This is an optimization exercise on Yosys and OpenROAD, whose aim is small area, a short achievable clock period and few clock cycles, not a production implementation. RTL that was checked went through simulation tests only; none was proved equivalent to the original. Not every run is shown, and edits may drop behaviour that the tests do not exercise. Function not checked in runs 5 and 6: the RTL went through the layout flow alone.

==> flow/config.mk <==
export PLATFORM = sky130hd
export DESIGN_NAME = cpu_top
export DESIGN_NICKNAME = cpu_top
export VERILOG_FILES = /design/flow/design.v
export SDC_FILE = /design/flow/constraint.sdc
export NUM_CORES = 4
export LEC_CHECK = 0
export CAP_MARGIN = 20
export CORE_MARGIN = 2
export CORE_UTILIZATION = 40
export SLEW_MARGIN = 20
==> flow/design.v <==
module accumulator (
    input wire clk,            
    input wire rst,            
    input wire ld_ac,          
    input wire [7:0] data_in,  
    output reg [7:0] acc_out   
);
    always @(posedge clk or posedge rst) begin
        if (rst) begin
            acc_out <= 8'h00;
        end else if (ld_ac) begin
            acc_out <= data_in;
        end
    end
endmodule 
module address_mux #(
    parameter ADDR_WIDTH = 5   
)(
    input wire sel,                        
    input wire [ADDR_WIDTH-1:0] pc_addr,   
    input wire [ADDR_WIDTH-1:0] op_addr,   
    output wire [ADDR_WIDTH-1:0] mem_addr  
);
    assign mem_addr = sel ? pc_addr : op_addr;
endmodule 
module alu (
    input wire [7:0] in_a,        
    input wire [7:0] in_b,        
    input wire [2:0] opcode,      
    output reg [7:0] alu_out,     
    output wire is_zero           
);
    localparam [2:0] 
        HLT = 3'b000,   
        SKZ = 3'b001,   
        ADD = 3'b010,   
        AND = 3'b011,   
        XOR = 3'b100,   
        LDA = 3'b101,   
        STO = 3'b110,   
        JMP = 3'b111;   
    always @(*) begin
        case (opcode)
            HLT: alu_out = in_a;           
            SKZ: alu_out = in_a;           
            ADD: alu_out = in_a + in_b;    
            AND: alu_out = in_a & in_b;    
            XOR: alu_out = in_a ^ in_b;    
            LDA: alu_out = in_b;           
            STO: alu_out = in_a;           
            JMP: alu_out = in_a;           
            default: alu_out = 8'h00;
        endcase
    end
    assign is_zero = (in_a == 8'h00);
endmodule 
module controller (
    input wire clk,                
    input wire rst,                
    input wire [2:0] opcode,       
    input wire zero,               
    output reg sel,                
    output reg rd,                 
    output reg ld_ir,              
    output reg halt,               
    output reg inc_pc,             
    output reg ld_ac,              
    output reg ld_pc,              
    output reg wr,                 
    output reg data_e              
);
    localparam [2:0]
        INST_ADDR  = 3'b000,   
        INST_FETCH = 3'b001,   
        INST_LOAD  = 3'b010,   
        IDLE       = 3'b011,   
        OP_ADDR    = 3'b100,   
        OP_FETCH   = 3'b101,   
        ALU_OP     = 3'b110,   
        STORE      = 3'b111;   
    localparam [2:0] 
        HLT = 3'b000,   
        SKZ = 3'b001,   
        ADD = 3'b010,   
        AND = 3'b011,   
        XOR = 3'b100,   
        LDA = 3'b101,   
        STO = 3'b110,   
        JMP = 3'b111;   
    reg [2:0] current_state, next_state;
    always @(posedge clk or posedge rst) begin
        if (rst)
            current_state <= INST_ADDR;   
        else
            current_state <= next_state;   
    end
    always @(*) begin
        case (current_state)
            INST_ADDR:  next_state = INST_FETCH;
            INST_FETCH: next_state = INST_LOAD;
            INST_LOAD:  next_state = IDLE;
            IDLE:       next_state = OP_ADDR;
            OP_ADDR:    next_state = (opcode == HLT) ? OP_ADDR : OP_FETCH;   
            OP_FETCH:   next_state = ALU_OP;
            ALU_OP:     next_state = STORE;
            STORE:      next_state = INST_ADDR;
            default:    next_state = INST_ADDR;
        endcase
    end
    always @(*) begin
        sel = 0;
        rd = 0;
        ld_ir = 0;
        halt = 0;
        inc_pc = 0;
        ld_ac = 0;
        ld_pc = 0;
        wr = 0;
        data_e = 0;
        case (current_state)
            INST_ADDR: begin
                sel = 1;   
            end
            INST_FETCH: begin
                sel = 1;   
                rd = 1;    
            end
            INST_LOAD: begin
                sel = 1;      
                rd = 1;       
                ld_ir = 1;    
            end
            IDLE: begin
                sel = 1;      
                ld_ir = 1;    
            end
            OP_ADDR: begin
                sel = 0;      
                halt = (opcode == HLT);
                inc_pc = 1;
            end
            OP_FETCH: begin
                sel = 0;      
                rd = (opcode == ADD || opcode == AND || opcode == XOR || opcode == LDA);
            end
            ALU_OP: begin
                sel = 0;      
                rd = (opcode == ADD || opcode == AND || opcode == XOR || opcode == LDA);
                inc_pc = (opcode == SKZ && zero);
                data_e = (opcode == STO);
                ld_pc = (opcode == JMP);
            end
            STORE: begin
                sel = 0;      
                rd = (opcode == ADD || opcode == AND || opcode == XOR || opcode == LDA);
                ld_ac = (opcode == ADD || opcode == AND || opcode == XOR || opcode == LDA);
                ld_pc = (opcode == JMP);
                wr = (opcode == STO);
                data_e = (opcode == STO);
            end
            default: begin
                sel = 1;
            end
        endcase
    end
endmodule 
module instruction_reg (
    input wire clk,            
    input wire rst,            
    input wire ld_ir,          
    input wire [7:0] data_in,  
    output reg [7:0] ir_out    
);
    always @(posedge clk or posedge rst) begin
        if (rst) begin
            ir_out <= 8'h00;
        end else if (ld_ir) begin
            ir_out <= data_in;
        end
    end
endmodule 
module memory (
    input wire clk,            
    input wire rst,            
    input wire rd,             
    input wire wr,             
    input wire [4:0] addr,     
    input wire [7:0] data_in,  
    output reg [7:0] data_out,  
    input wire prog_we,         
    input wire [4:0] prog_addr, 
    input wire [7:0] prog_data, 
    input wire [4:0] dbg_addr,  
    output reg [7:0] dbg_data   
);
    reg [7:0] mem [0:31];
    always @(posedge clk or posedge rst) begin
        if (rst) begin
            data_out <= 8'h00;
        end else begin
            if (rd) begin
                data_out <= mem[addr];
            end
        end
    end
    always @(posedge clk) begin
        if (prog_we) begin
            mem[prog_addr] <= prog_data;
        end else if (wr) begin
            mem[addr] <= data_in;
        end
    end
    always @(posedge clk) begin
        dbg_data <= mem[dbg_addr];
    end
endmodule
module program_counter (
    input wire clk,           
    input wire rst,           
    input wire ld_pc,         
    input wire inc_pc,        
    input wire [4:0] pc_in,   
    output reg [4:0] pc_out   
);
    always @(posedge clk or posedge rst) begin
        if (rst) begin
            pc_out <= 5'b0;
        end else if (ld_pc) begin
            pc_out <= pc_in;
        end else if (inc_pc) begin
            pc_out <= pc_out + 5'b1;
        end
    end
endmodule 
module cpu_top (
    input wire clk,           
    input wire rst,           
    input wire prog_we,       
    input wire [4:0] prog_addr,  
    input wire [7:0] prog_data,  
    input wire [4:0] dbg_addr,   
    output wire halt,         
    output wire [7:0] accum,  
    output wire [7:0] dbg_data   
);
    wire [4:0] pc_out;            
    wire [4:0] mem_addr;          
    wire [7:0] mem_data_out;      
    wire [7:0] mem_data_in;       
    wire [7:0] ir_out;            
    wire [7:0] acc_out;           
    wire [7:0] alu_out;           
    wire sel;                     
    wire rd;                      
    wire ld_ir;                   
    wire inc_pc;                  
    wire ld_ac;                   
    wire ld_pc;                   
    wire wr;                      
    wire data_e;                  
    wire is_zero;                 
    wire [2:0] opcode;            
    wire [4:0] operand;           
    assign opcode = ir_out[7:5];
    assign operand = ir_out[4:0];
    assign accum = acc_out;
    assign mem_data_in = data_e ? acc_out : 8'h00;
    program_counter pc (
        .clk(clk),
        .rst(rst),
        .ld_pc(ld_pc),
        .inc_pc(inc_pc),
        .pc_in(operand),
        .pc_out(pc_out)
    );
    address_mux addr_mux (
        .sel(sel),
        .pc_addr(pc_out),
        .op_addr(operand),
        .mem_addr(mem_addr)
    );
    memory mem (
        .clk(clk),
        .rst(rst),
        .rd(rd),
        .wr(wr),
        .addr(mem_addr),
        .data_in(mem_data_in),
        .data_out(mem_data_out),
        .prog_we(prog_we),
        .prog_addr(prog_addr),
        .prog_data(prog_data),
        .dbg_addr(dbg_addr),
        .dbg_data(dbg_data)
    );
    instruction_reg ir (
        .clk(clk),
        .rst(rst),
        .ld_ir(ld_ir),
        .data_in(mem_data_out),
        .ir_out(ir_out)
    );
    accumulator acc (
        .clk(clk),
        .rst(rst),
        .ld_ac(ld_ac),
        .data_in(alu_out),
        .acc_out(acc_out)
    );
    alu alu_inst (
        .in_a(acc_out),
        .in_b(mem_data_out),
        .opcode(opcode),
        .alu_out(alu_out),
        .is_zero(is_zero)
    );
    controller ctrl (
        .clk(clk),
        .rst(rst),
        .opcode(opcode),
        .zero(is_zero),
        .sel(sel),
        .rd(rd),
        .ld_ir(ld_ir),
        .halt(halt),
        .inc_pc(inc_pc),
        .ld_ac(ld_ac),
        .ld_pc(ld_pc),
        .wr(wr),
        .data_e(data_e)
    );
endmodule 
==> flow/constraint.sdc <==
create_clock -name core_clock -period 5.0 [get_ports {clk}]
set_input_delay 1.0000 -clock core_clock [delete_from_list [all_inputs] [get_ports {clk}]]
set_output_delay 1.0000 -clock core_clock [all_outputs]
set_load 0.01 [all_outputs]
==> flow/run.sh <==
#!/bin/bash
# synth_recipe.tcl (not shown) runs the flow's synth.tcl, then flattens the netlist and writes it again
# the make line also repeats each setting of config.mk as NAME=value (left out here)
make -C /OpenROAD-flow-scripts/flow DESIGN_CONFIG=/design/flow/config.mk WORK_HOME=/design/flow/orfs CLKGATE_MAP_FILE= SYNTH_SCRIPT=/design/flow/synth_recipe.tcl finish
### Pin placement, run 1

Pins as bars across the die edge, other pins in gray.
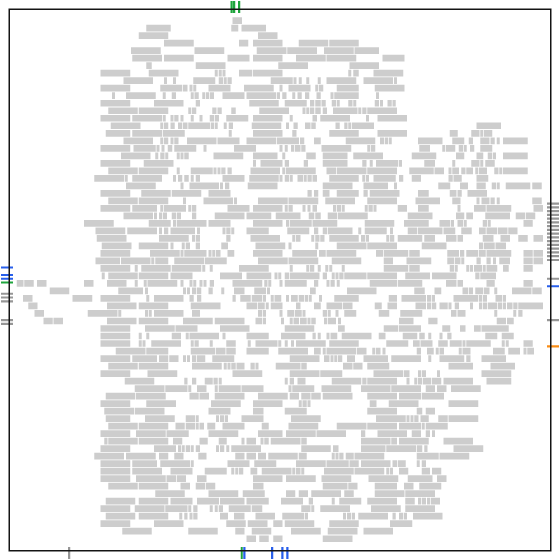
- orange: rst (pins 1; direction input; edge east)
- blue: dbg_data (pins 8; direction output; edge 4 south, 3 west, 1 east)
- green: dbg_addr (pins 5; direction input; edge 3 north, 1 west, 1 south)
Die Y: 196 um
buffers added on ports: 37
Die W: 196 um

### Clock network drawn from the DEF, run 1

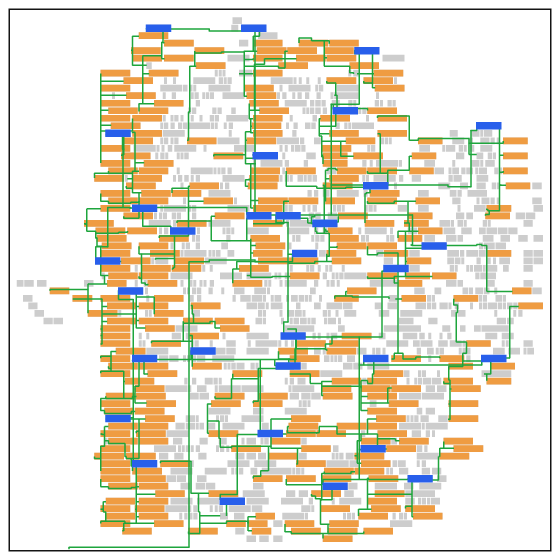
- orange: flip-flops (count 296)
- blue: clock drivers (count 31)
- green: clock wires (length 3,740 um)
- routed clock nets: 32
worst skew pair latency: 560 ps
Clock Skew: 11.7 ps

==> reports/metrics.yaml, run 1 <==
multi_input_area_share_pct: 34.2
synth_seq_cells: 296
place_area_sq_mm: 0.0155
num_rows: 70
fillers: 3163
synthTopCellsByArea: "edfxtp_1, mux4_2, nand2_1"
r2r_end: "mem.mem[11][5]"
synth_xor_area_share_pct: 0.596
worst_slew_pin_slew_ps: 1090
layout_commonest_cell: "edfxtp_1"
syn_area_sq_mm: 0.0147
layout.area.seq_sq_mm: 0.00865
buffer_area_share_pct: 3.36
hp-start: "ir.ir_out[4]"
hold_class: "reg2reg"
drv_slew: 0
first_pass_iters: 5
seq_share_pct: 52.3
crit_required_ps: 5200
num-nonclk-buffers: 58
m1WireLength_um: 17900
dp_hpwl_um: 26800
routedWlPerCell_um: 25.1
setup_tns_ps: 0
drc: 0
cpMostUsedCell: "nor2_1"
gp_congestion: 0.872
cts_hold_buf: 0
wl_met2_um: 17700
critPathCapture: "mem.mem[11][5]"
vias_per_cell: 6.02
grt_use_met2_pct: 31.4
cts_buffer_depth: 3
drtIter0Drc: 1120
synth_top_family_by_area: "multiplexers"
track_usage_pct: 21.1
cts_buffers: 31
postRouteAntennaNets: 0
busiest_layer: "met1"
synth_top_area_share_pct: 52.3
ioPinCount: 38
ys_async_sr_fraction_pct: 10.8
setup-violations-final: 0
layout_common_cells: "edfxtp_1, nand2_1, nand3_1, mux4_2, mux2i_1"
area_growth_pct: 12.6
seq_area_frac_synth_pct: 58.9
drt_wl_total_um: 40300
globalRouteMet3Util_pct: 3.85
arrival_ps: 3970
crit_path_start_kind: "flop"
clock_buffers: 40
synth_compound_area_share_pct: 5.32
hold_viol_final: 0
top_layer_used: "met4"
largest_register_ffs: 256
grt_pass1_vias: 9165
die_area_sq_mm: 0.0383
drive_above_1_share_pct: 17.1
largestClassByArea: "sequential cells"
multi_input_area_sq_mm: 0.00565
status: "complete, no violations"
met1_usage_pct: 31.5
cap_violations: 0
setup_slack_ps: 1230
cp_num_buf_inv: 2
ctsHtreeMaxLevel: 1
yosys.area_share.simple_pct: 12.3
path_clk_slew_ps: 70
synth_cell_type_count: 56
nets: 1151
postCtsSetupRepairBufs: 0
synth_top_area_cell: "edfxtp_1"
fin_crit_sh_pct: 75.4
r2r_cells: 8
critical_path_class: "reg2reg"
grt.overflow.total: 0
clock-sinks: 296
cp_cell_sequence: "inv_1, ha_1, o41ai_4, buf_4, mux2i_4, nor2_1, a32oi_1, nor2_1"
critical_path.startpoint: "ctrl.current_state[0]"
cts_resized: 0
dr_wl_met3_um: 3630
Testbench counts for the RTL of run 1, summed over its fixed seeds: cycles 264,896.
### Cell placement, run 1

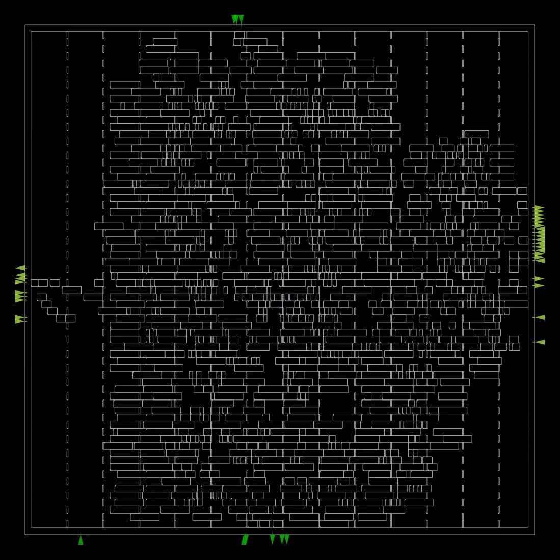
Post-Layout Cell Count: 1,607
CORE AREA: 0.0363 sq mm
Tapcell Cnt: 468
Seq cells: 296

==> run 2: a larger rewrite; changed files in full <==
==> flow/design.v <==
module accumulator (
    input wire clk,            
    input wire rst,            
    input wire ld_ac,          
    input wire [7:0] data_in,  
    output reg [7:0] acc_out   
);
    always @(posedge clk or posedge rst) begin
        if (rst)
            acc_out <= 8'h00;
        else if (ld_ac)
            acc_out <= data_in;
    end
endmodule
module address_mux (
    input wire dbg,
    input wire jmp,
    input wire skip,
    input wire [4:0] pc,
    input wire [4:0] operand,
    input wire [4:0] dbg_addr,
    output wire [4:0] faddr
);
    assign faddr = dbg  ? dbg_addr :
                   jmp  ? operand :
                   skip ? pc + 5'd1 : pc;
endmodule
module alu (
    input wire [7:0] in_a,        
    input wire [7:0] in_b,        
    input wire [2:0] opcode,
    output reg [7:0] alu_out
);
    always @(*) begin
        case (opcode)
            3'd2: alu_out = in_a + in_b;    
            3'd3: alu_out = in_a & in_b;    
            3'd4: alu_out = in_a ^ in_b;    
            default: alu_out = in_b;        
        endcase
    end
endmodule
module controller (
    input wire clk,
    input wire rst,
    input wire [2:0] opcode,
    input wire valid_in,
    input wire [7:0] acc,
    input wire [4:0] pc,
    input wire [4:0] operand,
    output wire valid,         
    output reg hf,             
    output wire load0,         
    output wire hlt_now,       
    output wire ex,            
    output wire ld_ac,         
    output wire wr,            
    output wire skz_take,      
    output wire is_jmp,        
    output wire fwd,           
    output wire halt
);
    localparam [2:0]
        HLT = 3'd0, SKZ = 3'd1, ADD = 3'd2, AND = 3'd3,
        XOR = 3'd4, LDA = 3'd5, STO = 3'd6, JMP = 3'd7;
    reg run, ld;
    assign valid = run | ld;
    always @(posedge clk or posedge rst) begin
        if (rst) begin
            run <= 1'b0;
            hf  <= 1'b0;
        end else begin
            run <= 1'b1;
            if (hlt_now) hf <= 1'b1;
        end
    end
    always @(posedge clk)
        ld <= load0;
    assign load0    = rst | ~valid;
    assign hlt_now  = valid & ~hf & (opcode == HLT);
    assign halt     = hf | hlt_now;
    assign ex       = valid & ~hf & ~rst;
    assign ld_ac    = ex & (opcode == ADD || opcode == AND || opcode == XOR || opcode == LDA);
    assign wr       = ex & (opcode == STO);
    assign is_jmp   = (opcode == JMP);
    assign skz_take = (opcode == SKZ) & (acc == 8'h00);
    assign fwd      = ~hf & (opcode == STO) & (pc == operand);
endmodule
module instruction_reg (
    input wire clk,
    input wire load0,            
    input wire prog_fwd,         
    input wire [7:0] prog_data,
    input wire [7:0] mem0,
    input wire fwd,              
    input wire [7:0] acc,
    input wire [7:0] fdata,
    output reg [7:0] ir
);
    always @(posedge clk) begin
        if (load0)
            ir <= prog_fwd ? prog_data : mem0;
        else
            ir <= fwd ? acc : fdata;
    end
endmodule
module memory (
    input wire clk,
    input wire rst,
    input wire wr,
    input wire [4:0] waddr,
    input wire [7:0] wdata,
    input wire prog_we,
    input wire [4:0] prog_addr,
    input wire [7:0] prog_data,
    input wire [4:0] faddr,
    output wire [7:0] fdata,
    input wire [4:0] oaddr,
    output wire [7:0] odata,
    output wire [7:0] mem0
);
    reg [7:0] mem [0:31];
    always @(posedge clk) begin
        if (prog_we)
            mem[prog_addr] <= prog_data;
        else if (wr)
            mem[waddr] <= wdata;
    end
    assign fdata = mem[faddr];
    assign odata = mem[oaddr];
    assign mem0  = mem[0];
endmodule
module program_counter (
    input wire clk,
    input wire rst,
    input wire en,
    input wire [4:0] faddr,    
    output reg [4:0] pc        
);
    always @(posedge clk or posedge rst) begin
        if (rst)
            pc <= 5'd1;
        else if (en)
            pc <= faddr + 5'd1;
    end
endmodule
module cpu_top (
    input wire clk,           
    input wire rst,           
    input wire prog_we,       
    input wire [4:0] prog_addr,  
    input wire [7:0] prog_data,  
    input wire [4:0] dbg_addr,   
    output wire halt,         
    output wire [7:0] accum,  
    output wire [7:0] dbg_data   
);
    wire [7:0] ir;            
    wire [4:0] pc;            
    wire [7:0] acc;
    wire       valid;         
    wire       hf;            
    wire [2:0] opcode  = ir[7:5];
    wire [4:0] operand = ir[4:0];
    wire load0;               
    wire hlt_now, ex, ld_ac, wr, skz_take, is_jmp, fwd;
    wire [4:0] faddr;
    wire [7:0] fdata, odata, mem0, alu_out;
    controller ctrl (
        .clk(clk), .rst(rst), .opcode(opcode), .valid_in(valid), .acc(acc),
        .pc(pc), .operand(operand),
        .valid(valid), .hf(hf), .load0(load0), .hlt_now(hlt_now), .ex(ex),
        .ld_ac(ld_ac), .wr(wr), .skz_take(skz_take), .is_jmp(is_jmp),
        .fwd(fwd), .halt(halt)
    );
    address_mux amux (
        .dbg(hf | hlt_now), .jmp(is_jmp), .skip(skz_take),
        .pc(pc), .operand(operand), .dbg_addr(dbg_addr), .faddr(faddr)
    );
    program_counter pcr (
        .clk(clk), .rst(rst), .en(ex), .faddr(faddr), .pc(pc)
    );
    memory mem (
        .clk(clk), .rst(rst), .wr(wr), .waddr(operand), .wdata(acc),
        .prog_we(prog_we), .prog_addr(prog_addr), .prog_data(prog_data),
        .faddr(faddr), .fdata(fdata), .oaddr(operand), .odata(odata),
        .mem0(mem0)
    );
    instruction_reg irr (
        .clk(clk), .load0(load0), .prog_fwd(prog_we && prog_addr == 5'd0),
        .prog_data(prog_data), .mem0(mem0), .fwd(fwd), .acc(acc),
        .fdata(fdata), .ir(ir)
    );
    alu alu_inst (
        .in_a(acc), .in_b(odata), .opcode(opcode), .alu_out(alu_out)
    );
    accumulator accr (
        .clk(clk), .rst(rst), .ld_ac(ld_ac), .data_in(alu_out), .acc_out(acc)
    );
    assign accum = acc;
    assign dbg_data = ir;
endmodule
==> flow/config.mk <==
export PLATFORM = sky130hd
export DESIGN_NAME = cpu_top
export DESIGN_NICKNAME = cpu_top
export VERILOG_FILES = /design/flow/design.v
export SDC_FILE = /design/flow/constraint.sdc
export NUM_CORES = 4
export LEC_CHECK = 0
export ABC_CLOCK_PERIOD_IN_PS = 2000
export CAP_MARGIN = 20
export CORE_MARGIN = 2
export CORE_UTILIZATION = 40
export SETUP_SLACK_MARGIN = 2.0
export SLEW_MARGIN = 20
### Placement by cell class, run 2

Bar = 50 um.
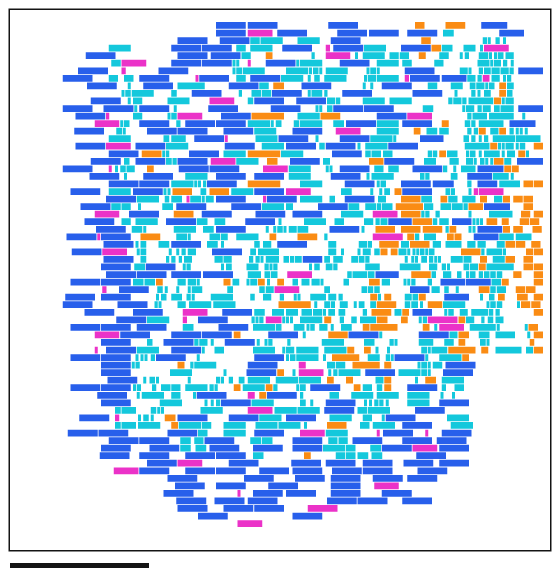
- orange: other buffers and delay cells (cells 146; share of their area 9.8%)
- blue: flops (cells 280; share of their area 47%)
- cyan: combinational and other logic (cells 729; share of their area 38%)
- magenta: clock drivers and dummy loads (cells 56; share of their area 5.5%)
Layout Utilization: 51.0%
fin area: 0.0182 sq mm
CORE AREA: 0.0357 sq mm
sequential cell area share: 45.5%

### Clock network drawn from the DEF, run 2

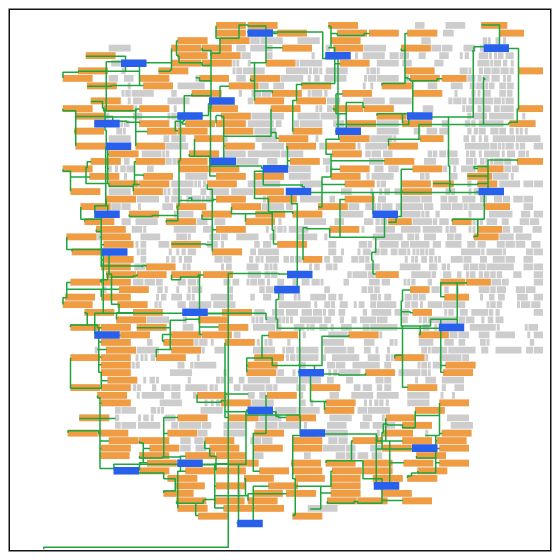
- green: clock wires (length 3,660 um)
- orange: flip-flops (count 280)
- blue: clock drivers (count 30)
- routed clock nets: 31

==> run 2 against run 1 <==
Against the previous run:
- maximum frequency is 7.0% higher
- wire length is 27% higher
- utilization is 5.5 points higher
- highest routed layer unchanged
- final area is 9.9% higher
- still clean
- synthesized area is 1.0% lower
- final cell count is 4.0% higher
- critical endpoint is now accr.acc_out[5]
- worst hold slack worse by 2.9 ps
- via count is 11% higher
- critical path depth is 7 higher
- worst setup slack better by 250 ps
- sequential share of layout area is 6.9 points lower
==> reports/metrics.yaml, run 2 <==
gp_congestion: 0.898
busiest_layer: "met2"
dr_wl_met3_um: 5870
multi_input_area_share_pct: 36.1
synth_top_family_by_area: "multiplexers"
seq_area_frac_synth_pct: 56.7
largestClassByArea: "sequential cells"
cts_buffer_depth: 3
wl_met2_um: 23300
crit_required_ps: 5490
layout_common_cells: "edfxtp_1, nand2_1, mux4_2, buf_4, mux2i_1"
setup-violations-final: 0
ioPinCount: 38
layout_commonest_cell: "edfxtp_1"
critical_path_class: "reg2reg"
first_pass_iters: 5
yosys.area_share.simple_pct: 11.6
routedWlPerCell_um: 30.6
clock-sinks: 280
fin_crit_sh_pct: 70.4
cts_resized: 99
vias_per_cell: 6.44
worst_slew_pin_slew_ps: 940
r2r_cells: 15
multi_input_area_sq_mm: 0.00656
status: "complete, no violations"
area_growth_pct: 25.0
drt_wl_total_um: 51200
drc: 0
arrival_ps: 4010
place_area_sq_mm: 0.0159
top_register: "mem.mem"
synthTopCellsByArea: "edfxtp_1, mux4_2, nand2_1"
num-multi-input-gates: 710
met1_usage_pct: 37.8
cp_cell_sequence: "buf_12, buf_12, mux4_2, mux4_2, nand2_1, nand2_4, ha_4, inv_1, o21bai_1, a21oi_2, xnor2_1, a22oi_1, nor2_1, a311o_1, o21ai_1"
dp_hpwl_um: 32800
synth_seq_cells: 280
skew_ps: 10.9
setup_slack_ps: 1480
path_clk_slew_ps: 70
die_y_um: 195
top_layer_used: "met4"
r2r_end: "accr.acc_out[5]"
min_path_cells: 2
hp-start: "pcr.pc[4]"
num-nonclk-buffers: 146
track_usage_pct: 26.7
synth_cell_type_count: 72
ctsHtreeMaxLevel: 1
die_area_sq_mm: 0.0379
postCtsSetupRepairBufs: 34
synth_top_area_cell: "edfxtp_1"
critical_path.startpoint: "irr.ir[0]"
synth_xor_area_share_pct: 0.904
nets: 1219
critPathCapture: "accr.acc_out[5]"
drv_slew: 0
cts_buffers: 30
grt.overflow.total: 0
clock_latency_ps: 570
crit_path_start_kind: "flop"
hold_viol_final: 0
clock_buffers: 34
drive_above_1_share_pct: 31.8
globalRouteMet3Util_pct: 5.26
layout.area.seq_sq_mm: 0.00826
hold_class: "reg2reg"
cap_violations: 0
buffer_area_share_pct: 9.45
cts_hold_buf: 0
die_x_um: 195
largest_register_ffs: 256
cp_num_buf_inv: 3
Testbench counts for the RTL of run 2, summed over its fixed seeds: cycles 32,731.
### Cell placement, run 2

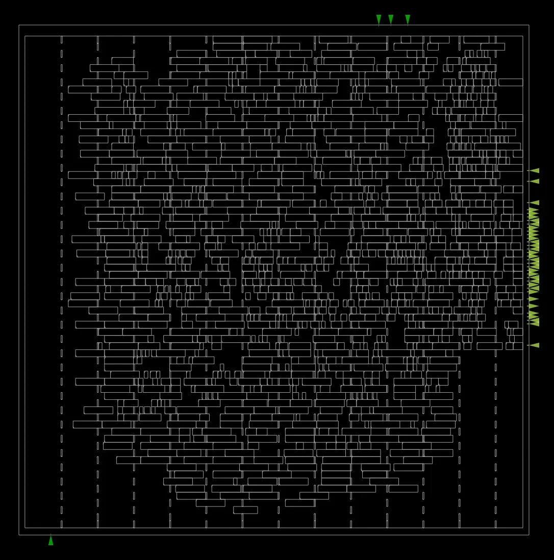
Fill cells: 2,966
Seq cells: 280
Post-Layout Cell Count: 1,672
Tapcell Cnt: 461
row cnt: 69

### Sequential cells grouped by signal name, run 2

Other sequential cells in the stronger gray, the rest of the logic in the fainter gray.
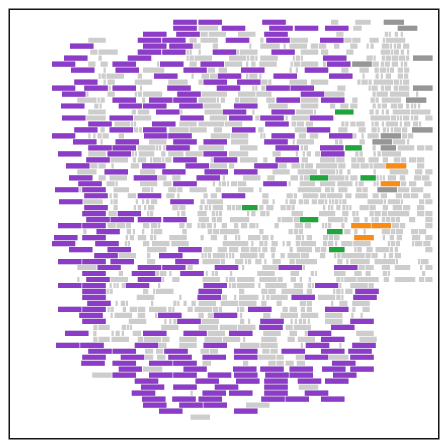
- green: irr.ir (placed flops 8; where east)
- purple: mem.mem (placed flops 256)
- orange: pcr.pc (placed flops 5; where east)
- not colored: 11

==> run 3: changes to the inputs <==
--- a/flow/config.mk
+++ b/flow/config.mk
@@ -9,5 +9,5 @@
 export CAP_MARGIN = 20
 export CORE_MARGIN = 2
-export CORE_UTILIZATION = 40
+export CORE_UTILIZATION = 60
 export SETUP_SLACK_MARGIN = 2.0
 export SLEW_MARGIN = 20
### Placement by cell class, run 3

Bar = 50 um.
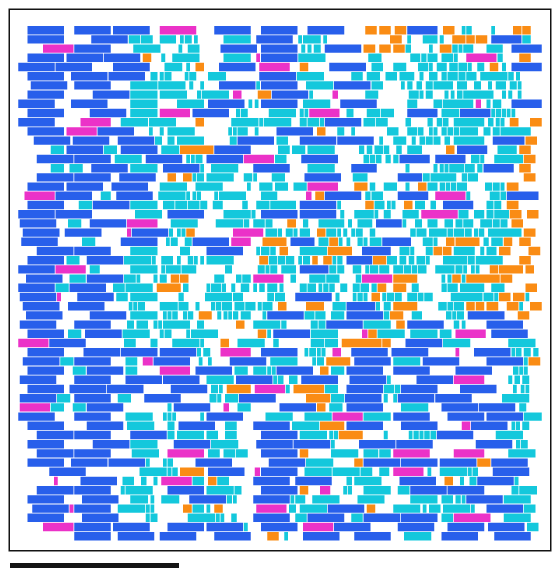
- cyan: combinational and other logic (cells 728; share of their area 39%)
- orange: other buffers and delay cells (cells 118; share of their area 7.3%)
- blue: flops (cells 280; share of their area 48%)
- magenta: clock drivers and dummy loads (cells 53; share of their area 5.9%)

### Clock network drawn from the DEF, run 3

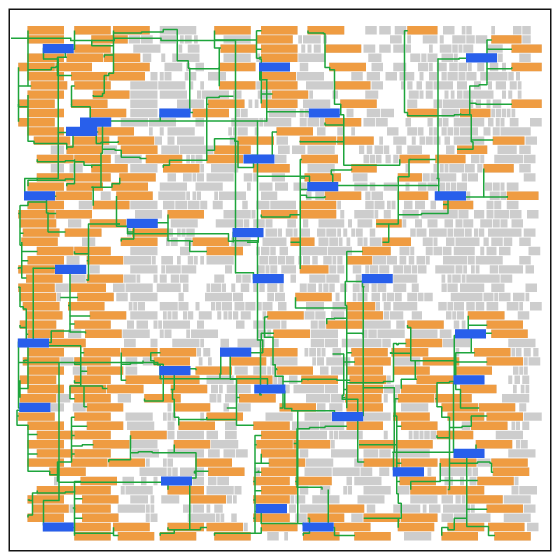
- orange: flip-flops (count 280)
- blue: clock drivers (count 30)
- green: clock wires (length 3,250 um)
- flops lie: spread over the die
worst skew pair latency: 580 ps
Clock Skew: 29.7 ps

==> run 3 against run 2 <==
Against the previous run:
- largest cell class unchanged
- die area decreased by 33%
- wire length fell by 9.3%
- final cell count fell by 10%
- final area decreased by 3.5%
- critical path type unchanged
- clock-buffer cell count increased by 1
- worst hold slack got worse by 25 ps
- utilization rose by 23 points
==> reports/metrics.yaml, run 3 <==
status: "complete, no violations"
fin_crit_sh_pct: 71.3
fillers: 1514
r2r_cells: 15
layout_common_cells: "edfxtp_1, nand2_1, mux4_2, buf_4, mux2i_1"
critical_path_class: "reg2reg"
setup_tns_ps: 0
setup-violations-final: 0
hp-start: "pcr.pc[0]"
first_pass_iters: 6
busiest_layer: "met1"
multi_input_area_share_pct: 37.1
layout_commonest_cell: "edfxtp_1"
seq_share_pct: 47.1
globalRouteMet3Util_pct: 7.82
path_clk_slew_ps: 60
syn_avg_cell_area_sq_um: 13.6
synth_common_cells: "edfxtp_1, nand2_1, mux4_2, nor2_1, mux2i_1"
gp_congestion: 0.987
multi_input_area_sq_mm: 0.00650
muxShareOfSynthArea_pct: 19.0
stdcell_count: 1499
routedWlPerCell_um: 31.0
num-nonclk-buffers: 118
m1WireLength_um: 17800
largest_register_ffs: 256
postRouteAntennaNets: 0
grt.overflow.total: 0
cp_cell_sequence: "buf_6, mux4_2, mux4_2, nand2_2, nand2_4, ha_4, a21o_1, a21oi_2, o21bai_1, a21oi_2, xnor2_1, a22oi_1, nor2_1, a311o_1, o21ai_1"
dr_wl_met3_um: 6300
vias_per_cell: 7.09
die_area_sq_mm: 0.0255
r2r_end: "accr.acc_out[5]"
wl_met2_um: 20000
critical_path.startpoint: "irr.ir[0]"
drc: 0
synth_compound_area_share_pct: 7.98
ctsHtreeMaxLevel: 1
synth_seq_cells: 280
largestClassByArea: "sequential cells"
cp.depth: 15
setup_slack_ps: 1440
top_layer_used: "met4"
buffer_area_share_pct: 7.17
yosys.area_share.simple_pct: 11.6
cts_buffers: 30
fin_util_pct: 74.3
nets: 1190
drive_above_1_share_pct: 29.9
syn_area_sq_mm: 0.0145
dp_hpwl_um: 30100
met1_usage_pct: 54.0
seq_area_frac_synth_pct: 56.7
min_path_cells: 2
synthTopCellsByArea: "edfxtp_1, mux4_2, nand2_1"
cts-root-buf: "clkbuf_16"
drv_slew: 0
num_rows: 56
hold_viol_final: 0
crit_path_start_kind: "flop"
drtIter0Drc: 1685
synth_top_area_share_pct: 52.9
grt_pass1_vias: 10079
top_register: "mem.mem"
crit_required_ps: 5470
num-multi-input-gates: 709
cts_buffer_depth: 3
ioPinCount: 38
tapCellCount: 319
arrival_ps: 4040
drt_wl_total_um: 46400
grt_use_met2_pct: 52.4
seq_cell_count: 280
ys_async_sr_fraction_pct: 5.36
rsz0062_at_grt: "yes"
synth_top_family_by_area: "multiplexers"
worst_slew_pin_slew_ps: 908
clock_buffers: 35
fin_area_sq_mm: 0.0175
place_area_sq_mm: 0.0156
synth_flop_cell: "edfxtp_1"
area_growth_pct: 20.7
synth_xor_area_share_pct: 0.904
track_usage_pct: 36.4
cap_violations: 0
cp_num_buf_inv: 1
critPathCapture: "accr.acc_out[5]"
synth_cell_type_count: 72
clock-sinks: 280
port_buffers: 37
### Sequential cells grouped by signal name, run 3

Other sequential cells in the stronger gray, the rest of the logic in the fainter gray.
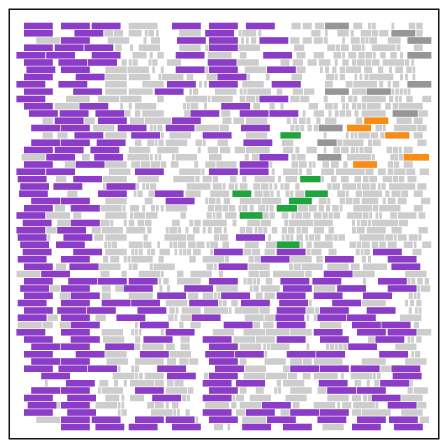
- green: irr.ir (placed flops 8)
- purple: mem.mem (placed flops 256; where spread over the die)
- orange: pcr.pc (placed flops 5)
- not colored: 11

### Pin placement, run 3

Pins as bars across the die edge, other pins in gray.
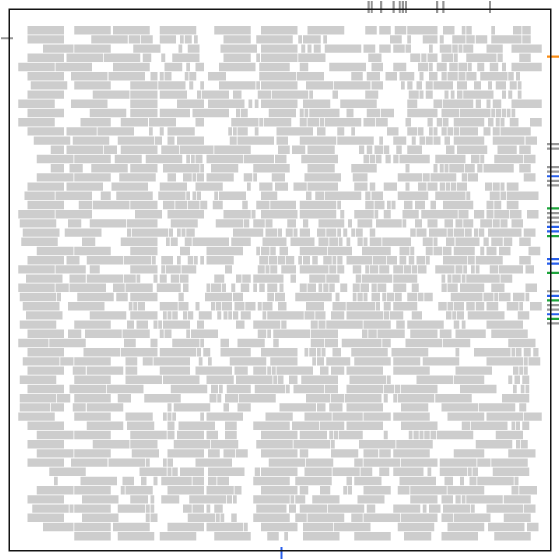
- orange: rst (pins 1; direction input; edge east)
- green: dbg_addr (pins 5; direction input; edge east)
- blue: dbg_data (pins 8; direction output; edge 7 east, 1 south)
- all pins by edge: 26 east, 10 north, 1 west, 1 south
Die Y: 160 um
Die W: 160 um

==> run 4: changes to the inputs <==
--- a/flow/config.mk
+++ b/flow/config.mk
@@ -6,8 +6,6 @@
 export NUM_CORES = 4
 export LEC_CHECK = 0
-export ABC_CLOCK_PERIOD_IN_PS = 2000
 export CAP_MARGIN = 20
 export CORE_MARGIN = 2
-export CORE_UTILIZATION = 60
-export SETUP_SLACK_MARGIN = 2.0
+export CORE_UTILIZATION = 40
 export SLEW_MARGIN = 20
### Placement by cell class, run 4

Bar = 50 um.
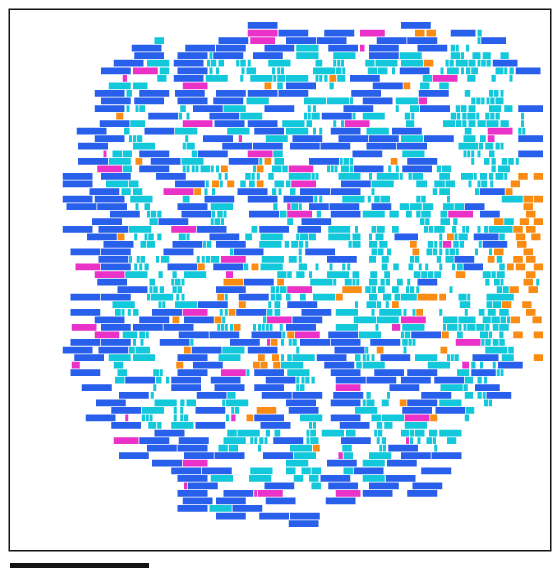
- orange: other buffers and delay cells (cells 90; share of their area 5.1%)
- magenta: clock drivers and dummy loads (cells 54; share of their area 6.3%)
- blue: flops (cells 280; share of their area 51%)
- cyan: combinational and other logic (cells 727; share of their area 37%)

### Pin placement, run 4

Pins as bars across the die edge, other pins in gray.
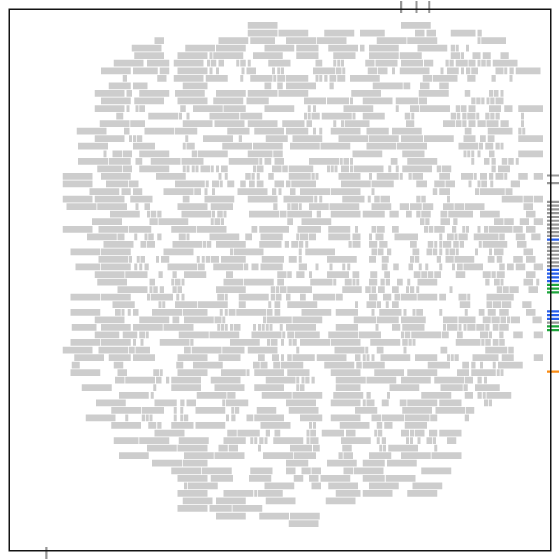
- green: dbg_addr (pins 5; direction input; edge east)
- blue: dbg_data (pins 8; direction output; edge east)
- orange: rst (pins 1; direction input; edge east)
- all pins by edge: 34 east, 3 north, 1 south

==> run 4 against run 3 <==
Against the previous run:
- global-route usage decreased by 13 points
- clock-buffer cell count decreased by 3
- non-clock buffer count decreased by 28
- final cell count increased by 7.5%
- utilization decreased by 28 points
- flip-flop and latch count unchanged
- via count decreased by 4.4%
- synthesized cell count unchanged
- clock skew decreased by 1.9 ps
- first-iteration DRC count decreased by 32%
==> reports/metrics.yaml, run 4 <==
status: "complete, no violations"
port_buffers: 37
path_clk_slew_ps: 60
layout.area.seq_sq_mm: 0.00825
routedWlPerCell_um: 27.8
critPathCapture: "accr.acc_out[6]"
m1WireLength_um: 18200
synth_common_cells: "edfxtp_1, nand2_1, mux4_2, nor2_1, mux2i_1"
r2r_cells: 17
cp.depth: 17
hp-start: "pcr.pc[0]"
die_x_um: 195
fin_crit_sh_pct: 84.6
setup-violations-final: 0
postRouteAntennaNets: 0
skew_ps: 27.9
synth_seq_cells: 280
rsz0062_at_grt: "no"
die_y_um: 195
gp_congestion: 0.899
setup_slack_ps: 769
postCtsSetupRepairBufs: 0
drc: 0
largestClassByArea: "sequential cells"
syn_area_sq_mm: 0.0145
dr_wl_met3_um: 4380
track_usage_pct: 23.7
cts_buffers: 30
syn_avg_cell_area_sq_um: 13.6
num-multi-input-gates: 709
layout_commonest_cell: "edfxtp_1"
wl_met2_um: 20500
synth_compound_area_share_pct: 7.98
top_register: "mem.mem"
synth_top_family_by_area: "multiplexers"
multi_input_area_share_pct: 35.5
cp_cell_sequence: "buf_12, mux4_2, mux4_2, nand2_1, nand2_1, ha_1, inv_1, fa_1, nand2b_1, a21oi_1, o21ai_0, nand2b_1, a21oi_1, xor2_1, a21oi_1, o221ai_1, o21ai_0"
first_pass_iters: 6
drtIter0Drc: 1150
crit_path_start_kind: "flop"
cts-root-buf: "clkbuf_16"
muxShareOfSynthArea_pct: 19.0
synthTopCellsByArea: "edfxtp_1, mux4_2, nand2_1"
synth_top_area_share_pct: 52.9
dp_hpwl_um: 30900
ioPinCount: 38
grt.overflow.total: 0
vias_per_cell: 6.30
largest_register_ffs: 256
min_path_cells: 2
core-area_sq_mm: 0.0357
num_rows: 69
seq_area_frac_synth_pct: 56.7
yosys.area_share.simple_pct: 11.6
hold_class: "reg2reg"
### Cell placement, run 4

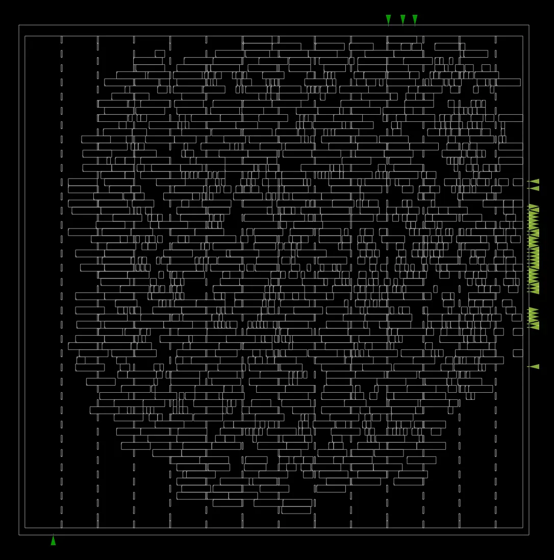
Layout Utilization: 46.6%
Fill cells: 3,121
Post-Layout Cell Count: 1,612
sequential cell area share: 49.6%

### Sequential cells grouped by signal name, run 4

Other sequential cells in the stronger gray, the rest of the logic in the fainter gray.
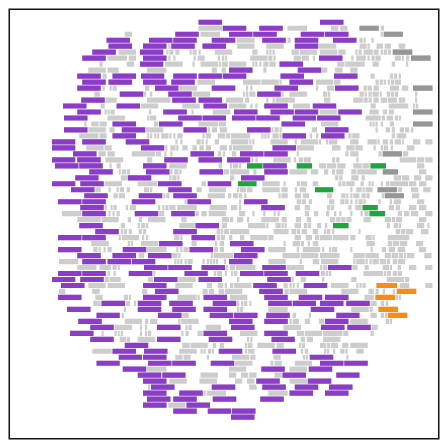
- green: irr.ir (placed flops 8; where east)
- orange: pcr.pc (placed flops 5)
- purple: mem.mem (placed flops 256)
- not colored: 11

## Run 5: files that changed since run 4, shown whole
==> flow/design.v <==
module accumulator (
    input wire clk,            
    input wire rst,            
    input wire ld_ac,          
    input wire [7:0] data_in,  
    output reg [7:0] acc_out   
);
    always @(posedge clk or posedge rst) begin
        if (rst)
            acc_out <= 8'h00;
        else if (ld_ac)
            acc_out <= data_in;
    end
endmodule
module address_mux (
    input wire dbg,
    input wire jmp,
    input wire skip,
    input wire [4:0] pc,
    input wire [4:0] operand,
    input wire [4:0] dbg_addr,
    output wire [4:0] faddr
);
    assign faddr = dbg  ? dbg_addr :
                   jmp  ? operand :
                   skip ? pc + 5'd1 : pc;
endmodule
module alu (
    input wire [7:0] in_a,        
    input wire [7:0] in_b,        
    input wire [2:0] opcode,
    output reg [7:0] alu_out
);
    always @(*) begin
        case (opcode)
            3'd2: alu_out = in_a + in_b;    
            3'd3: alu_out = in_a & in_b;    
            3'd4: alu_out = in_a ^ in_b;    
            default: alu_out = in_b;        
        endcase
    end
endmodule
module controller (
    input wire clk,
    input wire rst,
    input wire [2:0] opcode,       
    input wire [4:0] operand,
    input wire [7:0] acc_next,
    input wire [7:0] acc,
    input wire [4:0] pc,
    input wire [4:0] sto_addr,     
    output reg [2:0] eop,          
    output wire halt,
    output wire load0,             
    output wire pc_en,
    output wire ld_ac,             
    output wire wr,                
    output wire is_jmp,            
    output wire skip,              
    output wire dbg_sel,           
    output wire fwd_r,             
    output wire fwd_e,             
    output wire fwd_o,             
    output wire r_sto              
);
    localparam [2:0]
        HLT = 3'd0, SKZ = 3'd1, ADD = 3'd2, AND = 3'd3,
        XOR = 3'd4, LDA = 3'd5, STO = 3'd6, NOP = 3'd7;
    reg run, ld, accz;
    wire valid = run | ld;
    assign halt  = (eop == HLT);
    assign load0 = rst | ~valid;
    assign pc_en = ~load0;
    assign ld_ac = (eop == ADD) | (eop == AND) | (eop == XOR) | (eop == LDA);
    assign wr    = (eop == STO);
    wire   annul = (eop == SKZ) & accz;           
    wire   r_ok  = valid & ~annul & ~halt;        
    wire   r_skz = r_ok & (opcode == SKZ);
    wire   r_res = r_skz & ~ld_ac;                
    assign skip    = r_res & accz;
    assign is_jmp  = r_ok & (opcode == NOP);
    assign r_sto   = r_ok & (opcode == STO);
    assign dbg_sel = halt;
    assign fwd_r = r_sto & (pc == operand);
    assign fwd_e = wr & (is_jmp ? (operand == sto_addr) :
                         skip   ? (pc + 5'd1 == sto_addr) :
                                  (pc == sto_addr));
    assign fwd_o = wr & (operand == sto_addr);
    always @(posedge clk or posedge rst) begin
        if (rst) begin
            run  <= 1'b0;
            eop  <= NOP;
            accz <= 1'b1;
        end else begin
            run  <= 1'b1;
            accz <= (acc_next == 8'h00);
            if (!halt) begin
                if (!r_ok || r_res || opcode == NOP)
                    eop <= NOP;
                else
                    eop <= opcode;
            end
        end
    end
    always @(posedge clk)
        ld <= load0;
endmodule
module instruction_reg (
    input wire clk,
    input wire load0,
    input wire prog_fwd,         
    input wire [7:0] prog_data,
    input wire [7:0] mem0,
    input wire fwd_r,
    input wire [7:0] acc_next,
    input wire fwd_e,
    input wire [7:0] acc,
    input wire [7:0] fdata,
    input wire r_sto,
    input wire fwd_o,
    input wire [7:0] odata,
    output reg [7:0] ir,
    output reg [7:0] opr
);
    always @(posedge clk) begin
        if (load0)
            ir <= prog_fwd ? prog_data : mem0;
        else if (fwd_r)
            ir <= acc_next;
        else if (fwd_e)
            ir <= acc;
        else
            ir <= fdata;
    end
    always @(posedge clk) begin
        if (r_sto)
            opr <= {3'b000, ir[4:0]};
        else if (fwd_o)
            opr <= acc;
        else
            opr <= odata;
    end
endmodule
module memory (
    input wire clk,
    input wire wr,
    input wire [4:0] waddr,
    input wire [7:0] wdata,
    input wire prog_we,
    input wire [4:0] prog_addr,
    input wire [7:0] prog_data,
    input wire [4:0] faddr,
    output wire [7:0] fdata,
    input wire [4:0] oaddr,
    output wire [7:0] odata,
    output wire [7:0] mem0
);
    reg [7:0] mem [0:31];
    always @(posedge clk) begin
        if (prog_we)
            mem[prog_addr] <= prog_data;
        else if (wr)
            mem[waddr] <= wdata;
    end
    assign fdata = mem[faddr];
    assign odata = mem[oaddr];
    assign mem0  = mem[0];
endmodule
module program_counter (
    input wire clk,
    input wire rst,
    input wire en,
    input wire [4:0] faddr,    
    output reg [4:0] pc        
);
    always @(posedge clk or posedge rst) begin
        if (rst)
            pc <= 5'd1;
        else if (en)
            pc <= faddr + 5'd1;
    end
endmodule
module cpu_top (
    input wire clk,           
    input wire rst,           
    input wire prog_we,       
    input wire [4:0] prog_addr,  
    input wire [7:0] prog_data,  
    input wire [4:0] dbg_addr,   
    output wire halt,         
    output wire [7:0] accum,  
    output wire [7:0] dbg_data   
);
    wire [7:0] ir;            
    wire [4:0] pc;            
    wire [7:0] acc, acc_next, opr;
    wire [2:0] eop;           
    wire [2:0] opcode  = ir[7:5];
    wire [4:0] operand = ir[4:0];
    wire load0, pc_en, ld_ac, wr, is_jmp, skip, dbg_sel;
    wire fwd_r, fwd_e, fwd_o, r_sto;
    wire [4:0] faddr;
    wire [7:0] fdata, odata, mem0, alu_out;
    controller ctrl (
        .clk(clk), .rst(rst), .opcode(opcode), .operand(operand),
        .acc_next(acc_next), .acc(acc), .pc(pc), .sto_addr(opr[4:0]),
        .eop(eop), .halt(halt), .load0(load0), .pc_en(pc_en), .ld_ac(ld_ac),
        .wr(wr), .is_jmp(is_jmp), .skip(skip), .dbg_sel(dbg_sel),
        .fwd_r(fwd_r), .fwd_e(fwd_e), .fwd_o(fwd_o), .r_sto(r_sto)
    );
    address_mux amux (
        .dbg(dbg_sel), .jmp(is_jmp), .skip(skip),
        .pc(pc), .operand(operand), .dbg_addr(dbg_addr), .faddr(faddr)
    );
    program_counter pcr (
        .clk(clk), .rst(rst), .en(pc_en), .faddr(faddr), .pc(pc)
    );
    memory mem (
        .clk(clk), .wr(wr), .waddr(opr[4:0]), .wdata(acc),
        .prog_we(prog_we), .prog_addr(prog_addr), .prog_data(prog_data),
        .faddr(faddr), .fdata(fdata), .oaddr(operand), .odata(odata),
        .mem0(mem0)
    );
    instruction_reg irr (
        .clk(clk), .load0(load0), .prog_fwd(prog_we && prog_addr == 5'd0),
        .prog_data(prog_data), .mem0(mem0),
        .fwd_r(fwd_r), .acc_next(acc_next), .fwd_e(fwd_e), .acc(acc),
        .fdata(fdata), .r_sto(r_sto), .fwd_o(fwd_o), .odata(odata),
        .ir(ir), .opr(opr)
    );
    alu alu_inst (
        .in_a(acc), .in_b(opr), .opcode(eop), .alu_out(alu_out)
    );
    assign acc_next = ld_ac ? alu_out : acc;
    accumulator accr (
        .clk(clk), .rst(rst), .ld_ac(ld_ac), .data_in(alu_out), .acc_out(acc)
    );
    assign accum = acc;
    assign dbg_data = ir;
endmodule
==> flow/config.mk <==
export PLATFORM = sky130hd
export DESIGN_NAME = cpu_top
export DESIGN_NICKNAME = cpu_top
export VERILOG_FILES = /design/flow/design.v
export SDC_FILE = /design/flow/constraint.sdc
export NUM_CORES = 4
export LEC_CHECK = 0
export ABC_CLOCK_PERIOD_IN_PS = 2000
export CAP_MARGIN = 20
export CORE_MARGIN = 2
export CORE_UTILIZATION = 40
export SETUP_SLACK_MARGIN = 2.0
export SLEW_MARGIN = 20
### Pin placement, run 5

Pins as bars across the die edge, other pins in gray.
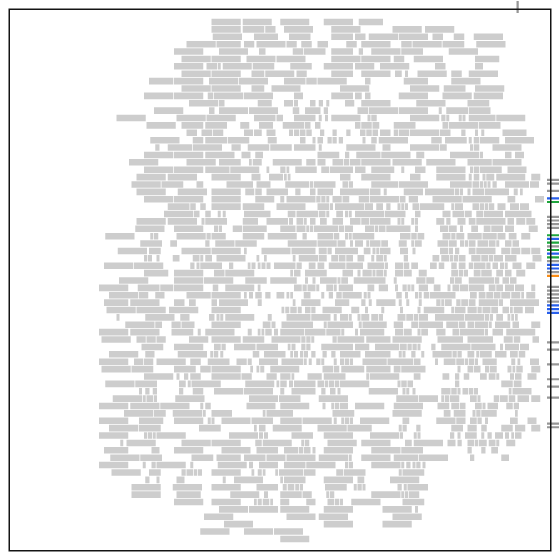
- green: dbg_addr (pins 5; direction input; edge east)
- orange: rst (pins 1; direction input; edge east)
- blue: dbg_data (pins 8; direction output; edge east)

### Clock network drawn from the DEF, run 5

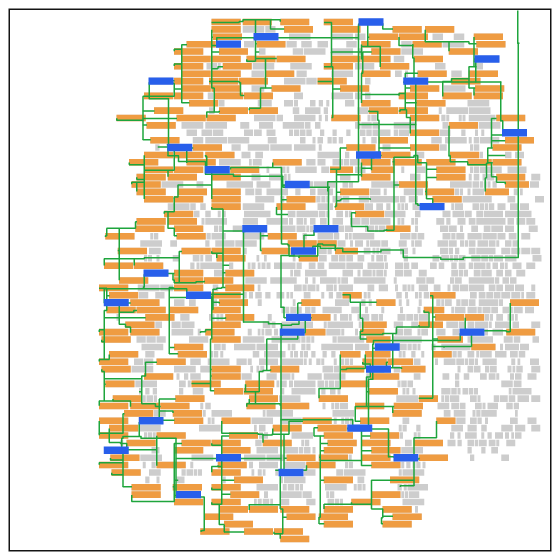
- blue: clock drivers (count 30)
- orange: flip-flops (count 291)
- green: clock wires (length 3,460 um)
- routed clock nets: 31
Clock Skew: 8.77 ps
worst skew pair latency: 570 ps

==> run 5 against run 4 <==
Against the previous run:
- still clean
- critical path depth is 5 lower
- utilization increased by 3.1 points
- clock-buffer cell count up 2
- largest cell class unchanged
- highest routed layer is now met5
==> reports/metrics.yaml, run 5 <==
hold_class: "reg2reg"
drtIter0Drc: 1606
yosys.area_share.simple_pct: 10.3
cp.depth: 12
r2r_end: "irr.ir[0]"
setup_tns_ps: 0
multi_input_area_share_pct: 36.9
vias_per_cell: 6.37
muxShareOfSynthArea_pct: 17.4
top_layer_used: "met5"
wl_met2_um: 22300
layout_commonest_cell: "edfxtp_1"
tapCellCount: 511
status: "complete, no violations"
grt_use_met2_pct: 38.6
fin_crit_sh_pct: 62.9
first_pass_iters: 6
grt_max_degree: 67
seq_area_frac_synth_pct: 55.8
multi_input_area_sq_mm: 0.00690
num_antenna_cells: 1
dp_hpwl_um: 31500
layout.area.seq_sq_mm: 0.00852
synth_seq_cells: 291
synth_cell_type_count: 76
start_util_pct: 40.4
ctsHtreeMaxLevel: 1
cts-root-buf: "clkbuf_16"
globalRouteMet3Util_pct: 7.19
hold_path_end: "ctrl.eop[1]"
buffer_area_share_pct: 7.66
top_register: "mem.mem"
busiest_layer: "met2"
hold_viol_final: 0
cts_buffer_depth: 3
area_growth_pct: 23.0
num-nonclk-buffers: 130
gp_congestion: 0.989
track_usage_pct: 26.3
r2r_cells: 12
layout_common_cells: "edfxtp_1, nand2_1, mux4_2, buf_4, a21oi_1"
ioPinCount: 38
worst_slew_pin_slew_ps: 1210
fin_area_sq_mm: 0.0187
cp_cell_sequence: "o2111ai_4, nor2_4, mux2_4, a221oi_4, buf_6, bufinv_16, buf_16, a21oi_1, a22oi_2, o22ai_4, nand4bb_1, o22ai_1"
cts_hold_buf: 0
num_rows: 71
synth_compound_area_share_pct: 10.9
routedWlPerCell_um: 28.6
num-multi-input-gates: 794
rsz0062_at_grt: "yes"
cts_resized: 134
die_y_um: 199
synth_top_family_by_area: "multiplexers"
die_x_um: 199
arrival_ps: 3570
synth_top_area_cell: "edfxtp_1"
drc: 0
synthTopCellsByArea: "edfxtp_1, mux4_2, nand2_1"
critical_path_class: "reg2reg"
largestClassByArea: "sequential cells"
met1_usage_pct: 36.2
nets: 1305
syn_area_sq_mm: 0.0152
path_clk_slew_ps: 70
die_area_sq_mm: 0.0396
synth_xor_area_share_pct: 1.27
postRouteAntennaNets: 0
drt_wl_total_um: 51800
synth_fa_ha_area_share_pct: 0.955
synth_top_area_share_pct: 50.6
grt.overflow.total: 0
postCtsSetupRepairBufs: 44
drive_above_1_share_pct: 30.5
ys_async_sr_fraction_pct: 6.19
fillers: 3173
setup-violations-final: 0
stdcell_count: 1809
critPathCapture: "irr.ir[0]"
grt_pass1_vias: 10788
clock_buffers: 34
setup_slack_ps: 1860
seq_share_pct: 45.6
core-area_sq_mm: 0.0376
cap_violations: 0
min_path_cells: 2
crit_required_ps: 5420
clock-sinks: 291
synth_common_cells: "edfxtp_1, nand2_1, mux4_2, nor2_1, a21oi_1"
cts_buffers: 30
crit_path_start_kind: "flop"
cp_num_buf_inv: 3
syn_inst: 1184
path_delay_family: "compound AO/OA/AOI/OAI gates"
place_area_sq_mm: 0.0160
syn_avg_cell_area_sq_um: 12.8
synth_flop_cell: "edfxtp_1"
hp-start: "irr.ir[6]"
### Sequential cells grouped by signal name, run 5

Other sequential cells in the stronger gray, the rest of the logic in the fainter gray.
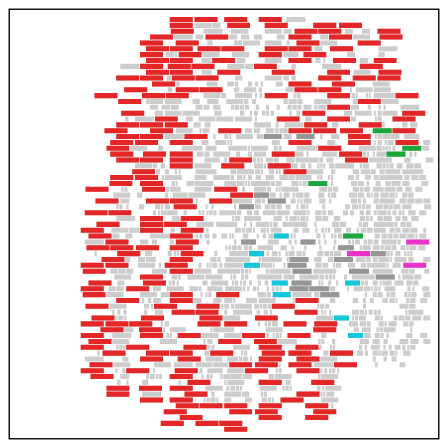
- red: mem.mem (placed flops 256)
- cyan: irr.opr (placed flops 8)
- magenta: ctrl.eop (placed flops 3)
- green: pcr.pc (placed flops 5)
- not colored: 19

### Cell placement, run 5

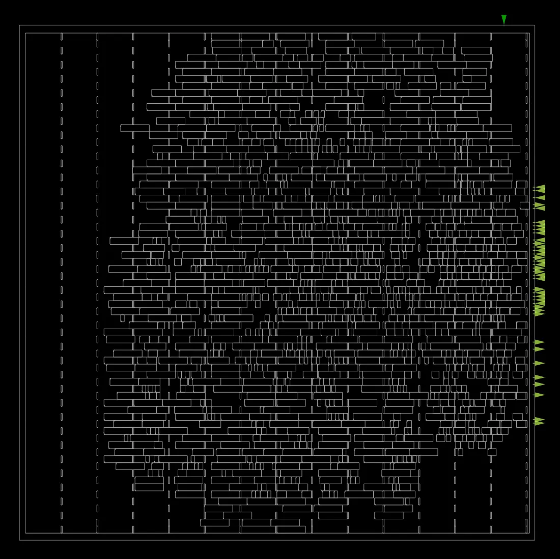
Layout Utilization: 49.8%
Seq cells: 291

==> run 6: changes to the inputs <==
--- a/flow/design.v
+++ b/flow/design.v
@@ -15,14 +15,9 @@
 module address_mux (
     input wire dbg,
-    input wire jmp,
-    input wire skip,
     input wire [4:0] pc,
-    input wire [4:0] operand,
     input wire [4:0] dbg_addr,
     output wire [4:0] faddr
 );
-    assign faddr = dbg  ? dbg_addr :
-                   jmp  ? operand :
-                   skip ? pc + 5'd1 : pc;
+    assign faddr = dbg ? dbg_addr : pc;
 endmodule
 module alu (
@@ -57,5 +52,4 @@
     output wire wr,                
     output wire is_jmp,            
-    output wire skip,              
     output wire dbg_sel,           
     output wire fwd_r,             
@@ -76,14 +70,9 @@
     wire   annul = (eop == SKZ) & accz;           
     wire   r_ok  = valid & ~annul & ~halt;        
-    wire   r_skz = r_ok & (opcode == SKZ);
-    wire   r_res = r_skz & ~ld_ac;                
-    assign skip    = r_res & accz;
     assign is_jmp  = r_ok & (opcode == NOP);
     assign r_sto   = r_ok & (opcode == STO);
     assign dbg_sel = halt;
     assign fwd_r = r_sto & (pc == operand);
-    assign fwd_e = wr & (is_jmp ? (operand == sto_addr) :
-                         skip   ? (pc + 5'd1 == sto_addr) :
-                                  (pc == sto_addr));
+    assign fwd_e = wr & (pc == sto_addr);
     assign fwd_o = wr & (operand == sto_addr);
     always @(posedge clk or posedge rst) begin
@@ -96,5 +85,5 @@
             accz <= (acc_next == 8'h00);
             if (!halt) begin
-                if (!r_ok || r_res || opcode == NOP)
+                if (!r_ok || opcode == NOP)
                     eop <= NOP;
                 else
@@ -117,4 +106,5 @@
     input wire [7:0] acc,
     input wire [7:0] fdata,
+    input wire jmp,              
     input wire r_sto,
     input wire fwd_o,
@@ -123,7 +113,10 @@
     output reg [7:0] opr
 );
+    wire [7:0] oval = fwd_o ? acc : odata;
     always @(posedge clk) begin
         if (load0)
             ir <= prog_fwd ? prog_data : mem0;
+        else if (jmp)
+            ir <= oval;
         else if (fwd_r)
             ir <= acc_next;
@@ -136,8 +129,6 @@
         if (r_sto)
             opr <= {3'b000, ir[4:0]};
-        else if (fwd_o)
-            opr <= acc;
         else
-            opr <= odata;
+            opr <= oval;
     end
 endmodule
@@ -171,6 +162,7 @@
     input wire rst,
     input wire en,
-    input wire [4:0] faddr,    
-    output reg [4:0] pc        
+    input wire jmp,
+    input wire [4:0] operand,   
+    output reg [4:0] pc         
 );
     always @(posedge clk or posedge rst) begin
@@ -178,5 +170,5 @@
             pc <= 5'd1;
         else if (en)
-            pc <= faddr + 5'd1;
+            pc <= (jmp ? operand : pc) + 5'd1;
     end
 endmodule
@@ -198,5 +190,5 @@
     wire [2:0] opcode  = ir[7:5];
     wire [4:0] operand = ir[4:0];
-    wire load0, pc_en, ld_ac, wr, is_jmp, skip, dbg_sel;
+    wire load0, pc_en, ld_ac, wr, is_jmp, dbg_sel;
     wire fwd_r, fwd_e, fwd_o, r_sto;
     wire [4:0] faddr;
@@ -206,13 +198,13 @@
         .acc_next(acc_next), .acc(acc), .pc(pc), .sto_addr(opr[4:0]),
         .eop(eop), .halt(halt), .load0(load0), .pc_en(pc_en), .ld_ac(ld_ac),
-        .wr(wr), .is_jmp(is_jmp), .skip(skip), .dbg_sel(dbg_sel),
+        .wr(wr), .is_jmp(is_jmp), .dbg_sel(dbg_sel),
         .fwd_r(fwd_r), .fwd_e(fwd_e), .fwd_o(fwd_o), .r_sto(r_sto)
     );
     address_mux amux (
-        .dbg(dbg_sel), .jmp(is_jmp), .skip(skip),
-        .pc(pc), .operand(operand), .dbg_addr(dbg_addr), .faddr(faddr)
+        .dbg(dbg_sel), .pc(pc), .dbg_addr(dbg_addr), .faddr(faddr)
     );
     program_counter pcr (
-        .clk(clk), .rst(rst), .en(pc_en), .faddr(faddr), .pc(pc)
+        .clk(clk), .rst(rst), .en(pc_en), .jmp(is_jmp), .operand(operand),
+        .pc(pc)
     );
     memory mem (
@@ -226,5 +218,5 @@
         .prog_data(prog_data), .mem0(mem0),
         .fwd_r(fwd_r), .acc_next(acc_next), .fwd_e(fwd_e), .acc(acc),
-        .fdata(fdata), .r_sto(r_sto), .fwd_o(fwd_o), .odata(odata),
+        .fdata(fdata), .jmp(is_jmp), .r_sto(r_sto), .fwd_o(fwd_o), .odata(odata),
         .ir(ir), .opr(opr)
     );
### Pin placement, run 6

Pins as bars across the die edge, other pins in gray.
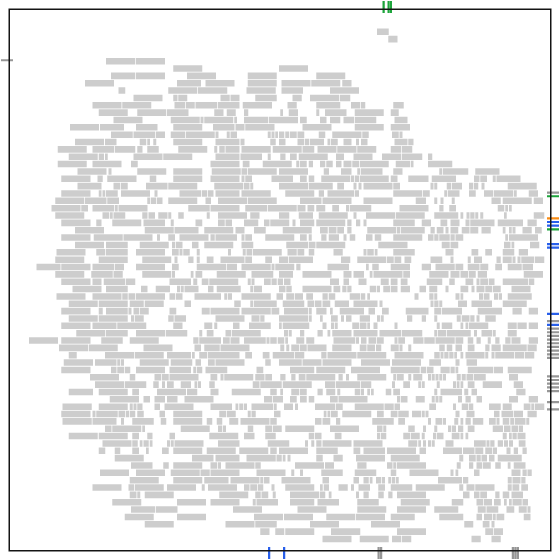
- orange: rst (pins 1; direction input; edge east)
- green: dbg_addr (pins 5; direction input; edge 3 north, 2 east)
- blue: dbg_data (pins 8; direction output; edge 6 east, 2 south)
- all pins by edge: 27 east, 7 south, 3 north, 1 west

### Sequential cells grouped by signal name, run 6

Other sequential cells in the stronger gray, the rest of the logic in the fainter gray.
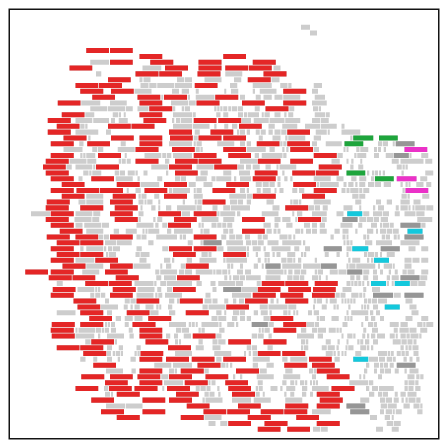
- cyan: irr.opr (placed flops 8; where east)
- red: mem.mem (placed flops 256)
- green: pcr.pc (placed flops 5)
- magenta: ctrl.eop (placed flops 3)
Layout Utilization: 49.0%
sequential cell area share: 46.0%
Register Area: 0.00851 sq mm

==> run 6 against run 5 <==
Against the previous run:
- still clean
- clock skew grew 3.5 ps
- non-clock buffer count up 13
- clock-buffer cell count rose by 3
==> reports/metrics.yaml, run 6 <==
ys_async_sr_fraction_pct: 6.19
grt_max_degree: 35
r2r_end: "irr.ir[2]"
num-multi-input-gates: 826
drc: 0
grt.overflow.total: 0
crit_path_start_kind: "input pin"
largestClassByArea: "sequential cells"
cts_buffer_depth: 3
fin_crit_sh_pct: 60.5
cts-root-buf: "clkbuf_16"
setup_tns_ps: 0
clock_latency_ps: 590
top_layer_used: "met5"
arrival_ps: 3540
multi_input_area_sq_mm: 0.00683
ctsHtreeMaxLevel: 1
multi_input_area_share_pct: 37.0
status: "complete, no violations"
cts_hold_buf: 0
critical_path_class: "in2reg"
synth_cell_type_count: 79
routedWlPerCell_um: 30.6
synth_common_cells: "edfxtp_1, nand2_1, nor2_1, mux4_2"
cts_resized: 85
drv_slew: 0
cap_violations: 0
layout_commonest_cell: "edfxtp_1"
num_antenna_cells: 0
layout_common_cells: "edfxtp_1, nand2_1, buf_4, mux4_2, nor2_1"
synth_seq_cells: 291
postRouteAntennaNets: 0
synth_xor_area_share_pct: 1.03
vias_per_cell: 6.62
grt_pass1_vias: 11407
hold_path_end: "ctrl.eop[2]"
synth_top_area_cell: "edfxtp_1"
syn_avg_cell_area_sq_um: 12.6
### Placement by cell class, run 6

Bar = 50 um.
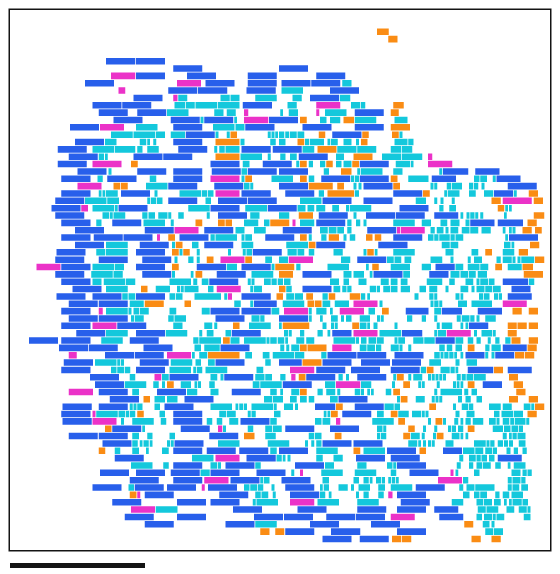
- magenta: clock drivers and dummy loads (cells 58; share of their area 5.7%)
- blue: flops (cells 291; share of their area 48%)
- cyan: combinational and other logic (cells 838; share of their area 39%)
- orange: other buffers and delay cells (cells 143; share of their area 8.1%)
row cnt: 71
CORE AREA: 0.0378 sq mm
fin area: 0.0185 sq mm

### Clock network drawn from the DEF, run 6

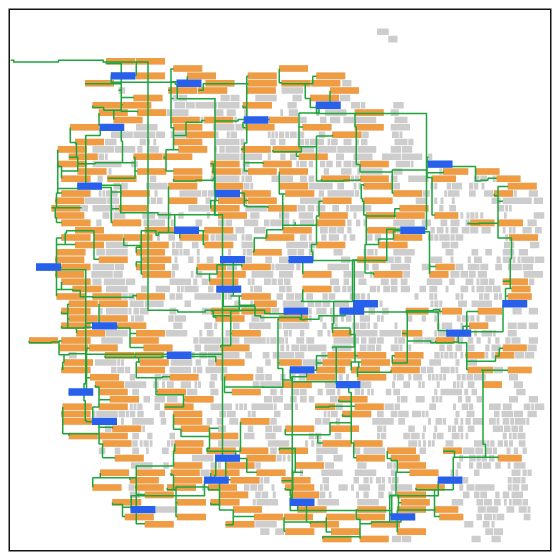
- orange: flip-flops (count 291)
- blue: clock drivers (count 31)
- green: clock wires (length 3,710 um)
- routed clock nets: 32
- flops lie: spread over the die
Clock Skew: 12.3 ps

==> run 7: changes to the inputs <==
--- a/flow/design.v
+++ b/flow/design.v
@@ -46,5 +46,5 @@
     input wire [4:0] sto_addr,     
     output reg [2:0] eop,          
-    output wire halt,
+    output reg halt,               
     output wire load0,             
     output wire pc_en,
@@ -62,11 +62,11 @@
         XOR = 3'd4, LDA = 3'd5, STO = 3'd6, NOP = 3'd7;
     reg run, ld, accz;
+    reg e_ld, e_sto, e_skz;
     wire valid = run | ld;
-    assign halt  = (eop == HLT);
     assign load0 = rst | ~valid;
     assign pc_en = ~load0;
-    assign ld_ac = (eop == ADD) | (eop == AND) | (eop == XOR) | (eop == LDA);
-    assign wr    = (eop == STO);
-    wire   annul = (eop == SKZ) & accz;           
+    assign ld_ac = e_ld;
+    assign wr    = e_sto;
+    wire   annul = e_skz & accz;                  
     wire   r_ok  = valid & ~annul & ~halt;        
     assign is_jmp  = r_ok & (opcode == NOP);
@@ -78,20 +78,26 @@
     always @(posedge clk or posedge rst) begin
         if (rst) begin
-            run  <= 1'b0;
-            eop  <= NOP;
-            accz <= 1'b1;
+            run   <= 1'b0;
+            accz  <= 1'b1;
+            halt  <= 1'b0;
+            e_ld  <= 1'b0;
+            e_sto <= 1'b0;
+            e_skz <= 1'b0;
         end else begin
-            run  <= 1'b1;
-            accz <= (acc_next == 8'h00);
+            run   <= 1'b1;
+            accz  <= (acc_next == 8'h00);
             if (!halt) begin
-                if (!r_ok || opcode == NOP)
-                    eop <= NOP;
-                else
-                    eop <= opcode;
+                halt  <= r_ok & (opcode == HLT);
+                e_ld  <= r_ok & (opcode == ADD || opcode == AND ||
+                                 opcode == XOR || opcode == LDA);
+                e_sto <= r_ok & (opcode == STO);
+                e_skz <= r_ok & (opcode == SKZ);
             end
         end
     end
-    always @(posedge clk)
-        ld <= load0;
+    always @(posedge clk) begin
+        ld  <= load0;
+        eop <= opcode;
+    end
 endmodule
 module instruction_reg (
--- a/flow/config.mk
+++ b/flow/config.mk
@@ -6,8 +6,8 @@
 export NUM_CORES = 4
 export LEC_CHECK = 0
-export ABC_CLOCK_PERIOD_IN_PS = 2000
+export ABC_CLOCK_PERIOD_IN_PS = 1500
 export CAP_MARGIN = 20
 export CORE_MARGIN = 2
-export CORE_UTILIZATION = 40
-export SETUP_SLACK_MARGIN = 2.0
+export CORE_UTILIZATION = 60
+export SETUP_SLACK_MARGIN = 3.0
 export SLEW_MARGIN = 20
### Cell placement, run 7

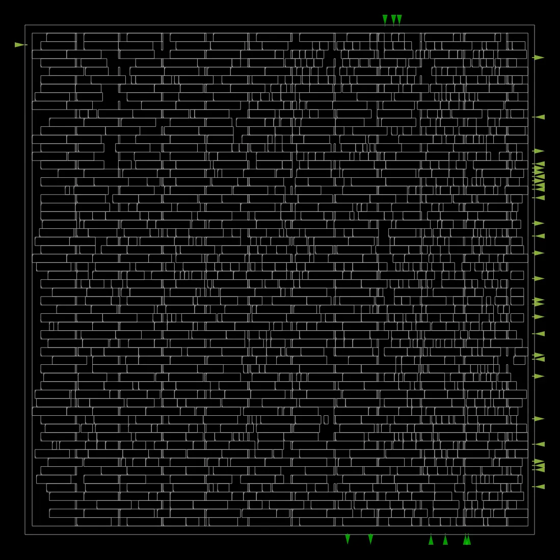
Tapcell Cnt: 330
sequential cell area share: 42.0%

### Sequential cells grouped by signal name, run 7

Other sequential cells in the stronger gray, the rest of the logic in the fainter gray.
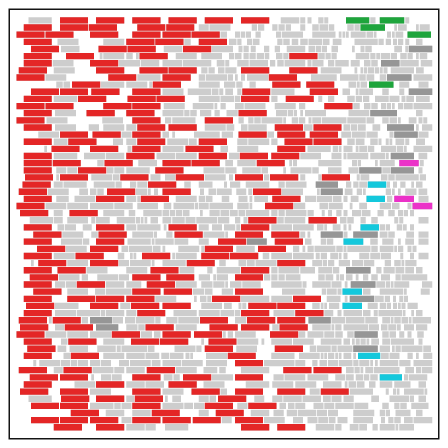
- red: mem.mem (placed flops 256)
- green: pcr.pc (placed flops 5; where north-east)
- cyan: irr.opr (placed flops 8)
- magenta: ctrl.eop (placed flops 3)
Register Area: 0.00862 sq mm
Layout Utilization: 81.9%

==> run 7 against run 6 <==
Against the previous run:
- global-route usage rose by 14 points
- final cell count is 12% lower
- sequential share of layout area decreased by 4.0 points
- register-to-register slack improved by 230 ps
- synthesized area is 1.0% lower
- utilization increased by 33 points
- via count is 1.1% lower
- highest routed layer unchanged
==> reports/metrics.yaml, run 7 <==
cts_hold_buf: 0
routedWlPerCell_um: 34.3
largestClassByArea: "sequential cells"
first_pass_iters: 6
cts_resized: 250
synthTopCellsByArea: "edfxtp_1, mux4_2, dfrtp_1"
num-nonclk-buffers: 241
m1WireLength_um: 18900
seq_area_frac_synth_pct: 56.4
cts_buffers: 34
core-area_sq_mm: 0.0250
ys_async_sr_fraction_pct: 6.44
ioPinCount: 38
met1_usage_pct: 55.0
buffer_area_share_pct: 13.7
status: "complete, no violations"
postCtsSetupRepairBufs: 116
cp.depth: 7
largest_register_ffs: 256
postRouteAntennaNets: 0
globalRouteMet3Util_pct: 12.3
synth_fa_ha_area_share_pct: 0.873
syn_area_sq_mm: 0.0152
layout_commonest_cell: "edfxtp_1"
cts_buffer_depth: 3
setup_slack_ps: 2200
clock_buffers: 44
path_clk_slew_ps: 60
synth_top_family_by_area: "multiplexers"
nets: 1303
muxShareOfSynthArea_pct: 21.3
critical_path_class: "in2reg"
clock_latency_ps: 540
synth_xor_area_share_pct: 0.923
drv_slew: 0
fin_area_sq_mm: 0.0205
synth_top_area_cell: "edfxtp_1"
fin_crit_sh_pct: 56.0
ctsHtreeMaxLevel: 2
drt_wl_total_um: 55800
skew_ps: 18.3
drc: 0
Testbench counts for the RTL of run 7, summed over its fixed seeds: cycles 33,875.
### Pin placement, run 7

Pins as bars across the die edge, other pins in gray.
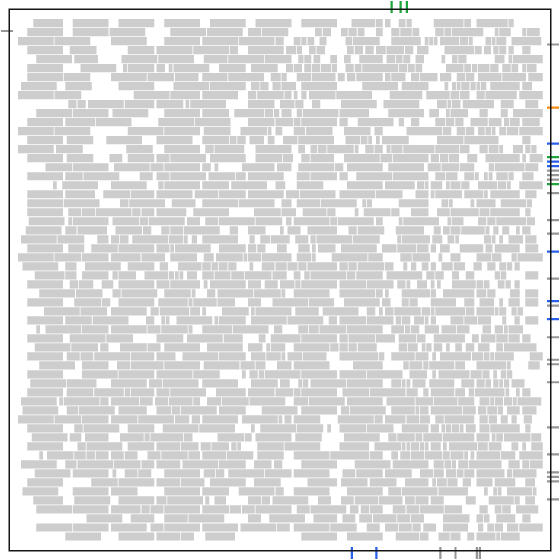
- orange: rst (pins 1; direction input; edge east)
- blue: dbg_data (pins 8; direction output; edge 6 east, 2 south)
- green: dbg_addr (pins 5; direction input; edge 3 north, 2 east)
- all pins by edge: 28 east, 6 south, 3 north, 1 west

### Placement by cell class, run 7

Bar = 50 um.
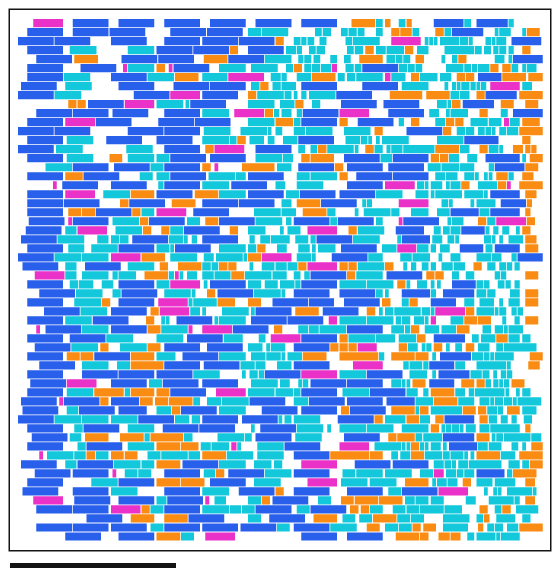
- magenta: clock drivers and dummy loads (cells 61; share of their area 5.4%)
- orange: other buffers and delay cells (cells 241; share of their area 14%)
- cyan: combinational and other logic (cells 700; share of their area 38%)
- blue: flops (cells 295; share of their area 43%)

==> run 8: changes to the inputs <==
--- a/flow/config.mk
+++ b/flow/config.mk
@@ -6,8 +6,8 @@
 export NUM_CORES = 4
 export LEC_CHECK = 0
-export ABC_CLOCK_PERIOD_IN_PS = 1500
+export ABC_CLOCK_PERIOD_IN_PS = 2000
 export CAP_MARGIN = 20
 export CORE_MARGIN = 2
-export CORE_UTILIZATION = 60
-export SETUP_SLACK_MARGIN = 3.0
+export CORE_UTILIZATION = 40
+export SETUP_SLACK_MARGIN = 2.5
 export SLEW_MARGIN = 20
### Sequential cells grouped by signal name, run 8

Other sequential cells in the stronger gray, the rest of the logic in the fainter gray.
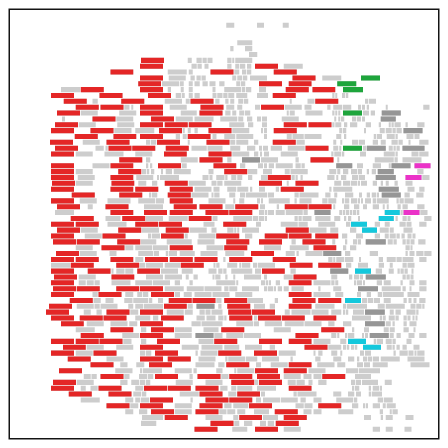
- cyan: irr.opr (placed flops 8; where east)
- green: pcr.pc (placed flops 5; where north-east)
- magenta: ctrl.eop (placed flops 3)
- red: mem.mem (placed flops 256)
- not colored: 23

### Cell placement, run 8

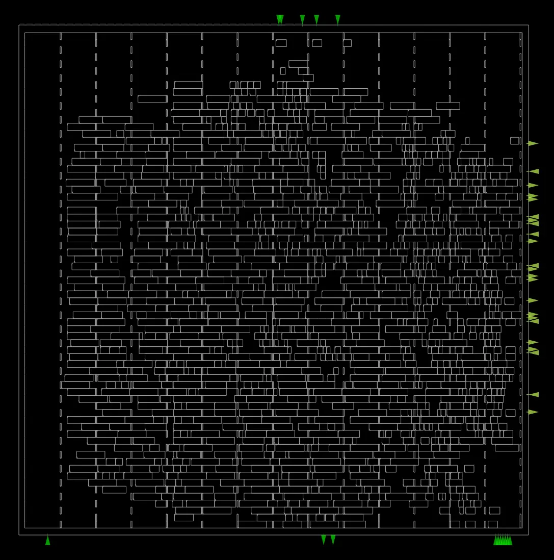
CORE AREA: 0.0375 sq mm
Tapcell Cnt: 511
Layout Utilization: 51.3%

==> run 8 against run 7 <==
Against the previous run:
- sequential share of layout area rose by 2.8 points
- final cell count is 6.3% higher
- global-route usage is 15 points lower
- register-to-register slack better by 70 ps
- worst hold slack got worse by 24 ps
- maximum frequency grew 4.6%
- still clean
- synthesized area unchanged
- non-clock buffer count fell by 75
- flip-flop and latch count unchanged
==> reports/metrics.yaml, run 8 <==
cp_num_buf_inv: 2
synth_common_cells: "edfxtp_1, mux4_2, nor2_1, nand2_1, clkbuf_1"
yosys.area_share.simple_pct: 8.41
area_growth_pct: 26.6
num-nonclk-buffers: 166
port_buffers: 37
globalRouteMet3Util_pct: 4.49
busiest_layer: "met2"
top_register: "mem.mem"
nets: 1225
ys_async_sr_fraction_pct: 6.44
hold_viol_final: 0
num_rows: 71
drtIter0Drc: 1334
critPathCapture: "irr.ir[6]"
fin_area_sq_mm: 0.0192
r2r_cells: 7
synth_xor_area_share_pct: 0.923
drc: 0
synth_seq_cells: 295
skew_ps: 36.3
largest_register_ffs: 256
largestClassByArea: "sequential cells"
syn_avg_cell_area_sq_um: 14.3
die_y_um: 199
synth_cell_type_count: 70
muxShareOfSynthArea_pct: 21.3
top_layer_used: "met4"
cp_cell_sequence: "clkdlybuf4s15_2, mux2_4, buf_4, mux4_2, mux2i_4, o311ai_1, o21ai_1, a31oi_1"
worst_slew_pin_slew_ps: 864
ioPinCount: 38
cp.depth: 8
num_antenna_cells: 0
multi_input_area_sq_mm: 0.00702
synth_flop_cell: "edfxtp_1"
drv_slew: 0
wl_met2_um: 24600
clock_latency_ps: 540
layout_common_cells: "edfxtp_1, mux4_2, buf_4, nand2_1, nor2_1"
arrival_ps: 3060
buffer_area_share_pct: 9.65
status: "complete, no violations"
synth_compound_area_share_pct: 9.37
clock-sinks: 295
fin_crit_sh_pct: 53.5
path_delay_family: "multiplexers"
dp_hpwl_um: 33400
hp-start: "irr.ir[6]"
dr_wl_met3_um: 4790
critical_path_class: "in2reg"
syn_area_sq_mm: 0.0152
drive_above_1_share_pct: 38.3
synth_top_area_share_pct: 50.6
cts_hold_buf: 0
postRouteAntennaNets: 0
setup-violations-final: 0
multi_input_area_share_pct: 36.5
seq_share_pct: 44.8
### Placement by cell class, run 8

Bar = 50 um.
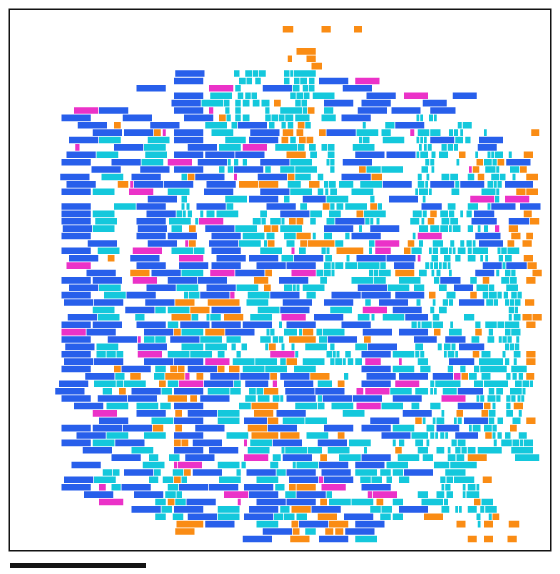
- orange: other buffers and delay cells (cells 166; share of their area 10%)
- blue: flops (cells 295; share of their area 46%)
- magenta: clock drivers and dummy loads (cells 62; share of their area 5.7%)
- cyan: combinational and other logic (cells 696; share of their area 38%)

### Clock network drawn from the DEF, run 8

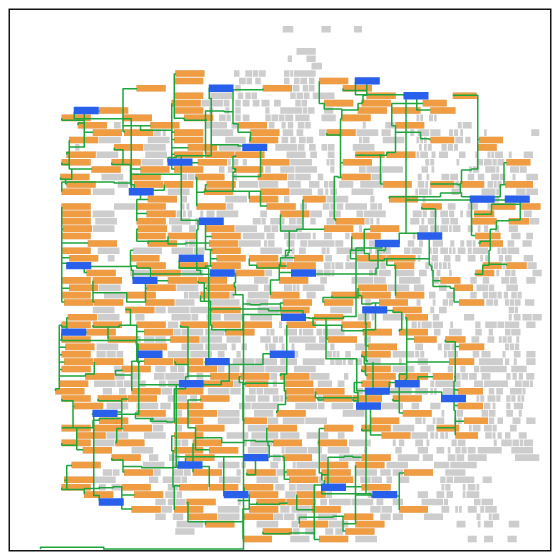
- orange: flip-flops (count 295)
- green: clock wires (length 3,740 um)
- blue: clock drivers (count 35)
- routed clock nets: 36
- flops lie: spread over the die

==> run 9: changes to the inputs <==
--- a/flow/config.mk
+++ b/flow/config.mk
@@ -10,4 +10,4 @@
 export CORE_MARGIN = 2
 export CORE_UTILIZATION = 40
-export SETUP_SLACK_MARGIN = 2.5
+export SETUP_SLACK_MARGIN = 2.0
 export SLEW_MARGIN = 20
### Sequential cells grouped by signal name, run 9

Other sequential cells in the stronger gray, the rest of the logic in the fainter gray.
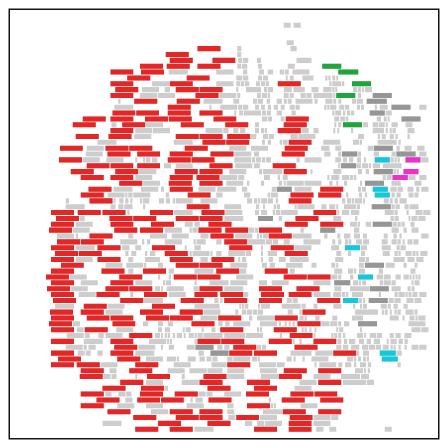
- red: mem.mem (placed flops 256)
- cyan: irr.opr (placed flops 8)
- magenta: ctrl.eop (placed flops 3)
- green: pcr.pc (placed flops 5; where north-east)
- not colored: 23

### Clock network drawn from the DEF, run 9

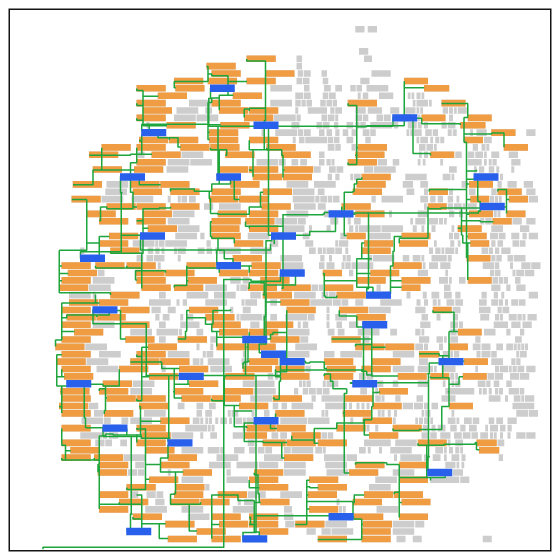
- blue: clock drivers (count 31)
- green: clock wires (length 3,720 um)
- orange: flip-flops (count 295)
- flops lie: spread over the die
worst skew pair latency: 580 ps
Clock Skew: 16.6 ps

==> run 9 against run 8 <==
Against the previous run:
- still clean on timing, DRC and antenna
- clock-buffer cell count increased by 3
- die area unchanged
- first-iteration DRC count decreased by 13%
- global-route usage decreased by 1.3 points
- critical path type is now reg2out
==> reports/metrics.yaml, run 9 <==
area_growth_pct: 15.7
fin_util_pct: 46.9
die_y_um: 199
critPathCapture: "dbg_data[2]"
arrival_ps: 1980
crit_required_ps: 4000
multi_input_area_share_pct: 36.3
tapCellCount: 511
muxShareOfSynthArea_pct: 21.3
stdcell_count: 1656
seq_area_frac_synth_pct: 56.4
grt_pass1_vias: 10407
synth_top_area_cell: "edfxtp_1"
critical_path.startpoint: "irr.ir[2]"
num-multi-input-gates: 680
place_area_sq_mm: 0.0163
cts_resized: 14
wl_met2_um: 23200
gp_congestion: 0.947
clock-sinks: 295
multi_input_area_sq_mm: 0.00638
r2r_end: "irr.ir[7]"
r2r_cells: 9
synth_common_cells: "edfxtp_1, mux4_2, nor2_1, nand2_1, clkbuf_1"
drtIter0Drc: 1157
cp_num_buf_inv: 1
synthTopCellsByArea: "edfxtp_1, mux4_2, dfrtp_1"
start_util_pct: 40.5
postRouteAntennaNets: 0
cp_cell_sequence: "clkdlybuf4s50_1"
synth_top_family_by_area: "multiplexers"
ioPinCount: 38
ys_async_sr_fraction_pct: 6.44
layout.area.seq_sq_mm: 0.00858
synth_flop_cell: "edfxtp_1"
num_antenna_cells: 0
met1_usage_pct: 33.5
synth_top_area_share_pct: 50.6
ctsHtreeMaxLevel: 1
track_usage_pct: 25.1
syn_inst: 1062
yosys.area_share.simple_pct: 8.41
path_delay_family: "flip-flops"
crit_path_start_kind: "flop"
layout_common_cells: "edfxtp_1, mux4_2, nor2_1, nand2_1, buf_4"
rsz0062_at_grt: "yes"
core-area_sq_mm: 0.0375
hold_path_end: "ctrl.eop[2]"
hold_viol_final: 0
critical_path_class: "reg2out"
setup-violations-final: 0
layout_commonest_cell: "edfxtp_1"
status: "complete, no violations"
synth_compound_area_share_pct: 9.37
grt_max_degree: 35
grt_use_met2_pct: 40.4
synth_cell_type_count: 70
largestClassByArea: "sequential cells"
top_layer_used: "met4"
num_rows: 71
globalRouteMet3Util_pct: 5.27
### Placement by cell class, run 9

Bar = 50 um.
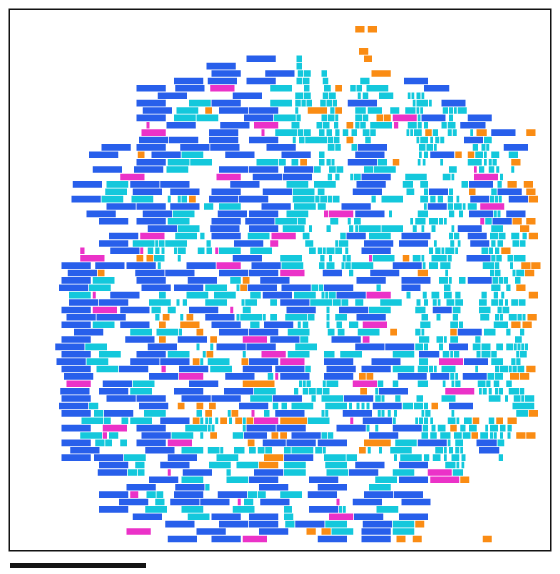
- orange: other buffers and delay cells (cells 101; share of their area 5.8%)
- magenta: clock drivers and dummy loads (cells 56; share of their area 5.6%)
- blue: flops (cells 295; share of their area 51%)
- cyan: combinational and other logic (cells 693; share of their area 38%)
sequential cell area share: 48.8%
fin area: 0.0176 sq mm

### Cell placement, run 9

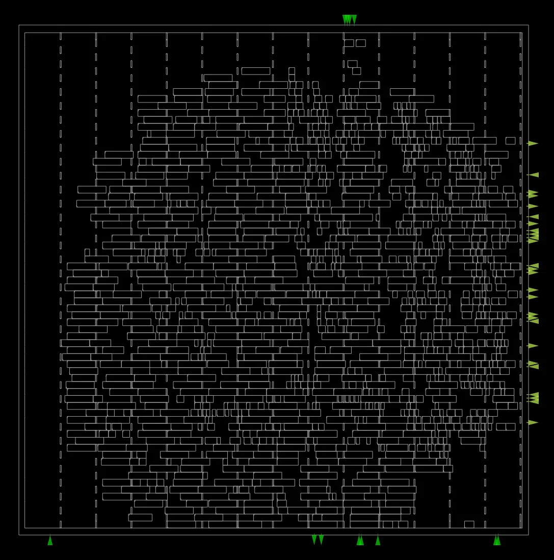
Fill cells: 3,308
Seq cells: 295

==> run 10: changes to the inputs <==
--- a/flow/config.mk
+++ b/flow/config.mk
@@ -10,4 +10,5 @@
 export CORE_MARGIN = 2
 export CORE_UTILIZATION = 40
+export CTS_BUF_LIST = sky130_fd_sc_hd__clkbuf_4 sky130_fd_sc_hd__clkbuf_8
 export SETUP_SLACK_MARGIN = 2.0
 export SLEW_MARGIN = 20
### Sequential cells grouped by signal name, run 10

Other sequential cells in the stronger gray, the rest of the logic in the fainter gray.
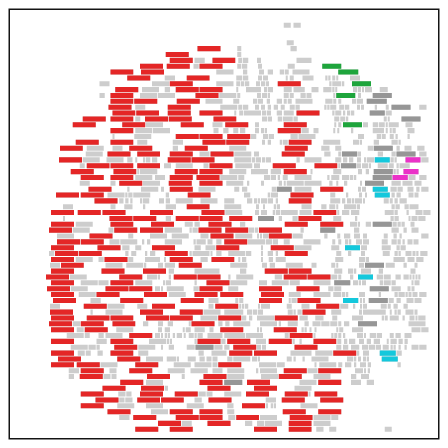
- magenta: ctrl.eop (placed flops 3)
- red: mem.mem (placed flops 256)
- cyan: irr.opr (placed flops 8)
- green: pcr.pc (placed flops 5; where north-east)
sequential cell area share: 48.5%
Layout Utilization: 47.2%
Register Area: 0.00858 sq mm

### Placement by cell class, run 10

Bar = 50 um.
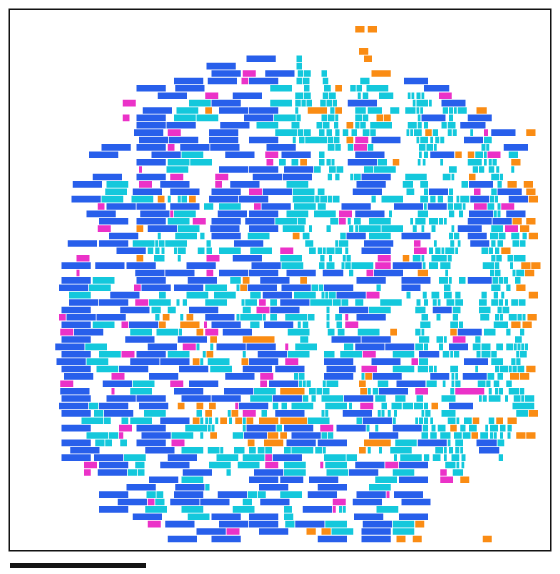
- blue: flops (cells 295; share of their area 50%)
- cyan: combinational and other logic (cells 693; share of their area 38%)
- magenta: clock drivers and dummy loads (cells 90; share of their area 5.8%)
- orange: other buffers and delay cells (cells 102; share of their area 5.9%)
fin area: 0.0177 sq mm

==> run 10 against run 9 <==
Against the previous run:
- via count grew 1.5%
- first-iteration DRC count grew 20%
- highest routed layer unchanged
- final area grew 0.59%
==> reports/metrics.yaml, run 10 <==
cts-root-buf: "clkbuf_8"
cp_num_buf_inv: 3
seq_area_frac_synth_pct: 56.4
cp.depth: 7
start_util_pct: 40.5
crit_required_ps: 5280
r2r_end: "irr.ir[7]"
critPathCapture: "mem.mem[3][4]"
cap_violations: 0
fin_crit_sh_pct: 59.9
largest_register_ffs: 256
cts_buffer_depth: 3
cts_hold_buf: 0
arrival_ps: 3280
syn_area_sq_mm: 0.0152
cp_cell_sequence: "clkdlybuf4s50_1, nand2b_2, buf_4, o31ai_1, nand2_2, nor2_4, buf_4"
tapCellCount: 511
top_layer_used: "met4"
hold_viol_final: 0
synth_cell_type_count: 70
seq_cell_count: 295
nets: 1173
num-multi-input-gates: 680
die_x_um: 199
setup-violations-final: 0
multi_input_area_sq_mm: 0.00640
dr_wl_met3_um: 5110
yosys.area_share.simple_pct: 8.41
synth_top_area_share_pct: 50.6
m1WireLength_um: 19000
busiest_layer: "met2"
cpMostUsedCell: "buf_4"
area_growth_pct: 16.4
gp_congestion: 0.947
syn_avg_cell_area_sq_um: 14.3
critical_path_class: "in2reg"
muxShareOfSynthArea_pct: 21.3
grt_pass1_vias: 10509
critical_path.startpoint: "prog_we"
largestClassByArea: "sequential cells"
r2r_cells: 9
setup_tns_ps: 0
worst_slew_pin_slew_ps: 979
clock_latency_ps: 600
path_clk_slew_ps: 60
multi_input_area_share_pct: 36.2
top_register: "mem.mem"
postRouteAntennaNets: 0
routedWlPerCell_um: 29.4
synth_xor_area_share_pct: 0.923
drv_slew: 0
drtIter0Drc: 1384
synth_common_cells: "edfxtp_1, mux4_2, nor2_1, nand2_1, clkbuf_1"
synth_fa_ha_area_share_pct: 0.873
synth_top_family_by_area: "multiplexers"
postCtsSetupRepairBufs: 15
syn_inst: 1062
dp_hpwl_um: 33100
ys_async_sr_fraction_pct: 6.44
globalRouteMet3Util_pct: 5.61
hp-start: "irr.ir[6]"
status: "complete, no violations"
skew_ps: 30.7
min_path_cells: 0
drt_wl_total_um: 49700
die_y_um: 199
vias_per_cell: 6.38
cts_resized: 12
ioPinCount: 38
clock_buffers: 74
synthTopCellsByArea: "edfxtp_1, mux4_2, dfrtp_1"
synth_top_area_cell: "edfxtp_1"
buffer_area_share_pct: 5.73
met1_usage_pct: 34.1
synth_compound_area_share_pct: 9.37
synth_seq_cells: 295
synth_flop_cell: "edfxtp_1"
setup_slack_ps: 2010
port_buffers: 37
num_antenna_cells: 1
die_area_sq_mm: 0.0395
crit_path_start_kind: "input pin"
place_area_sq_mm: 0.0163
drc: 0
path_delay_family: "buffers and inverters"
drive_above_1_share_pct: 28.3
wl_met2_um: 23400
hold_path_end: "ctrl.eop[1]"
layout_common_cells: "edfxtp_1, mux4_2, nor2_1, nand2_1, buf_4"
rsz0062_at_grt: "yes"
### Cell placement, run 10

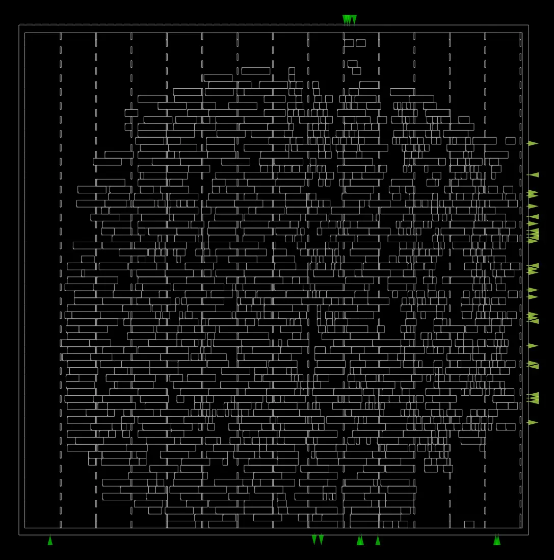
Post-Layout Cell Count: 1,692
Fill cells: 3,292

### Clock network drawn from the DEF, run 10

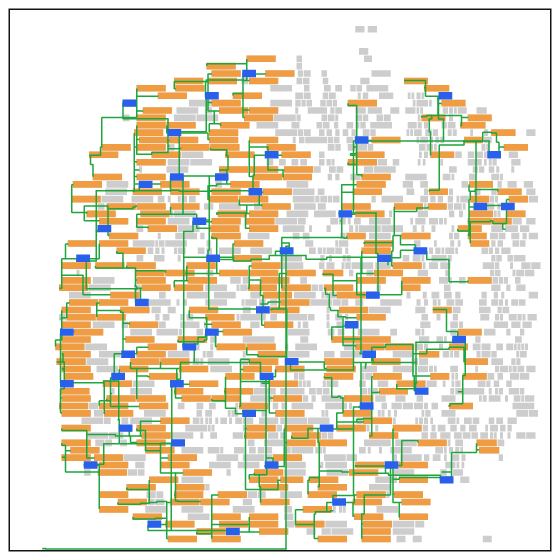
- green: clock wires (length 4,020 um)
- orange: flip-flops (count 295)
- blue: clock drivers (count 50)
- routed clock nets: 51
- flops lie: spread over the die

==> run 11: changes to the inputs <==
==> flow/flow/run.sh (new file) <==
#!/bin/bash
# Standard layout, with plain buffers (buf_2) instead of delay cells on the ports.
set -euo pipefail
export BUFFER_PORTS_ARGS="-buffer_cell sky130_fd_sc_hd__buf_2"
bash standard.sh > standard.log 2>&1
==> flow/standard.sh (new file) <==
#!/bin/bash
# synth_recipe.tcl (not shown) runs the flow's synth.tcl, then flattens the netlist and writes it again
# the make line also repeats each setting of config.mk as NAME=value (left out here)
make -C /OpenROAD-flow-scripts/flow DESIGN_CONFIG=/design/flow/config.mk WORK_HOME=/design/flow/orfs CLKGATE_MAP_FILE= SYNTH_SCRIPT=/design/flow/synth_recipe.tcl "${@:-finish}"
--- a/flow/config.mk
+++ b/flow/config.mk
@@ -10,5 +10,4 @@
 export CORE_MARGIN = 2
 export CORE_UTILIZATION = 40
-export CTS_BUF_LIST = sky130_fd_sc_hd__clkbuf_4 sky130_fd_sc_hd__clkbuf_8
 export SETUP_SLACK_MARGIN = 2.0
 export SLEW_MARGIN = 20
removed: flow/run.sh
### Sequential cells grouped by signal name, run 11

Other sequential cells in the stronger gray, the rest of the logic in the fainter gray.
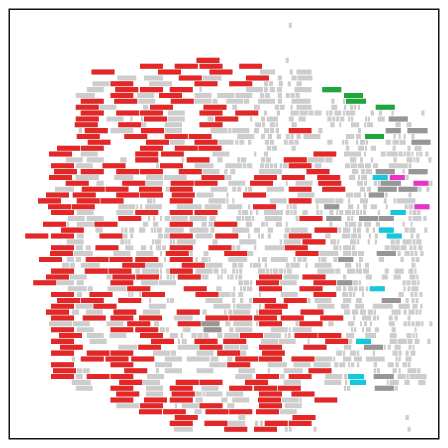
- magenta: ctrl.eop (placed flops 3)
- red: mem.mem (placed flops 256)
- cyan: irr.opr (placed flops 8)
- green: pcr.pc (placed flops 5; where north-east)
- not colored: 23

### Clock network drawn from the DEF, run 11

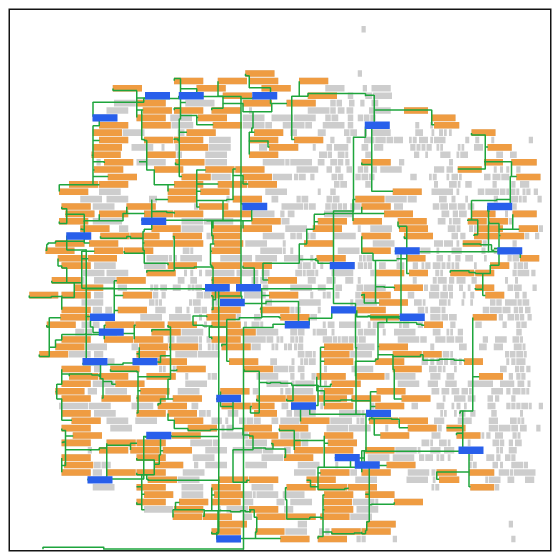
- green: clock wires (length 3,620 um)
- blue: clock drivers (count 31)
- orange: flip-flops (count 295)
- routed clock nets: 32
- flops lie: spread over the die
worst skew pair latency: 590 ps

==> run 11 against run 10 <==
Against the previous run:
- critical endpoint is now irr.ir[2]
- worst setup slack improved by 27 ps
- wire length fell by 3.0%
- utilization fell by 0.62 points
- via count is 2.6% lower
- die area stayed put
- still clean on timing, DRC and antenna
- critical path depth stayed put
- clock-buffer cell count is 42 lower
- synthesized area did not move
- largest cell class unchanged
==> reports/metrics.yaml, run 11 <==
status: "complete, no violations"
m1WireLength_um: 18700
seq_area_frac_synth_pct: 56.4
syn_inst: 1062
synth_top_area_share_pct: 50.6
fin_crit_sh_pct: 59.4
stdcell_count: 1641
synth_top_area_cell: "edfxtp_1"
synth_xor_area_share_pct: 0.923
crit_required_ps: 5450
multi_input_area_share_pct: 36.3
cp_num_buf_inv: 1
syn_avg_cell_area_sq_um: 14.3
hp-start: "irr.ir[7]"
ctsHtreeMaxLevel: 1
muxShareOfSynthArea_pct: 21.3
synth_top_family_by_area: "multiplexers"
hold_class: "reg2reg"
layout.area.seq_sq_mm: 0.00858
setup_slack_ps: 2030
synth_flop_cell: "edfxtp_1"
ys_async_sr_fraction_pct: 6.44
grt_pass1_vias: 10297
layout_common_cells: "edfxtp_1, mux4_2, nor2_1, nand2_1, buf_2"
vias_per_cell: 6.41
buffer_area_share_pct: 4.09
start_util_pct: 40.5
largest_register_ffs: 256
seq_cell_count: 295
synth_seq_cells: 295
grt.overflow.total: 0
setup_tns_ps: 0
synth_compound_area_share_pct: 9.37
clock_buffers: 32
fin_area_sq_mm: 0.0174
routedWlPerCell_um: 29.4
cts_hold_buf: 0
cts_buffer_depth: 3
num_antenna_cells: 0
num_rows: 71
min_path_cells: 0
track_usage_pct: 24.7
rsz0062_at_grt: "yes"
skew_ps: 20.1
met1_usage_pct: 33.3
critical_path.startpoint: "ctrl.halt"
path_clk_slew_ps: 70
hold_path_end: "ctrl.eop[2]"
busiest_layer: "met2"
grt_use_met2_pct: 40.0
grt_max_degree: 38
dr_wl_met3_um: 4930
dp_hpwl_um: 33100
postCtsSetupRepairBufs: 9
cp_cell_sequence: "buf_4, mux2i_4, nor2_1, a22oi_1, nand4_1, a21oi_1, o41ai_1"
nets: 1136
die_area_sq_mm: 0.0395
r2r_end: "irr.ir[2]"
drv_slew: 0
globalRouteMet3Util_pct: 5.34
hold_viol_final: 0
largestClassByArea: "sequential cells"
tapCellCount: 511
port_buffers: 37
drtIter0Drc: 1482
drive_above_1_share_pct: 27.7
cp.depth: 7
first_pass_iters: 5
postRouteAntennaNets: 0
cap_violations: 0
path_delay_family: "multiplexers"
worst_slew_pin_slew_ps: 1000
### Placement by cell class, run 11

Bar = 50 um.
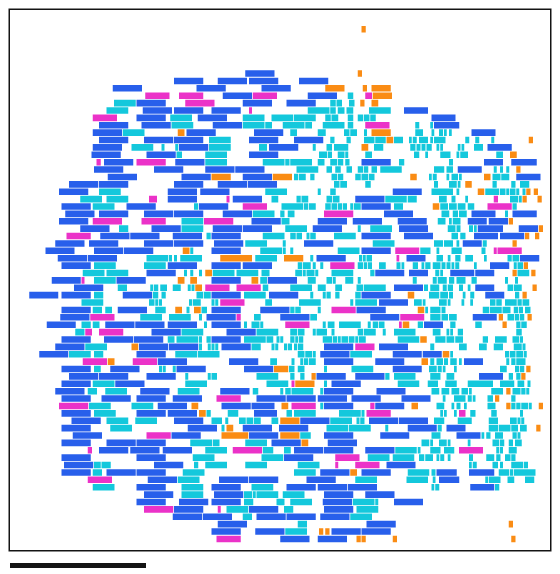
- magenta: clock drivers and dummy loads (cells 58; share of their area 6.7%)
- orange: other buffers and delay cells (cells 84; share of their area 4.2%)
- cyan: combinational and other logic (cells 693; share of their area 38%)
- blue: flops (cells 295; share of their area 51%)
sequential cell area share: 49.2%
Layout Utilization: 46.5%

### Pin placement, run 11

Pins as bars across the die edge, other pins in gray.
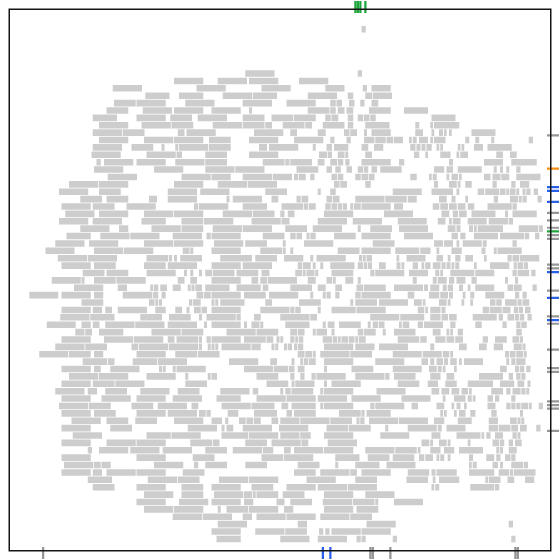
- orange: rst (pins 1; direction input; edge east)
- blue: dbg_data (pins 8; direction output; edge 6 east, 2 south)
- green: dbg_addr (pins 5; direction input; edge 4 north, 1 east)
- all pins by edge: 26 east, 8 south, 4 north
Die W: 199 um
Die Y: 199 um

==> run 12: changes to the inputs <==
--- a/flow/config.mk
+++ b/flow/config.mk
@@ -10,4 +10,6 @@
 export CORE_MARGIN = 2
 export CORE_UTILIZATION = 40
-export SETUP_SLACK_MARGIN = 2.0
+export CTS_CLUSTER_DIAMETER = 100
+export CTS_CLUSTER_SIZE = 30
+export SETUP_SLACK_MARGIN = 2.5
 export SLEW_MARGIN = 20
### Placement by cell class, run 12

Bar = 50 um.
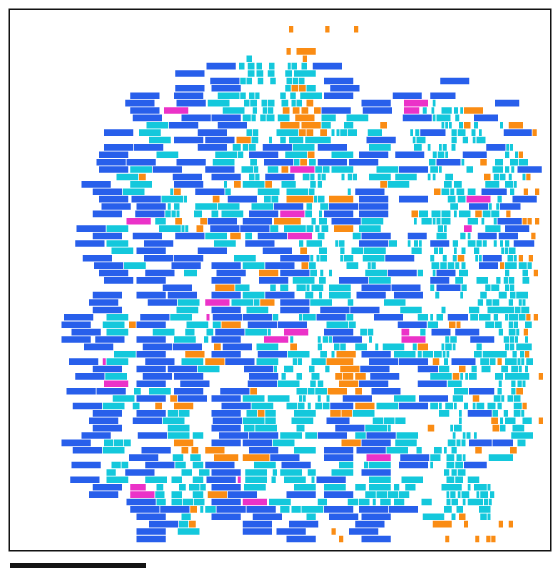
- cyan: combinational and other logic (cells 696; share of their area 40%)
- magenta: clock drivers and dummy loads (cells 22; share of their area 2.5%)
- orange: other buffers and delay cells (cells 131; share of their area 7.6%)
- blue: flops (cells 295; share of their area 50%)
Layout Utilization: 48.0%
fin area: 0.0180 sq mm
sequential cell area share: 47.8%

### Clock network drawn from the DEF, run 12

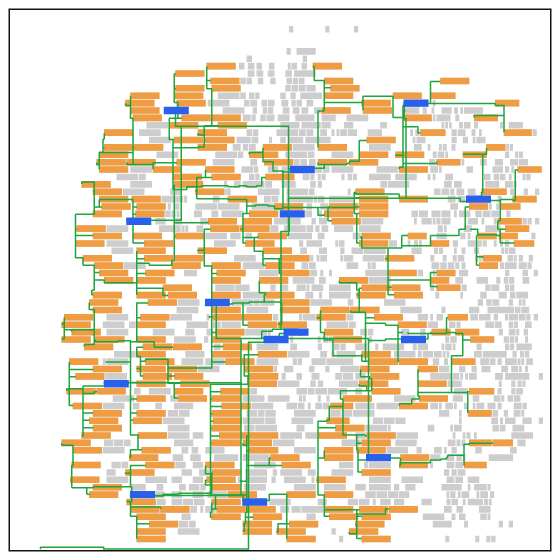
- orange: flip-flops (count 295)
- green: clock wires (length 3,180 um)
- blue: clock drivers (count 14)
- routed clock nets: 15
- flops lie: spread over the die
Clock Skew: 17.6 ps
worst skew pair latency: 520 ps

==> run 12 against run 11 <==
Against the previous run:
- still clean
- global-route usage is 0.43 points higher
- synthesized cell count stayed put
- die area stayed put
- wire length is 1.5% higher
- sequential share of layout area is 1.4 points lower
- final area is 3.1% higher
- worst setup slack better by 310 ps
- largest cell class unchanged
- highest routed layer is now met4
==> reports/metrics.yaml, run 12 <==
cts-root-buf: "clkbuf_16"
layout.area.seq_sq_mm: 0.00860
track_usage_pct: 25.2
syn_area_sq_mm: 0.0152
status: "complete, no violations"
cts_buffer_depth: 3
min_path_cells: 0
cts_buffers: 14
synth_top_area_cell: "edfxtp_1"
hold_class: "reg2reg"
synth_seq_cells: 295
seq_area_frac_synth_pct: 56.4
hp-start: "irr.ir[6]"
path_delay_family: "compound AO/OA/AOI/OAI gates"
muxShareOfSynthArea_pct: 21.3
crit_path_start_kind: "flop"
largestClassByArea: "sequential cells"
cp_cell_sequence: "buf_12, mux2i_4, buf_12, mux4_2, and3_4, a311oi_2, o211ai_1, a221o_1"
num-nonclk-buffers: 131
num_antenna_cells: 0
synth_top_area_share_pct: 50.6
hold_viol_final: 0
ioPinCount: 38
start_util_pct: 40.5
dp_hpwl_um: 31800
layout_commonest_cell: "edfxtp_1"
cp_num_buf_inv: 2
critical_path_class: "reg2reg"
nets: 1169
drt_wl_total_um: 49000
routedWlPerCell_um: 29.6
die_area_sq_mm: 0.0395
top_layer_used: "met4"
min_period_ps: 2650
cpMostUsedCell: "buf_12"
syn_inst: 1062
gp_congestion: 0.886
cts_hold_buf: 0
die_x_um: 199
drc: 0
cap_violations: 0
synth_cell_type_count: 70
synth_fa_ha_area_share_pct: 0.873
setup-violations-final: 0
drtIter0Drc: 1370
fin_crit_sh_pct: 53.1
layout_common_cells: "edfxtp_1, mux4_2, nand2_1, buf_4, nor2_1"
cp.depth: 8
num_rows: 71
cts_resized: 83
grt_antenna_before_repair: 1
yosys.area_share.simple_pct: 8.41
ys_async_sr_fraction_pct: 6.44
port_buffers: 37
vias_per_cell: 6.45
drv_slew: 0
m1WireLength_um: 19200
clock_buffers: 18
clock-sinks: 295
busiest_layer: "met2"
postRouteAntennaNets: 0
critical_path.startpoint: "ctrl.halt"
synth_top_family_by_area: "multiplexers"
grt.overflow.total: 0
synthTopCellsByArea: "edfxtp_1, mux4_2, dfrtp_1"
num-multi-input-gates: 683
synth_common_cells: "edfxtp_1, mux4_2, nor2_1, nand2_1, clkbuf_1"
path_clk_slew_ps: 110
place_area_sq_mm: 0.0163
buffer_area_share_pct: 7.37
wl_met2_um: 23400
synth_xor_area_share_pct: 0.923
rsz0062_at_grt: "yes"
top_register: "mem.mem"
met1_usage_pct: 33.8
worst_slew_pin_slew_ps: 1150
setup_slack_ps: 2350
max_slew_margin_pct: 23.4
synth_compound_area_share_pct: 9.37
hold_path_end: "ctrl.eop[1]"
r2r_cells: 8
globalRouteMet3Util_pct: 4.39
seq_cell_count: 295
arrival_ps: 3070
multi_input_area_sq_mm: 0.00694
dr_wl_met3_um: 4760
grt_pass1_vias: 10461
core-area_sq_mm: 0.0375
first_pass_iters: 5
critPathSlowestCell: "dfrtp_4"
die_y_um: 199
drive_above_1_share_pct: 36.4
tapCellCount: 511
crit_required_ps: 5410
r2r_end: "irr.ir[5]"
grt_use_met2_pct: 42.2
### Pin placement, run 12

Pins as bars across the die edge, other pins in gray.
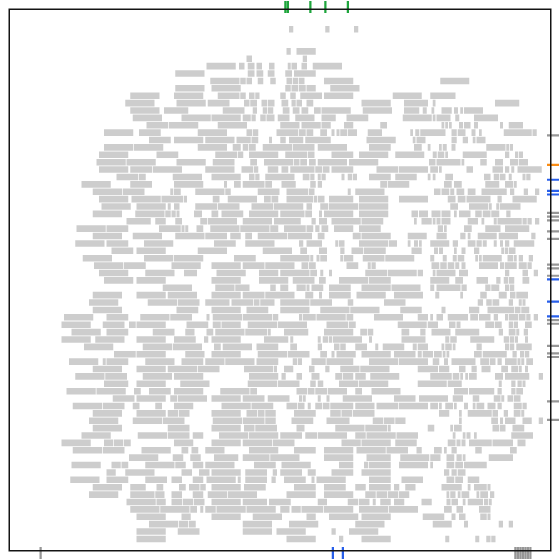
- orange: rst (pins 1; direction input; edge east)
- blue: dbg_data (pins 8; direction output; edge 6 east, 2 south)
- green: dbg_addr (pins 5; direction input; edge north)
- all pins by edge: 23 east, 10 south, 5 north

### Cell placement, run 12

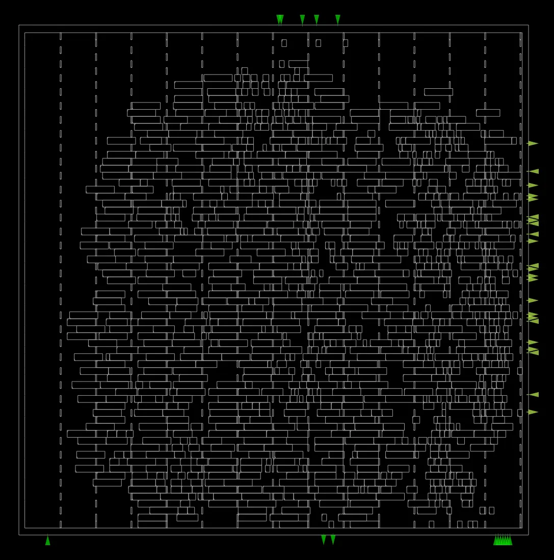
Post-Layout Cell Count: 1,655
Fill cells: 3,208

==> run 13: changes to the inputs <==
--- a/flow/config.mk
+++ b/flow/config.mk
@@ -12,4 +12,4 @@
 export CTS_CLUSTER_DIAMETER = 100
 export CTS_CLUSTER_SIZE = 30
-export SETUP_SLACK_MARGIN = 2.5
+export SETUP_SLACK_MARGIN = 3.0
 export SLEW_MARGIN = 20
### Placement by cell class, run 13

Bar = 50 um.
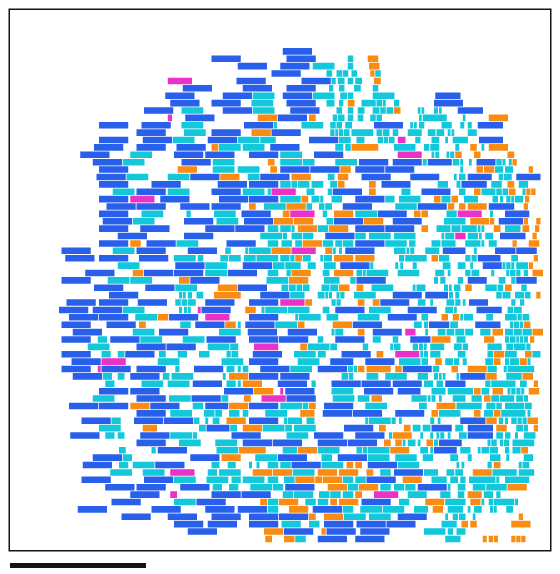
- magenta: clock drivers and dummy loads (cells 23; share of their area 2.3%)
- cyan: combinational and other logic (cells 696; share of their area 39%)
- orange: other buffers and delay cells (cells 199; share of their area 13%)
- blue: flops (cells 295; share of their area 46%)

### Clock network drawn from the DEF, run 13

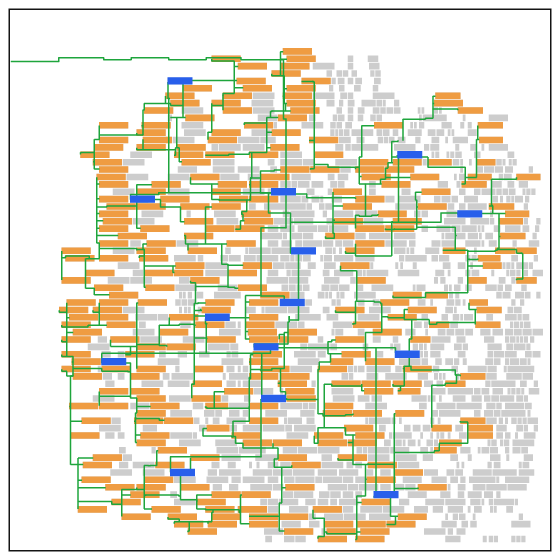
- blue: clock drivers (count 14)
- green: clock wires (length 3,340 um)
- orange: flip-flops (count 295)
- routed clock nets: 15
- flops lie: spread over the die
Clock Skew: 26.0 ps

==> run 13 against run 12 <==
Against the previous run:
- non-clock buffer count increased by 68
- clock-buffer cell count stayed put
- global-route usage up 1.2 points
- wire length increased by 5.8%
- final area rose by 7.9%
==> reports/metrics.yaml, run 13 <==
die_y_um: 199
seq_area_frac_synth_pct: 56.4
muxShareOfSynthArea_pct: 21.3
fillers: 3056
clock_latency_ps: 520
min_period_ps: 2700
drive_above_1_share_pct: 44.6
multi_input_area_share_pct: 37.7
setup_slack_ps: 2300
hold_path_end: "ctrl.eop[2]"
cts_resized: 154
cap_violations: 0
crit_path_start_kind: "flop"
path_clk_slew_ps: 120
setup_tns_ps: 0
synth_common_cells: "edfxtp_1, mux4_2, nor2_1, nand2_1, clkbuf_1"
stdcell_count: 1724
seq_share_pct: 44.4
layout.area.seq_sq_mm: 0.00863
status: "complete, no violations"
die_x_um: 199
grt.overflow.total: 0
cp_cell_sequence: "buf_12, buf_4, buf_12, buf_12, buf_12, mux4_2, nand2_2, nand3_1, a211oi_2, nor3_1, a211oi_1, o22ai_1"
cpMostUsedCell: "buf_12"
num_rows: 71
ioPinCount: 38
synth_top_area_cell: "edfxtp_1"
hold_class: "reg2reg"
die_area_sq_mm: 0.0395
wl_met2_um: 24400
fin_crit_sh_pct: 54.0
arrival_ps: 3110
track_usage_pct: 26.3
critPathSlowestCell: "mux4_2"
clock_buffers: 18
met1_usage_pct: 35.4
hp-start: "irr.ir[7]"
syn_avg_cell_area_sq_um: 14.3
postRouteAntennaNets: 0
dp_hpwl_um: 33300
cp.depth: 12
rsz0062_at_grt: "yes"
core-area_sq_mm: 0.0375
dr_wl_met3_um: 4960
num_antenna_cells: 0
r2r_end: "irr.ir[3]"
synth_seq_cells: 295
cts_buffers: 14
drt_wl_total_um: 51800
### Pin placement, run 13

Pins as bars across the die edge, other pins in gray.
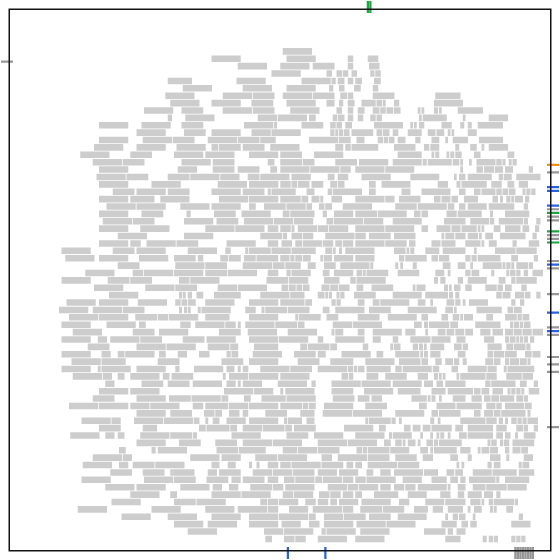
- blue: dbg_data (pins 8; direction output; edge 6 east, 2 south)
- green: dbg_addr (pins 5; direction input; edge 3 east, 2 north)
- orange: rst (pins 1; direction input; edge east)
- all pins by edge: 25 east, 10 south, 2 north, 1 west

### Sequential cells grouped by signal name, run 13

Other sequential cells in the stronger gray, the rest of the logic in the fainter gray.
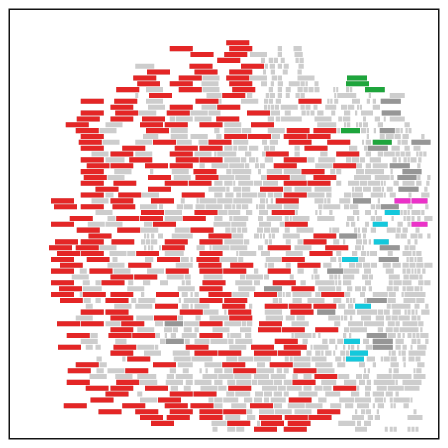
- red: mem.mem (placed flops 256)
- green: pcr.pc (placed flops 5; where north-east)
- cyan: irr.opr (placed flops 8)
- magenta: ctrl.eop (placed flops 3)
- not colored: 23


==> notes/layouts.md <==
Pictures saved along the way, in no particular order.

Cell placement.
picture 1
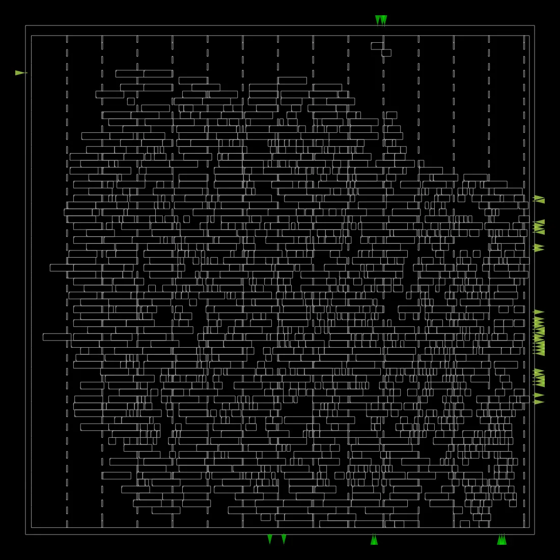
picture 2
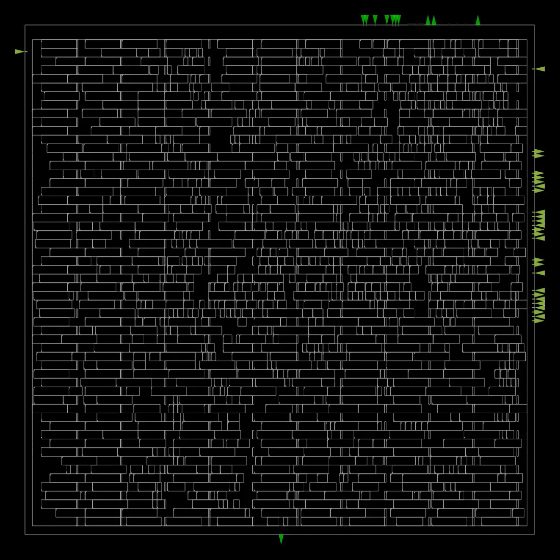
picture 3
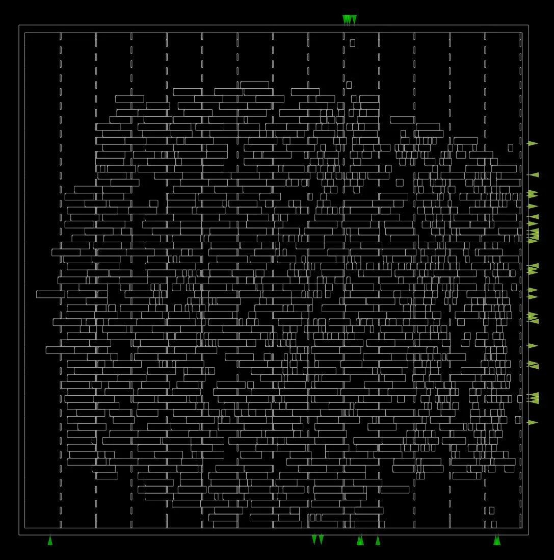
- highest utilization: picture 2
Run 11 is picture 3.
Run 6 is picture 1.
Run 3 is picture 2.

## re-timing with driven ports
The results above use ideal ports. As a check the final layouts listed here were re-extracted and re-timed, cells and wires unchanged.
Step 1 sets driving cells, clkbuf_16 on the clock port and buf_2 on the other inputs (assumed; they add their load-dependent delay and slew).
Step 2 adds t to the input delays and takes it off the output delays; t is the mean of the earliest and latest rising clock arrival at the registers after step 1. Input paths then give back, and output paths get back, about the clock's delay inside the block.
Three values: ideal ports, drivers, drivers and shift; two values: the first two.
run | t (ns) | slack for setup (ns) | hold slack, ns
run 1 | 0.611 | 1.231 / 1.231 / 0.928 | 0.561 / 0.561 / 0.561
run 2 | 0.614 | 1.479 / 1.479 / 1.459 | 0.558 / 0.558 / 0.558
run 3 | 0.611 | 1.436 / 1.436 / 1.436 | 0.534 / 0.534 / 0.534
run 4 | 0.607 | 0.769 / 0.769 / 0.769 | 0.532 / 0.532 / 0.532
run 5 | 0.617 | 1.855 / 1.855 / 1.294 | 0.561 / 0.561 / 0.561
run 6 | 0.645 | 1.977 / 1.987 / 1.355 | 0.523 / 0.523 / 0.523
run 7 | 0.575 | 2.202 / 2.227 / 1.651 | 0.417 / 0.417 / 0.417
run 8 | 0.569 | 2.324 / 2.336 / 1.780 | 0.393 / 0.393 / 0.393
run 9 | 0.619 | 2.022 / 1.971 / 1.427 | 0.458 / 0.458 / 0.458
run 10 | 0.634 | 2.005 / 1.978 / 1.398 | 0.453 / 0.453 / 0.453
run 11 | 0.629 | 2.032 / 2.032 / 1.442 | 0.435 / 0.435 / 0.435
run 12 | 0.562 | 2.346 / 2.346 / 1.868 | 0.436 / 0.436 / 0.436
run 13 | 0.571 | 2.298 / 2.298 / 1.823 | 0.420 / 0.420 / 0.420
After both steps setup and hold are still met in every run listed. The setup slack of run 6, which loses most, moves by +0.010 ns with the drivers and by -0.622 ns with both steps.
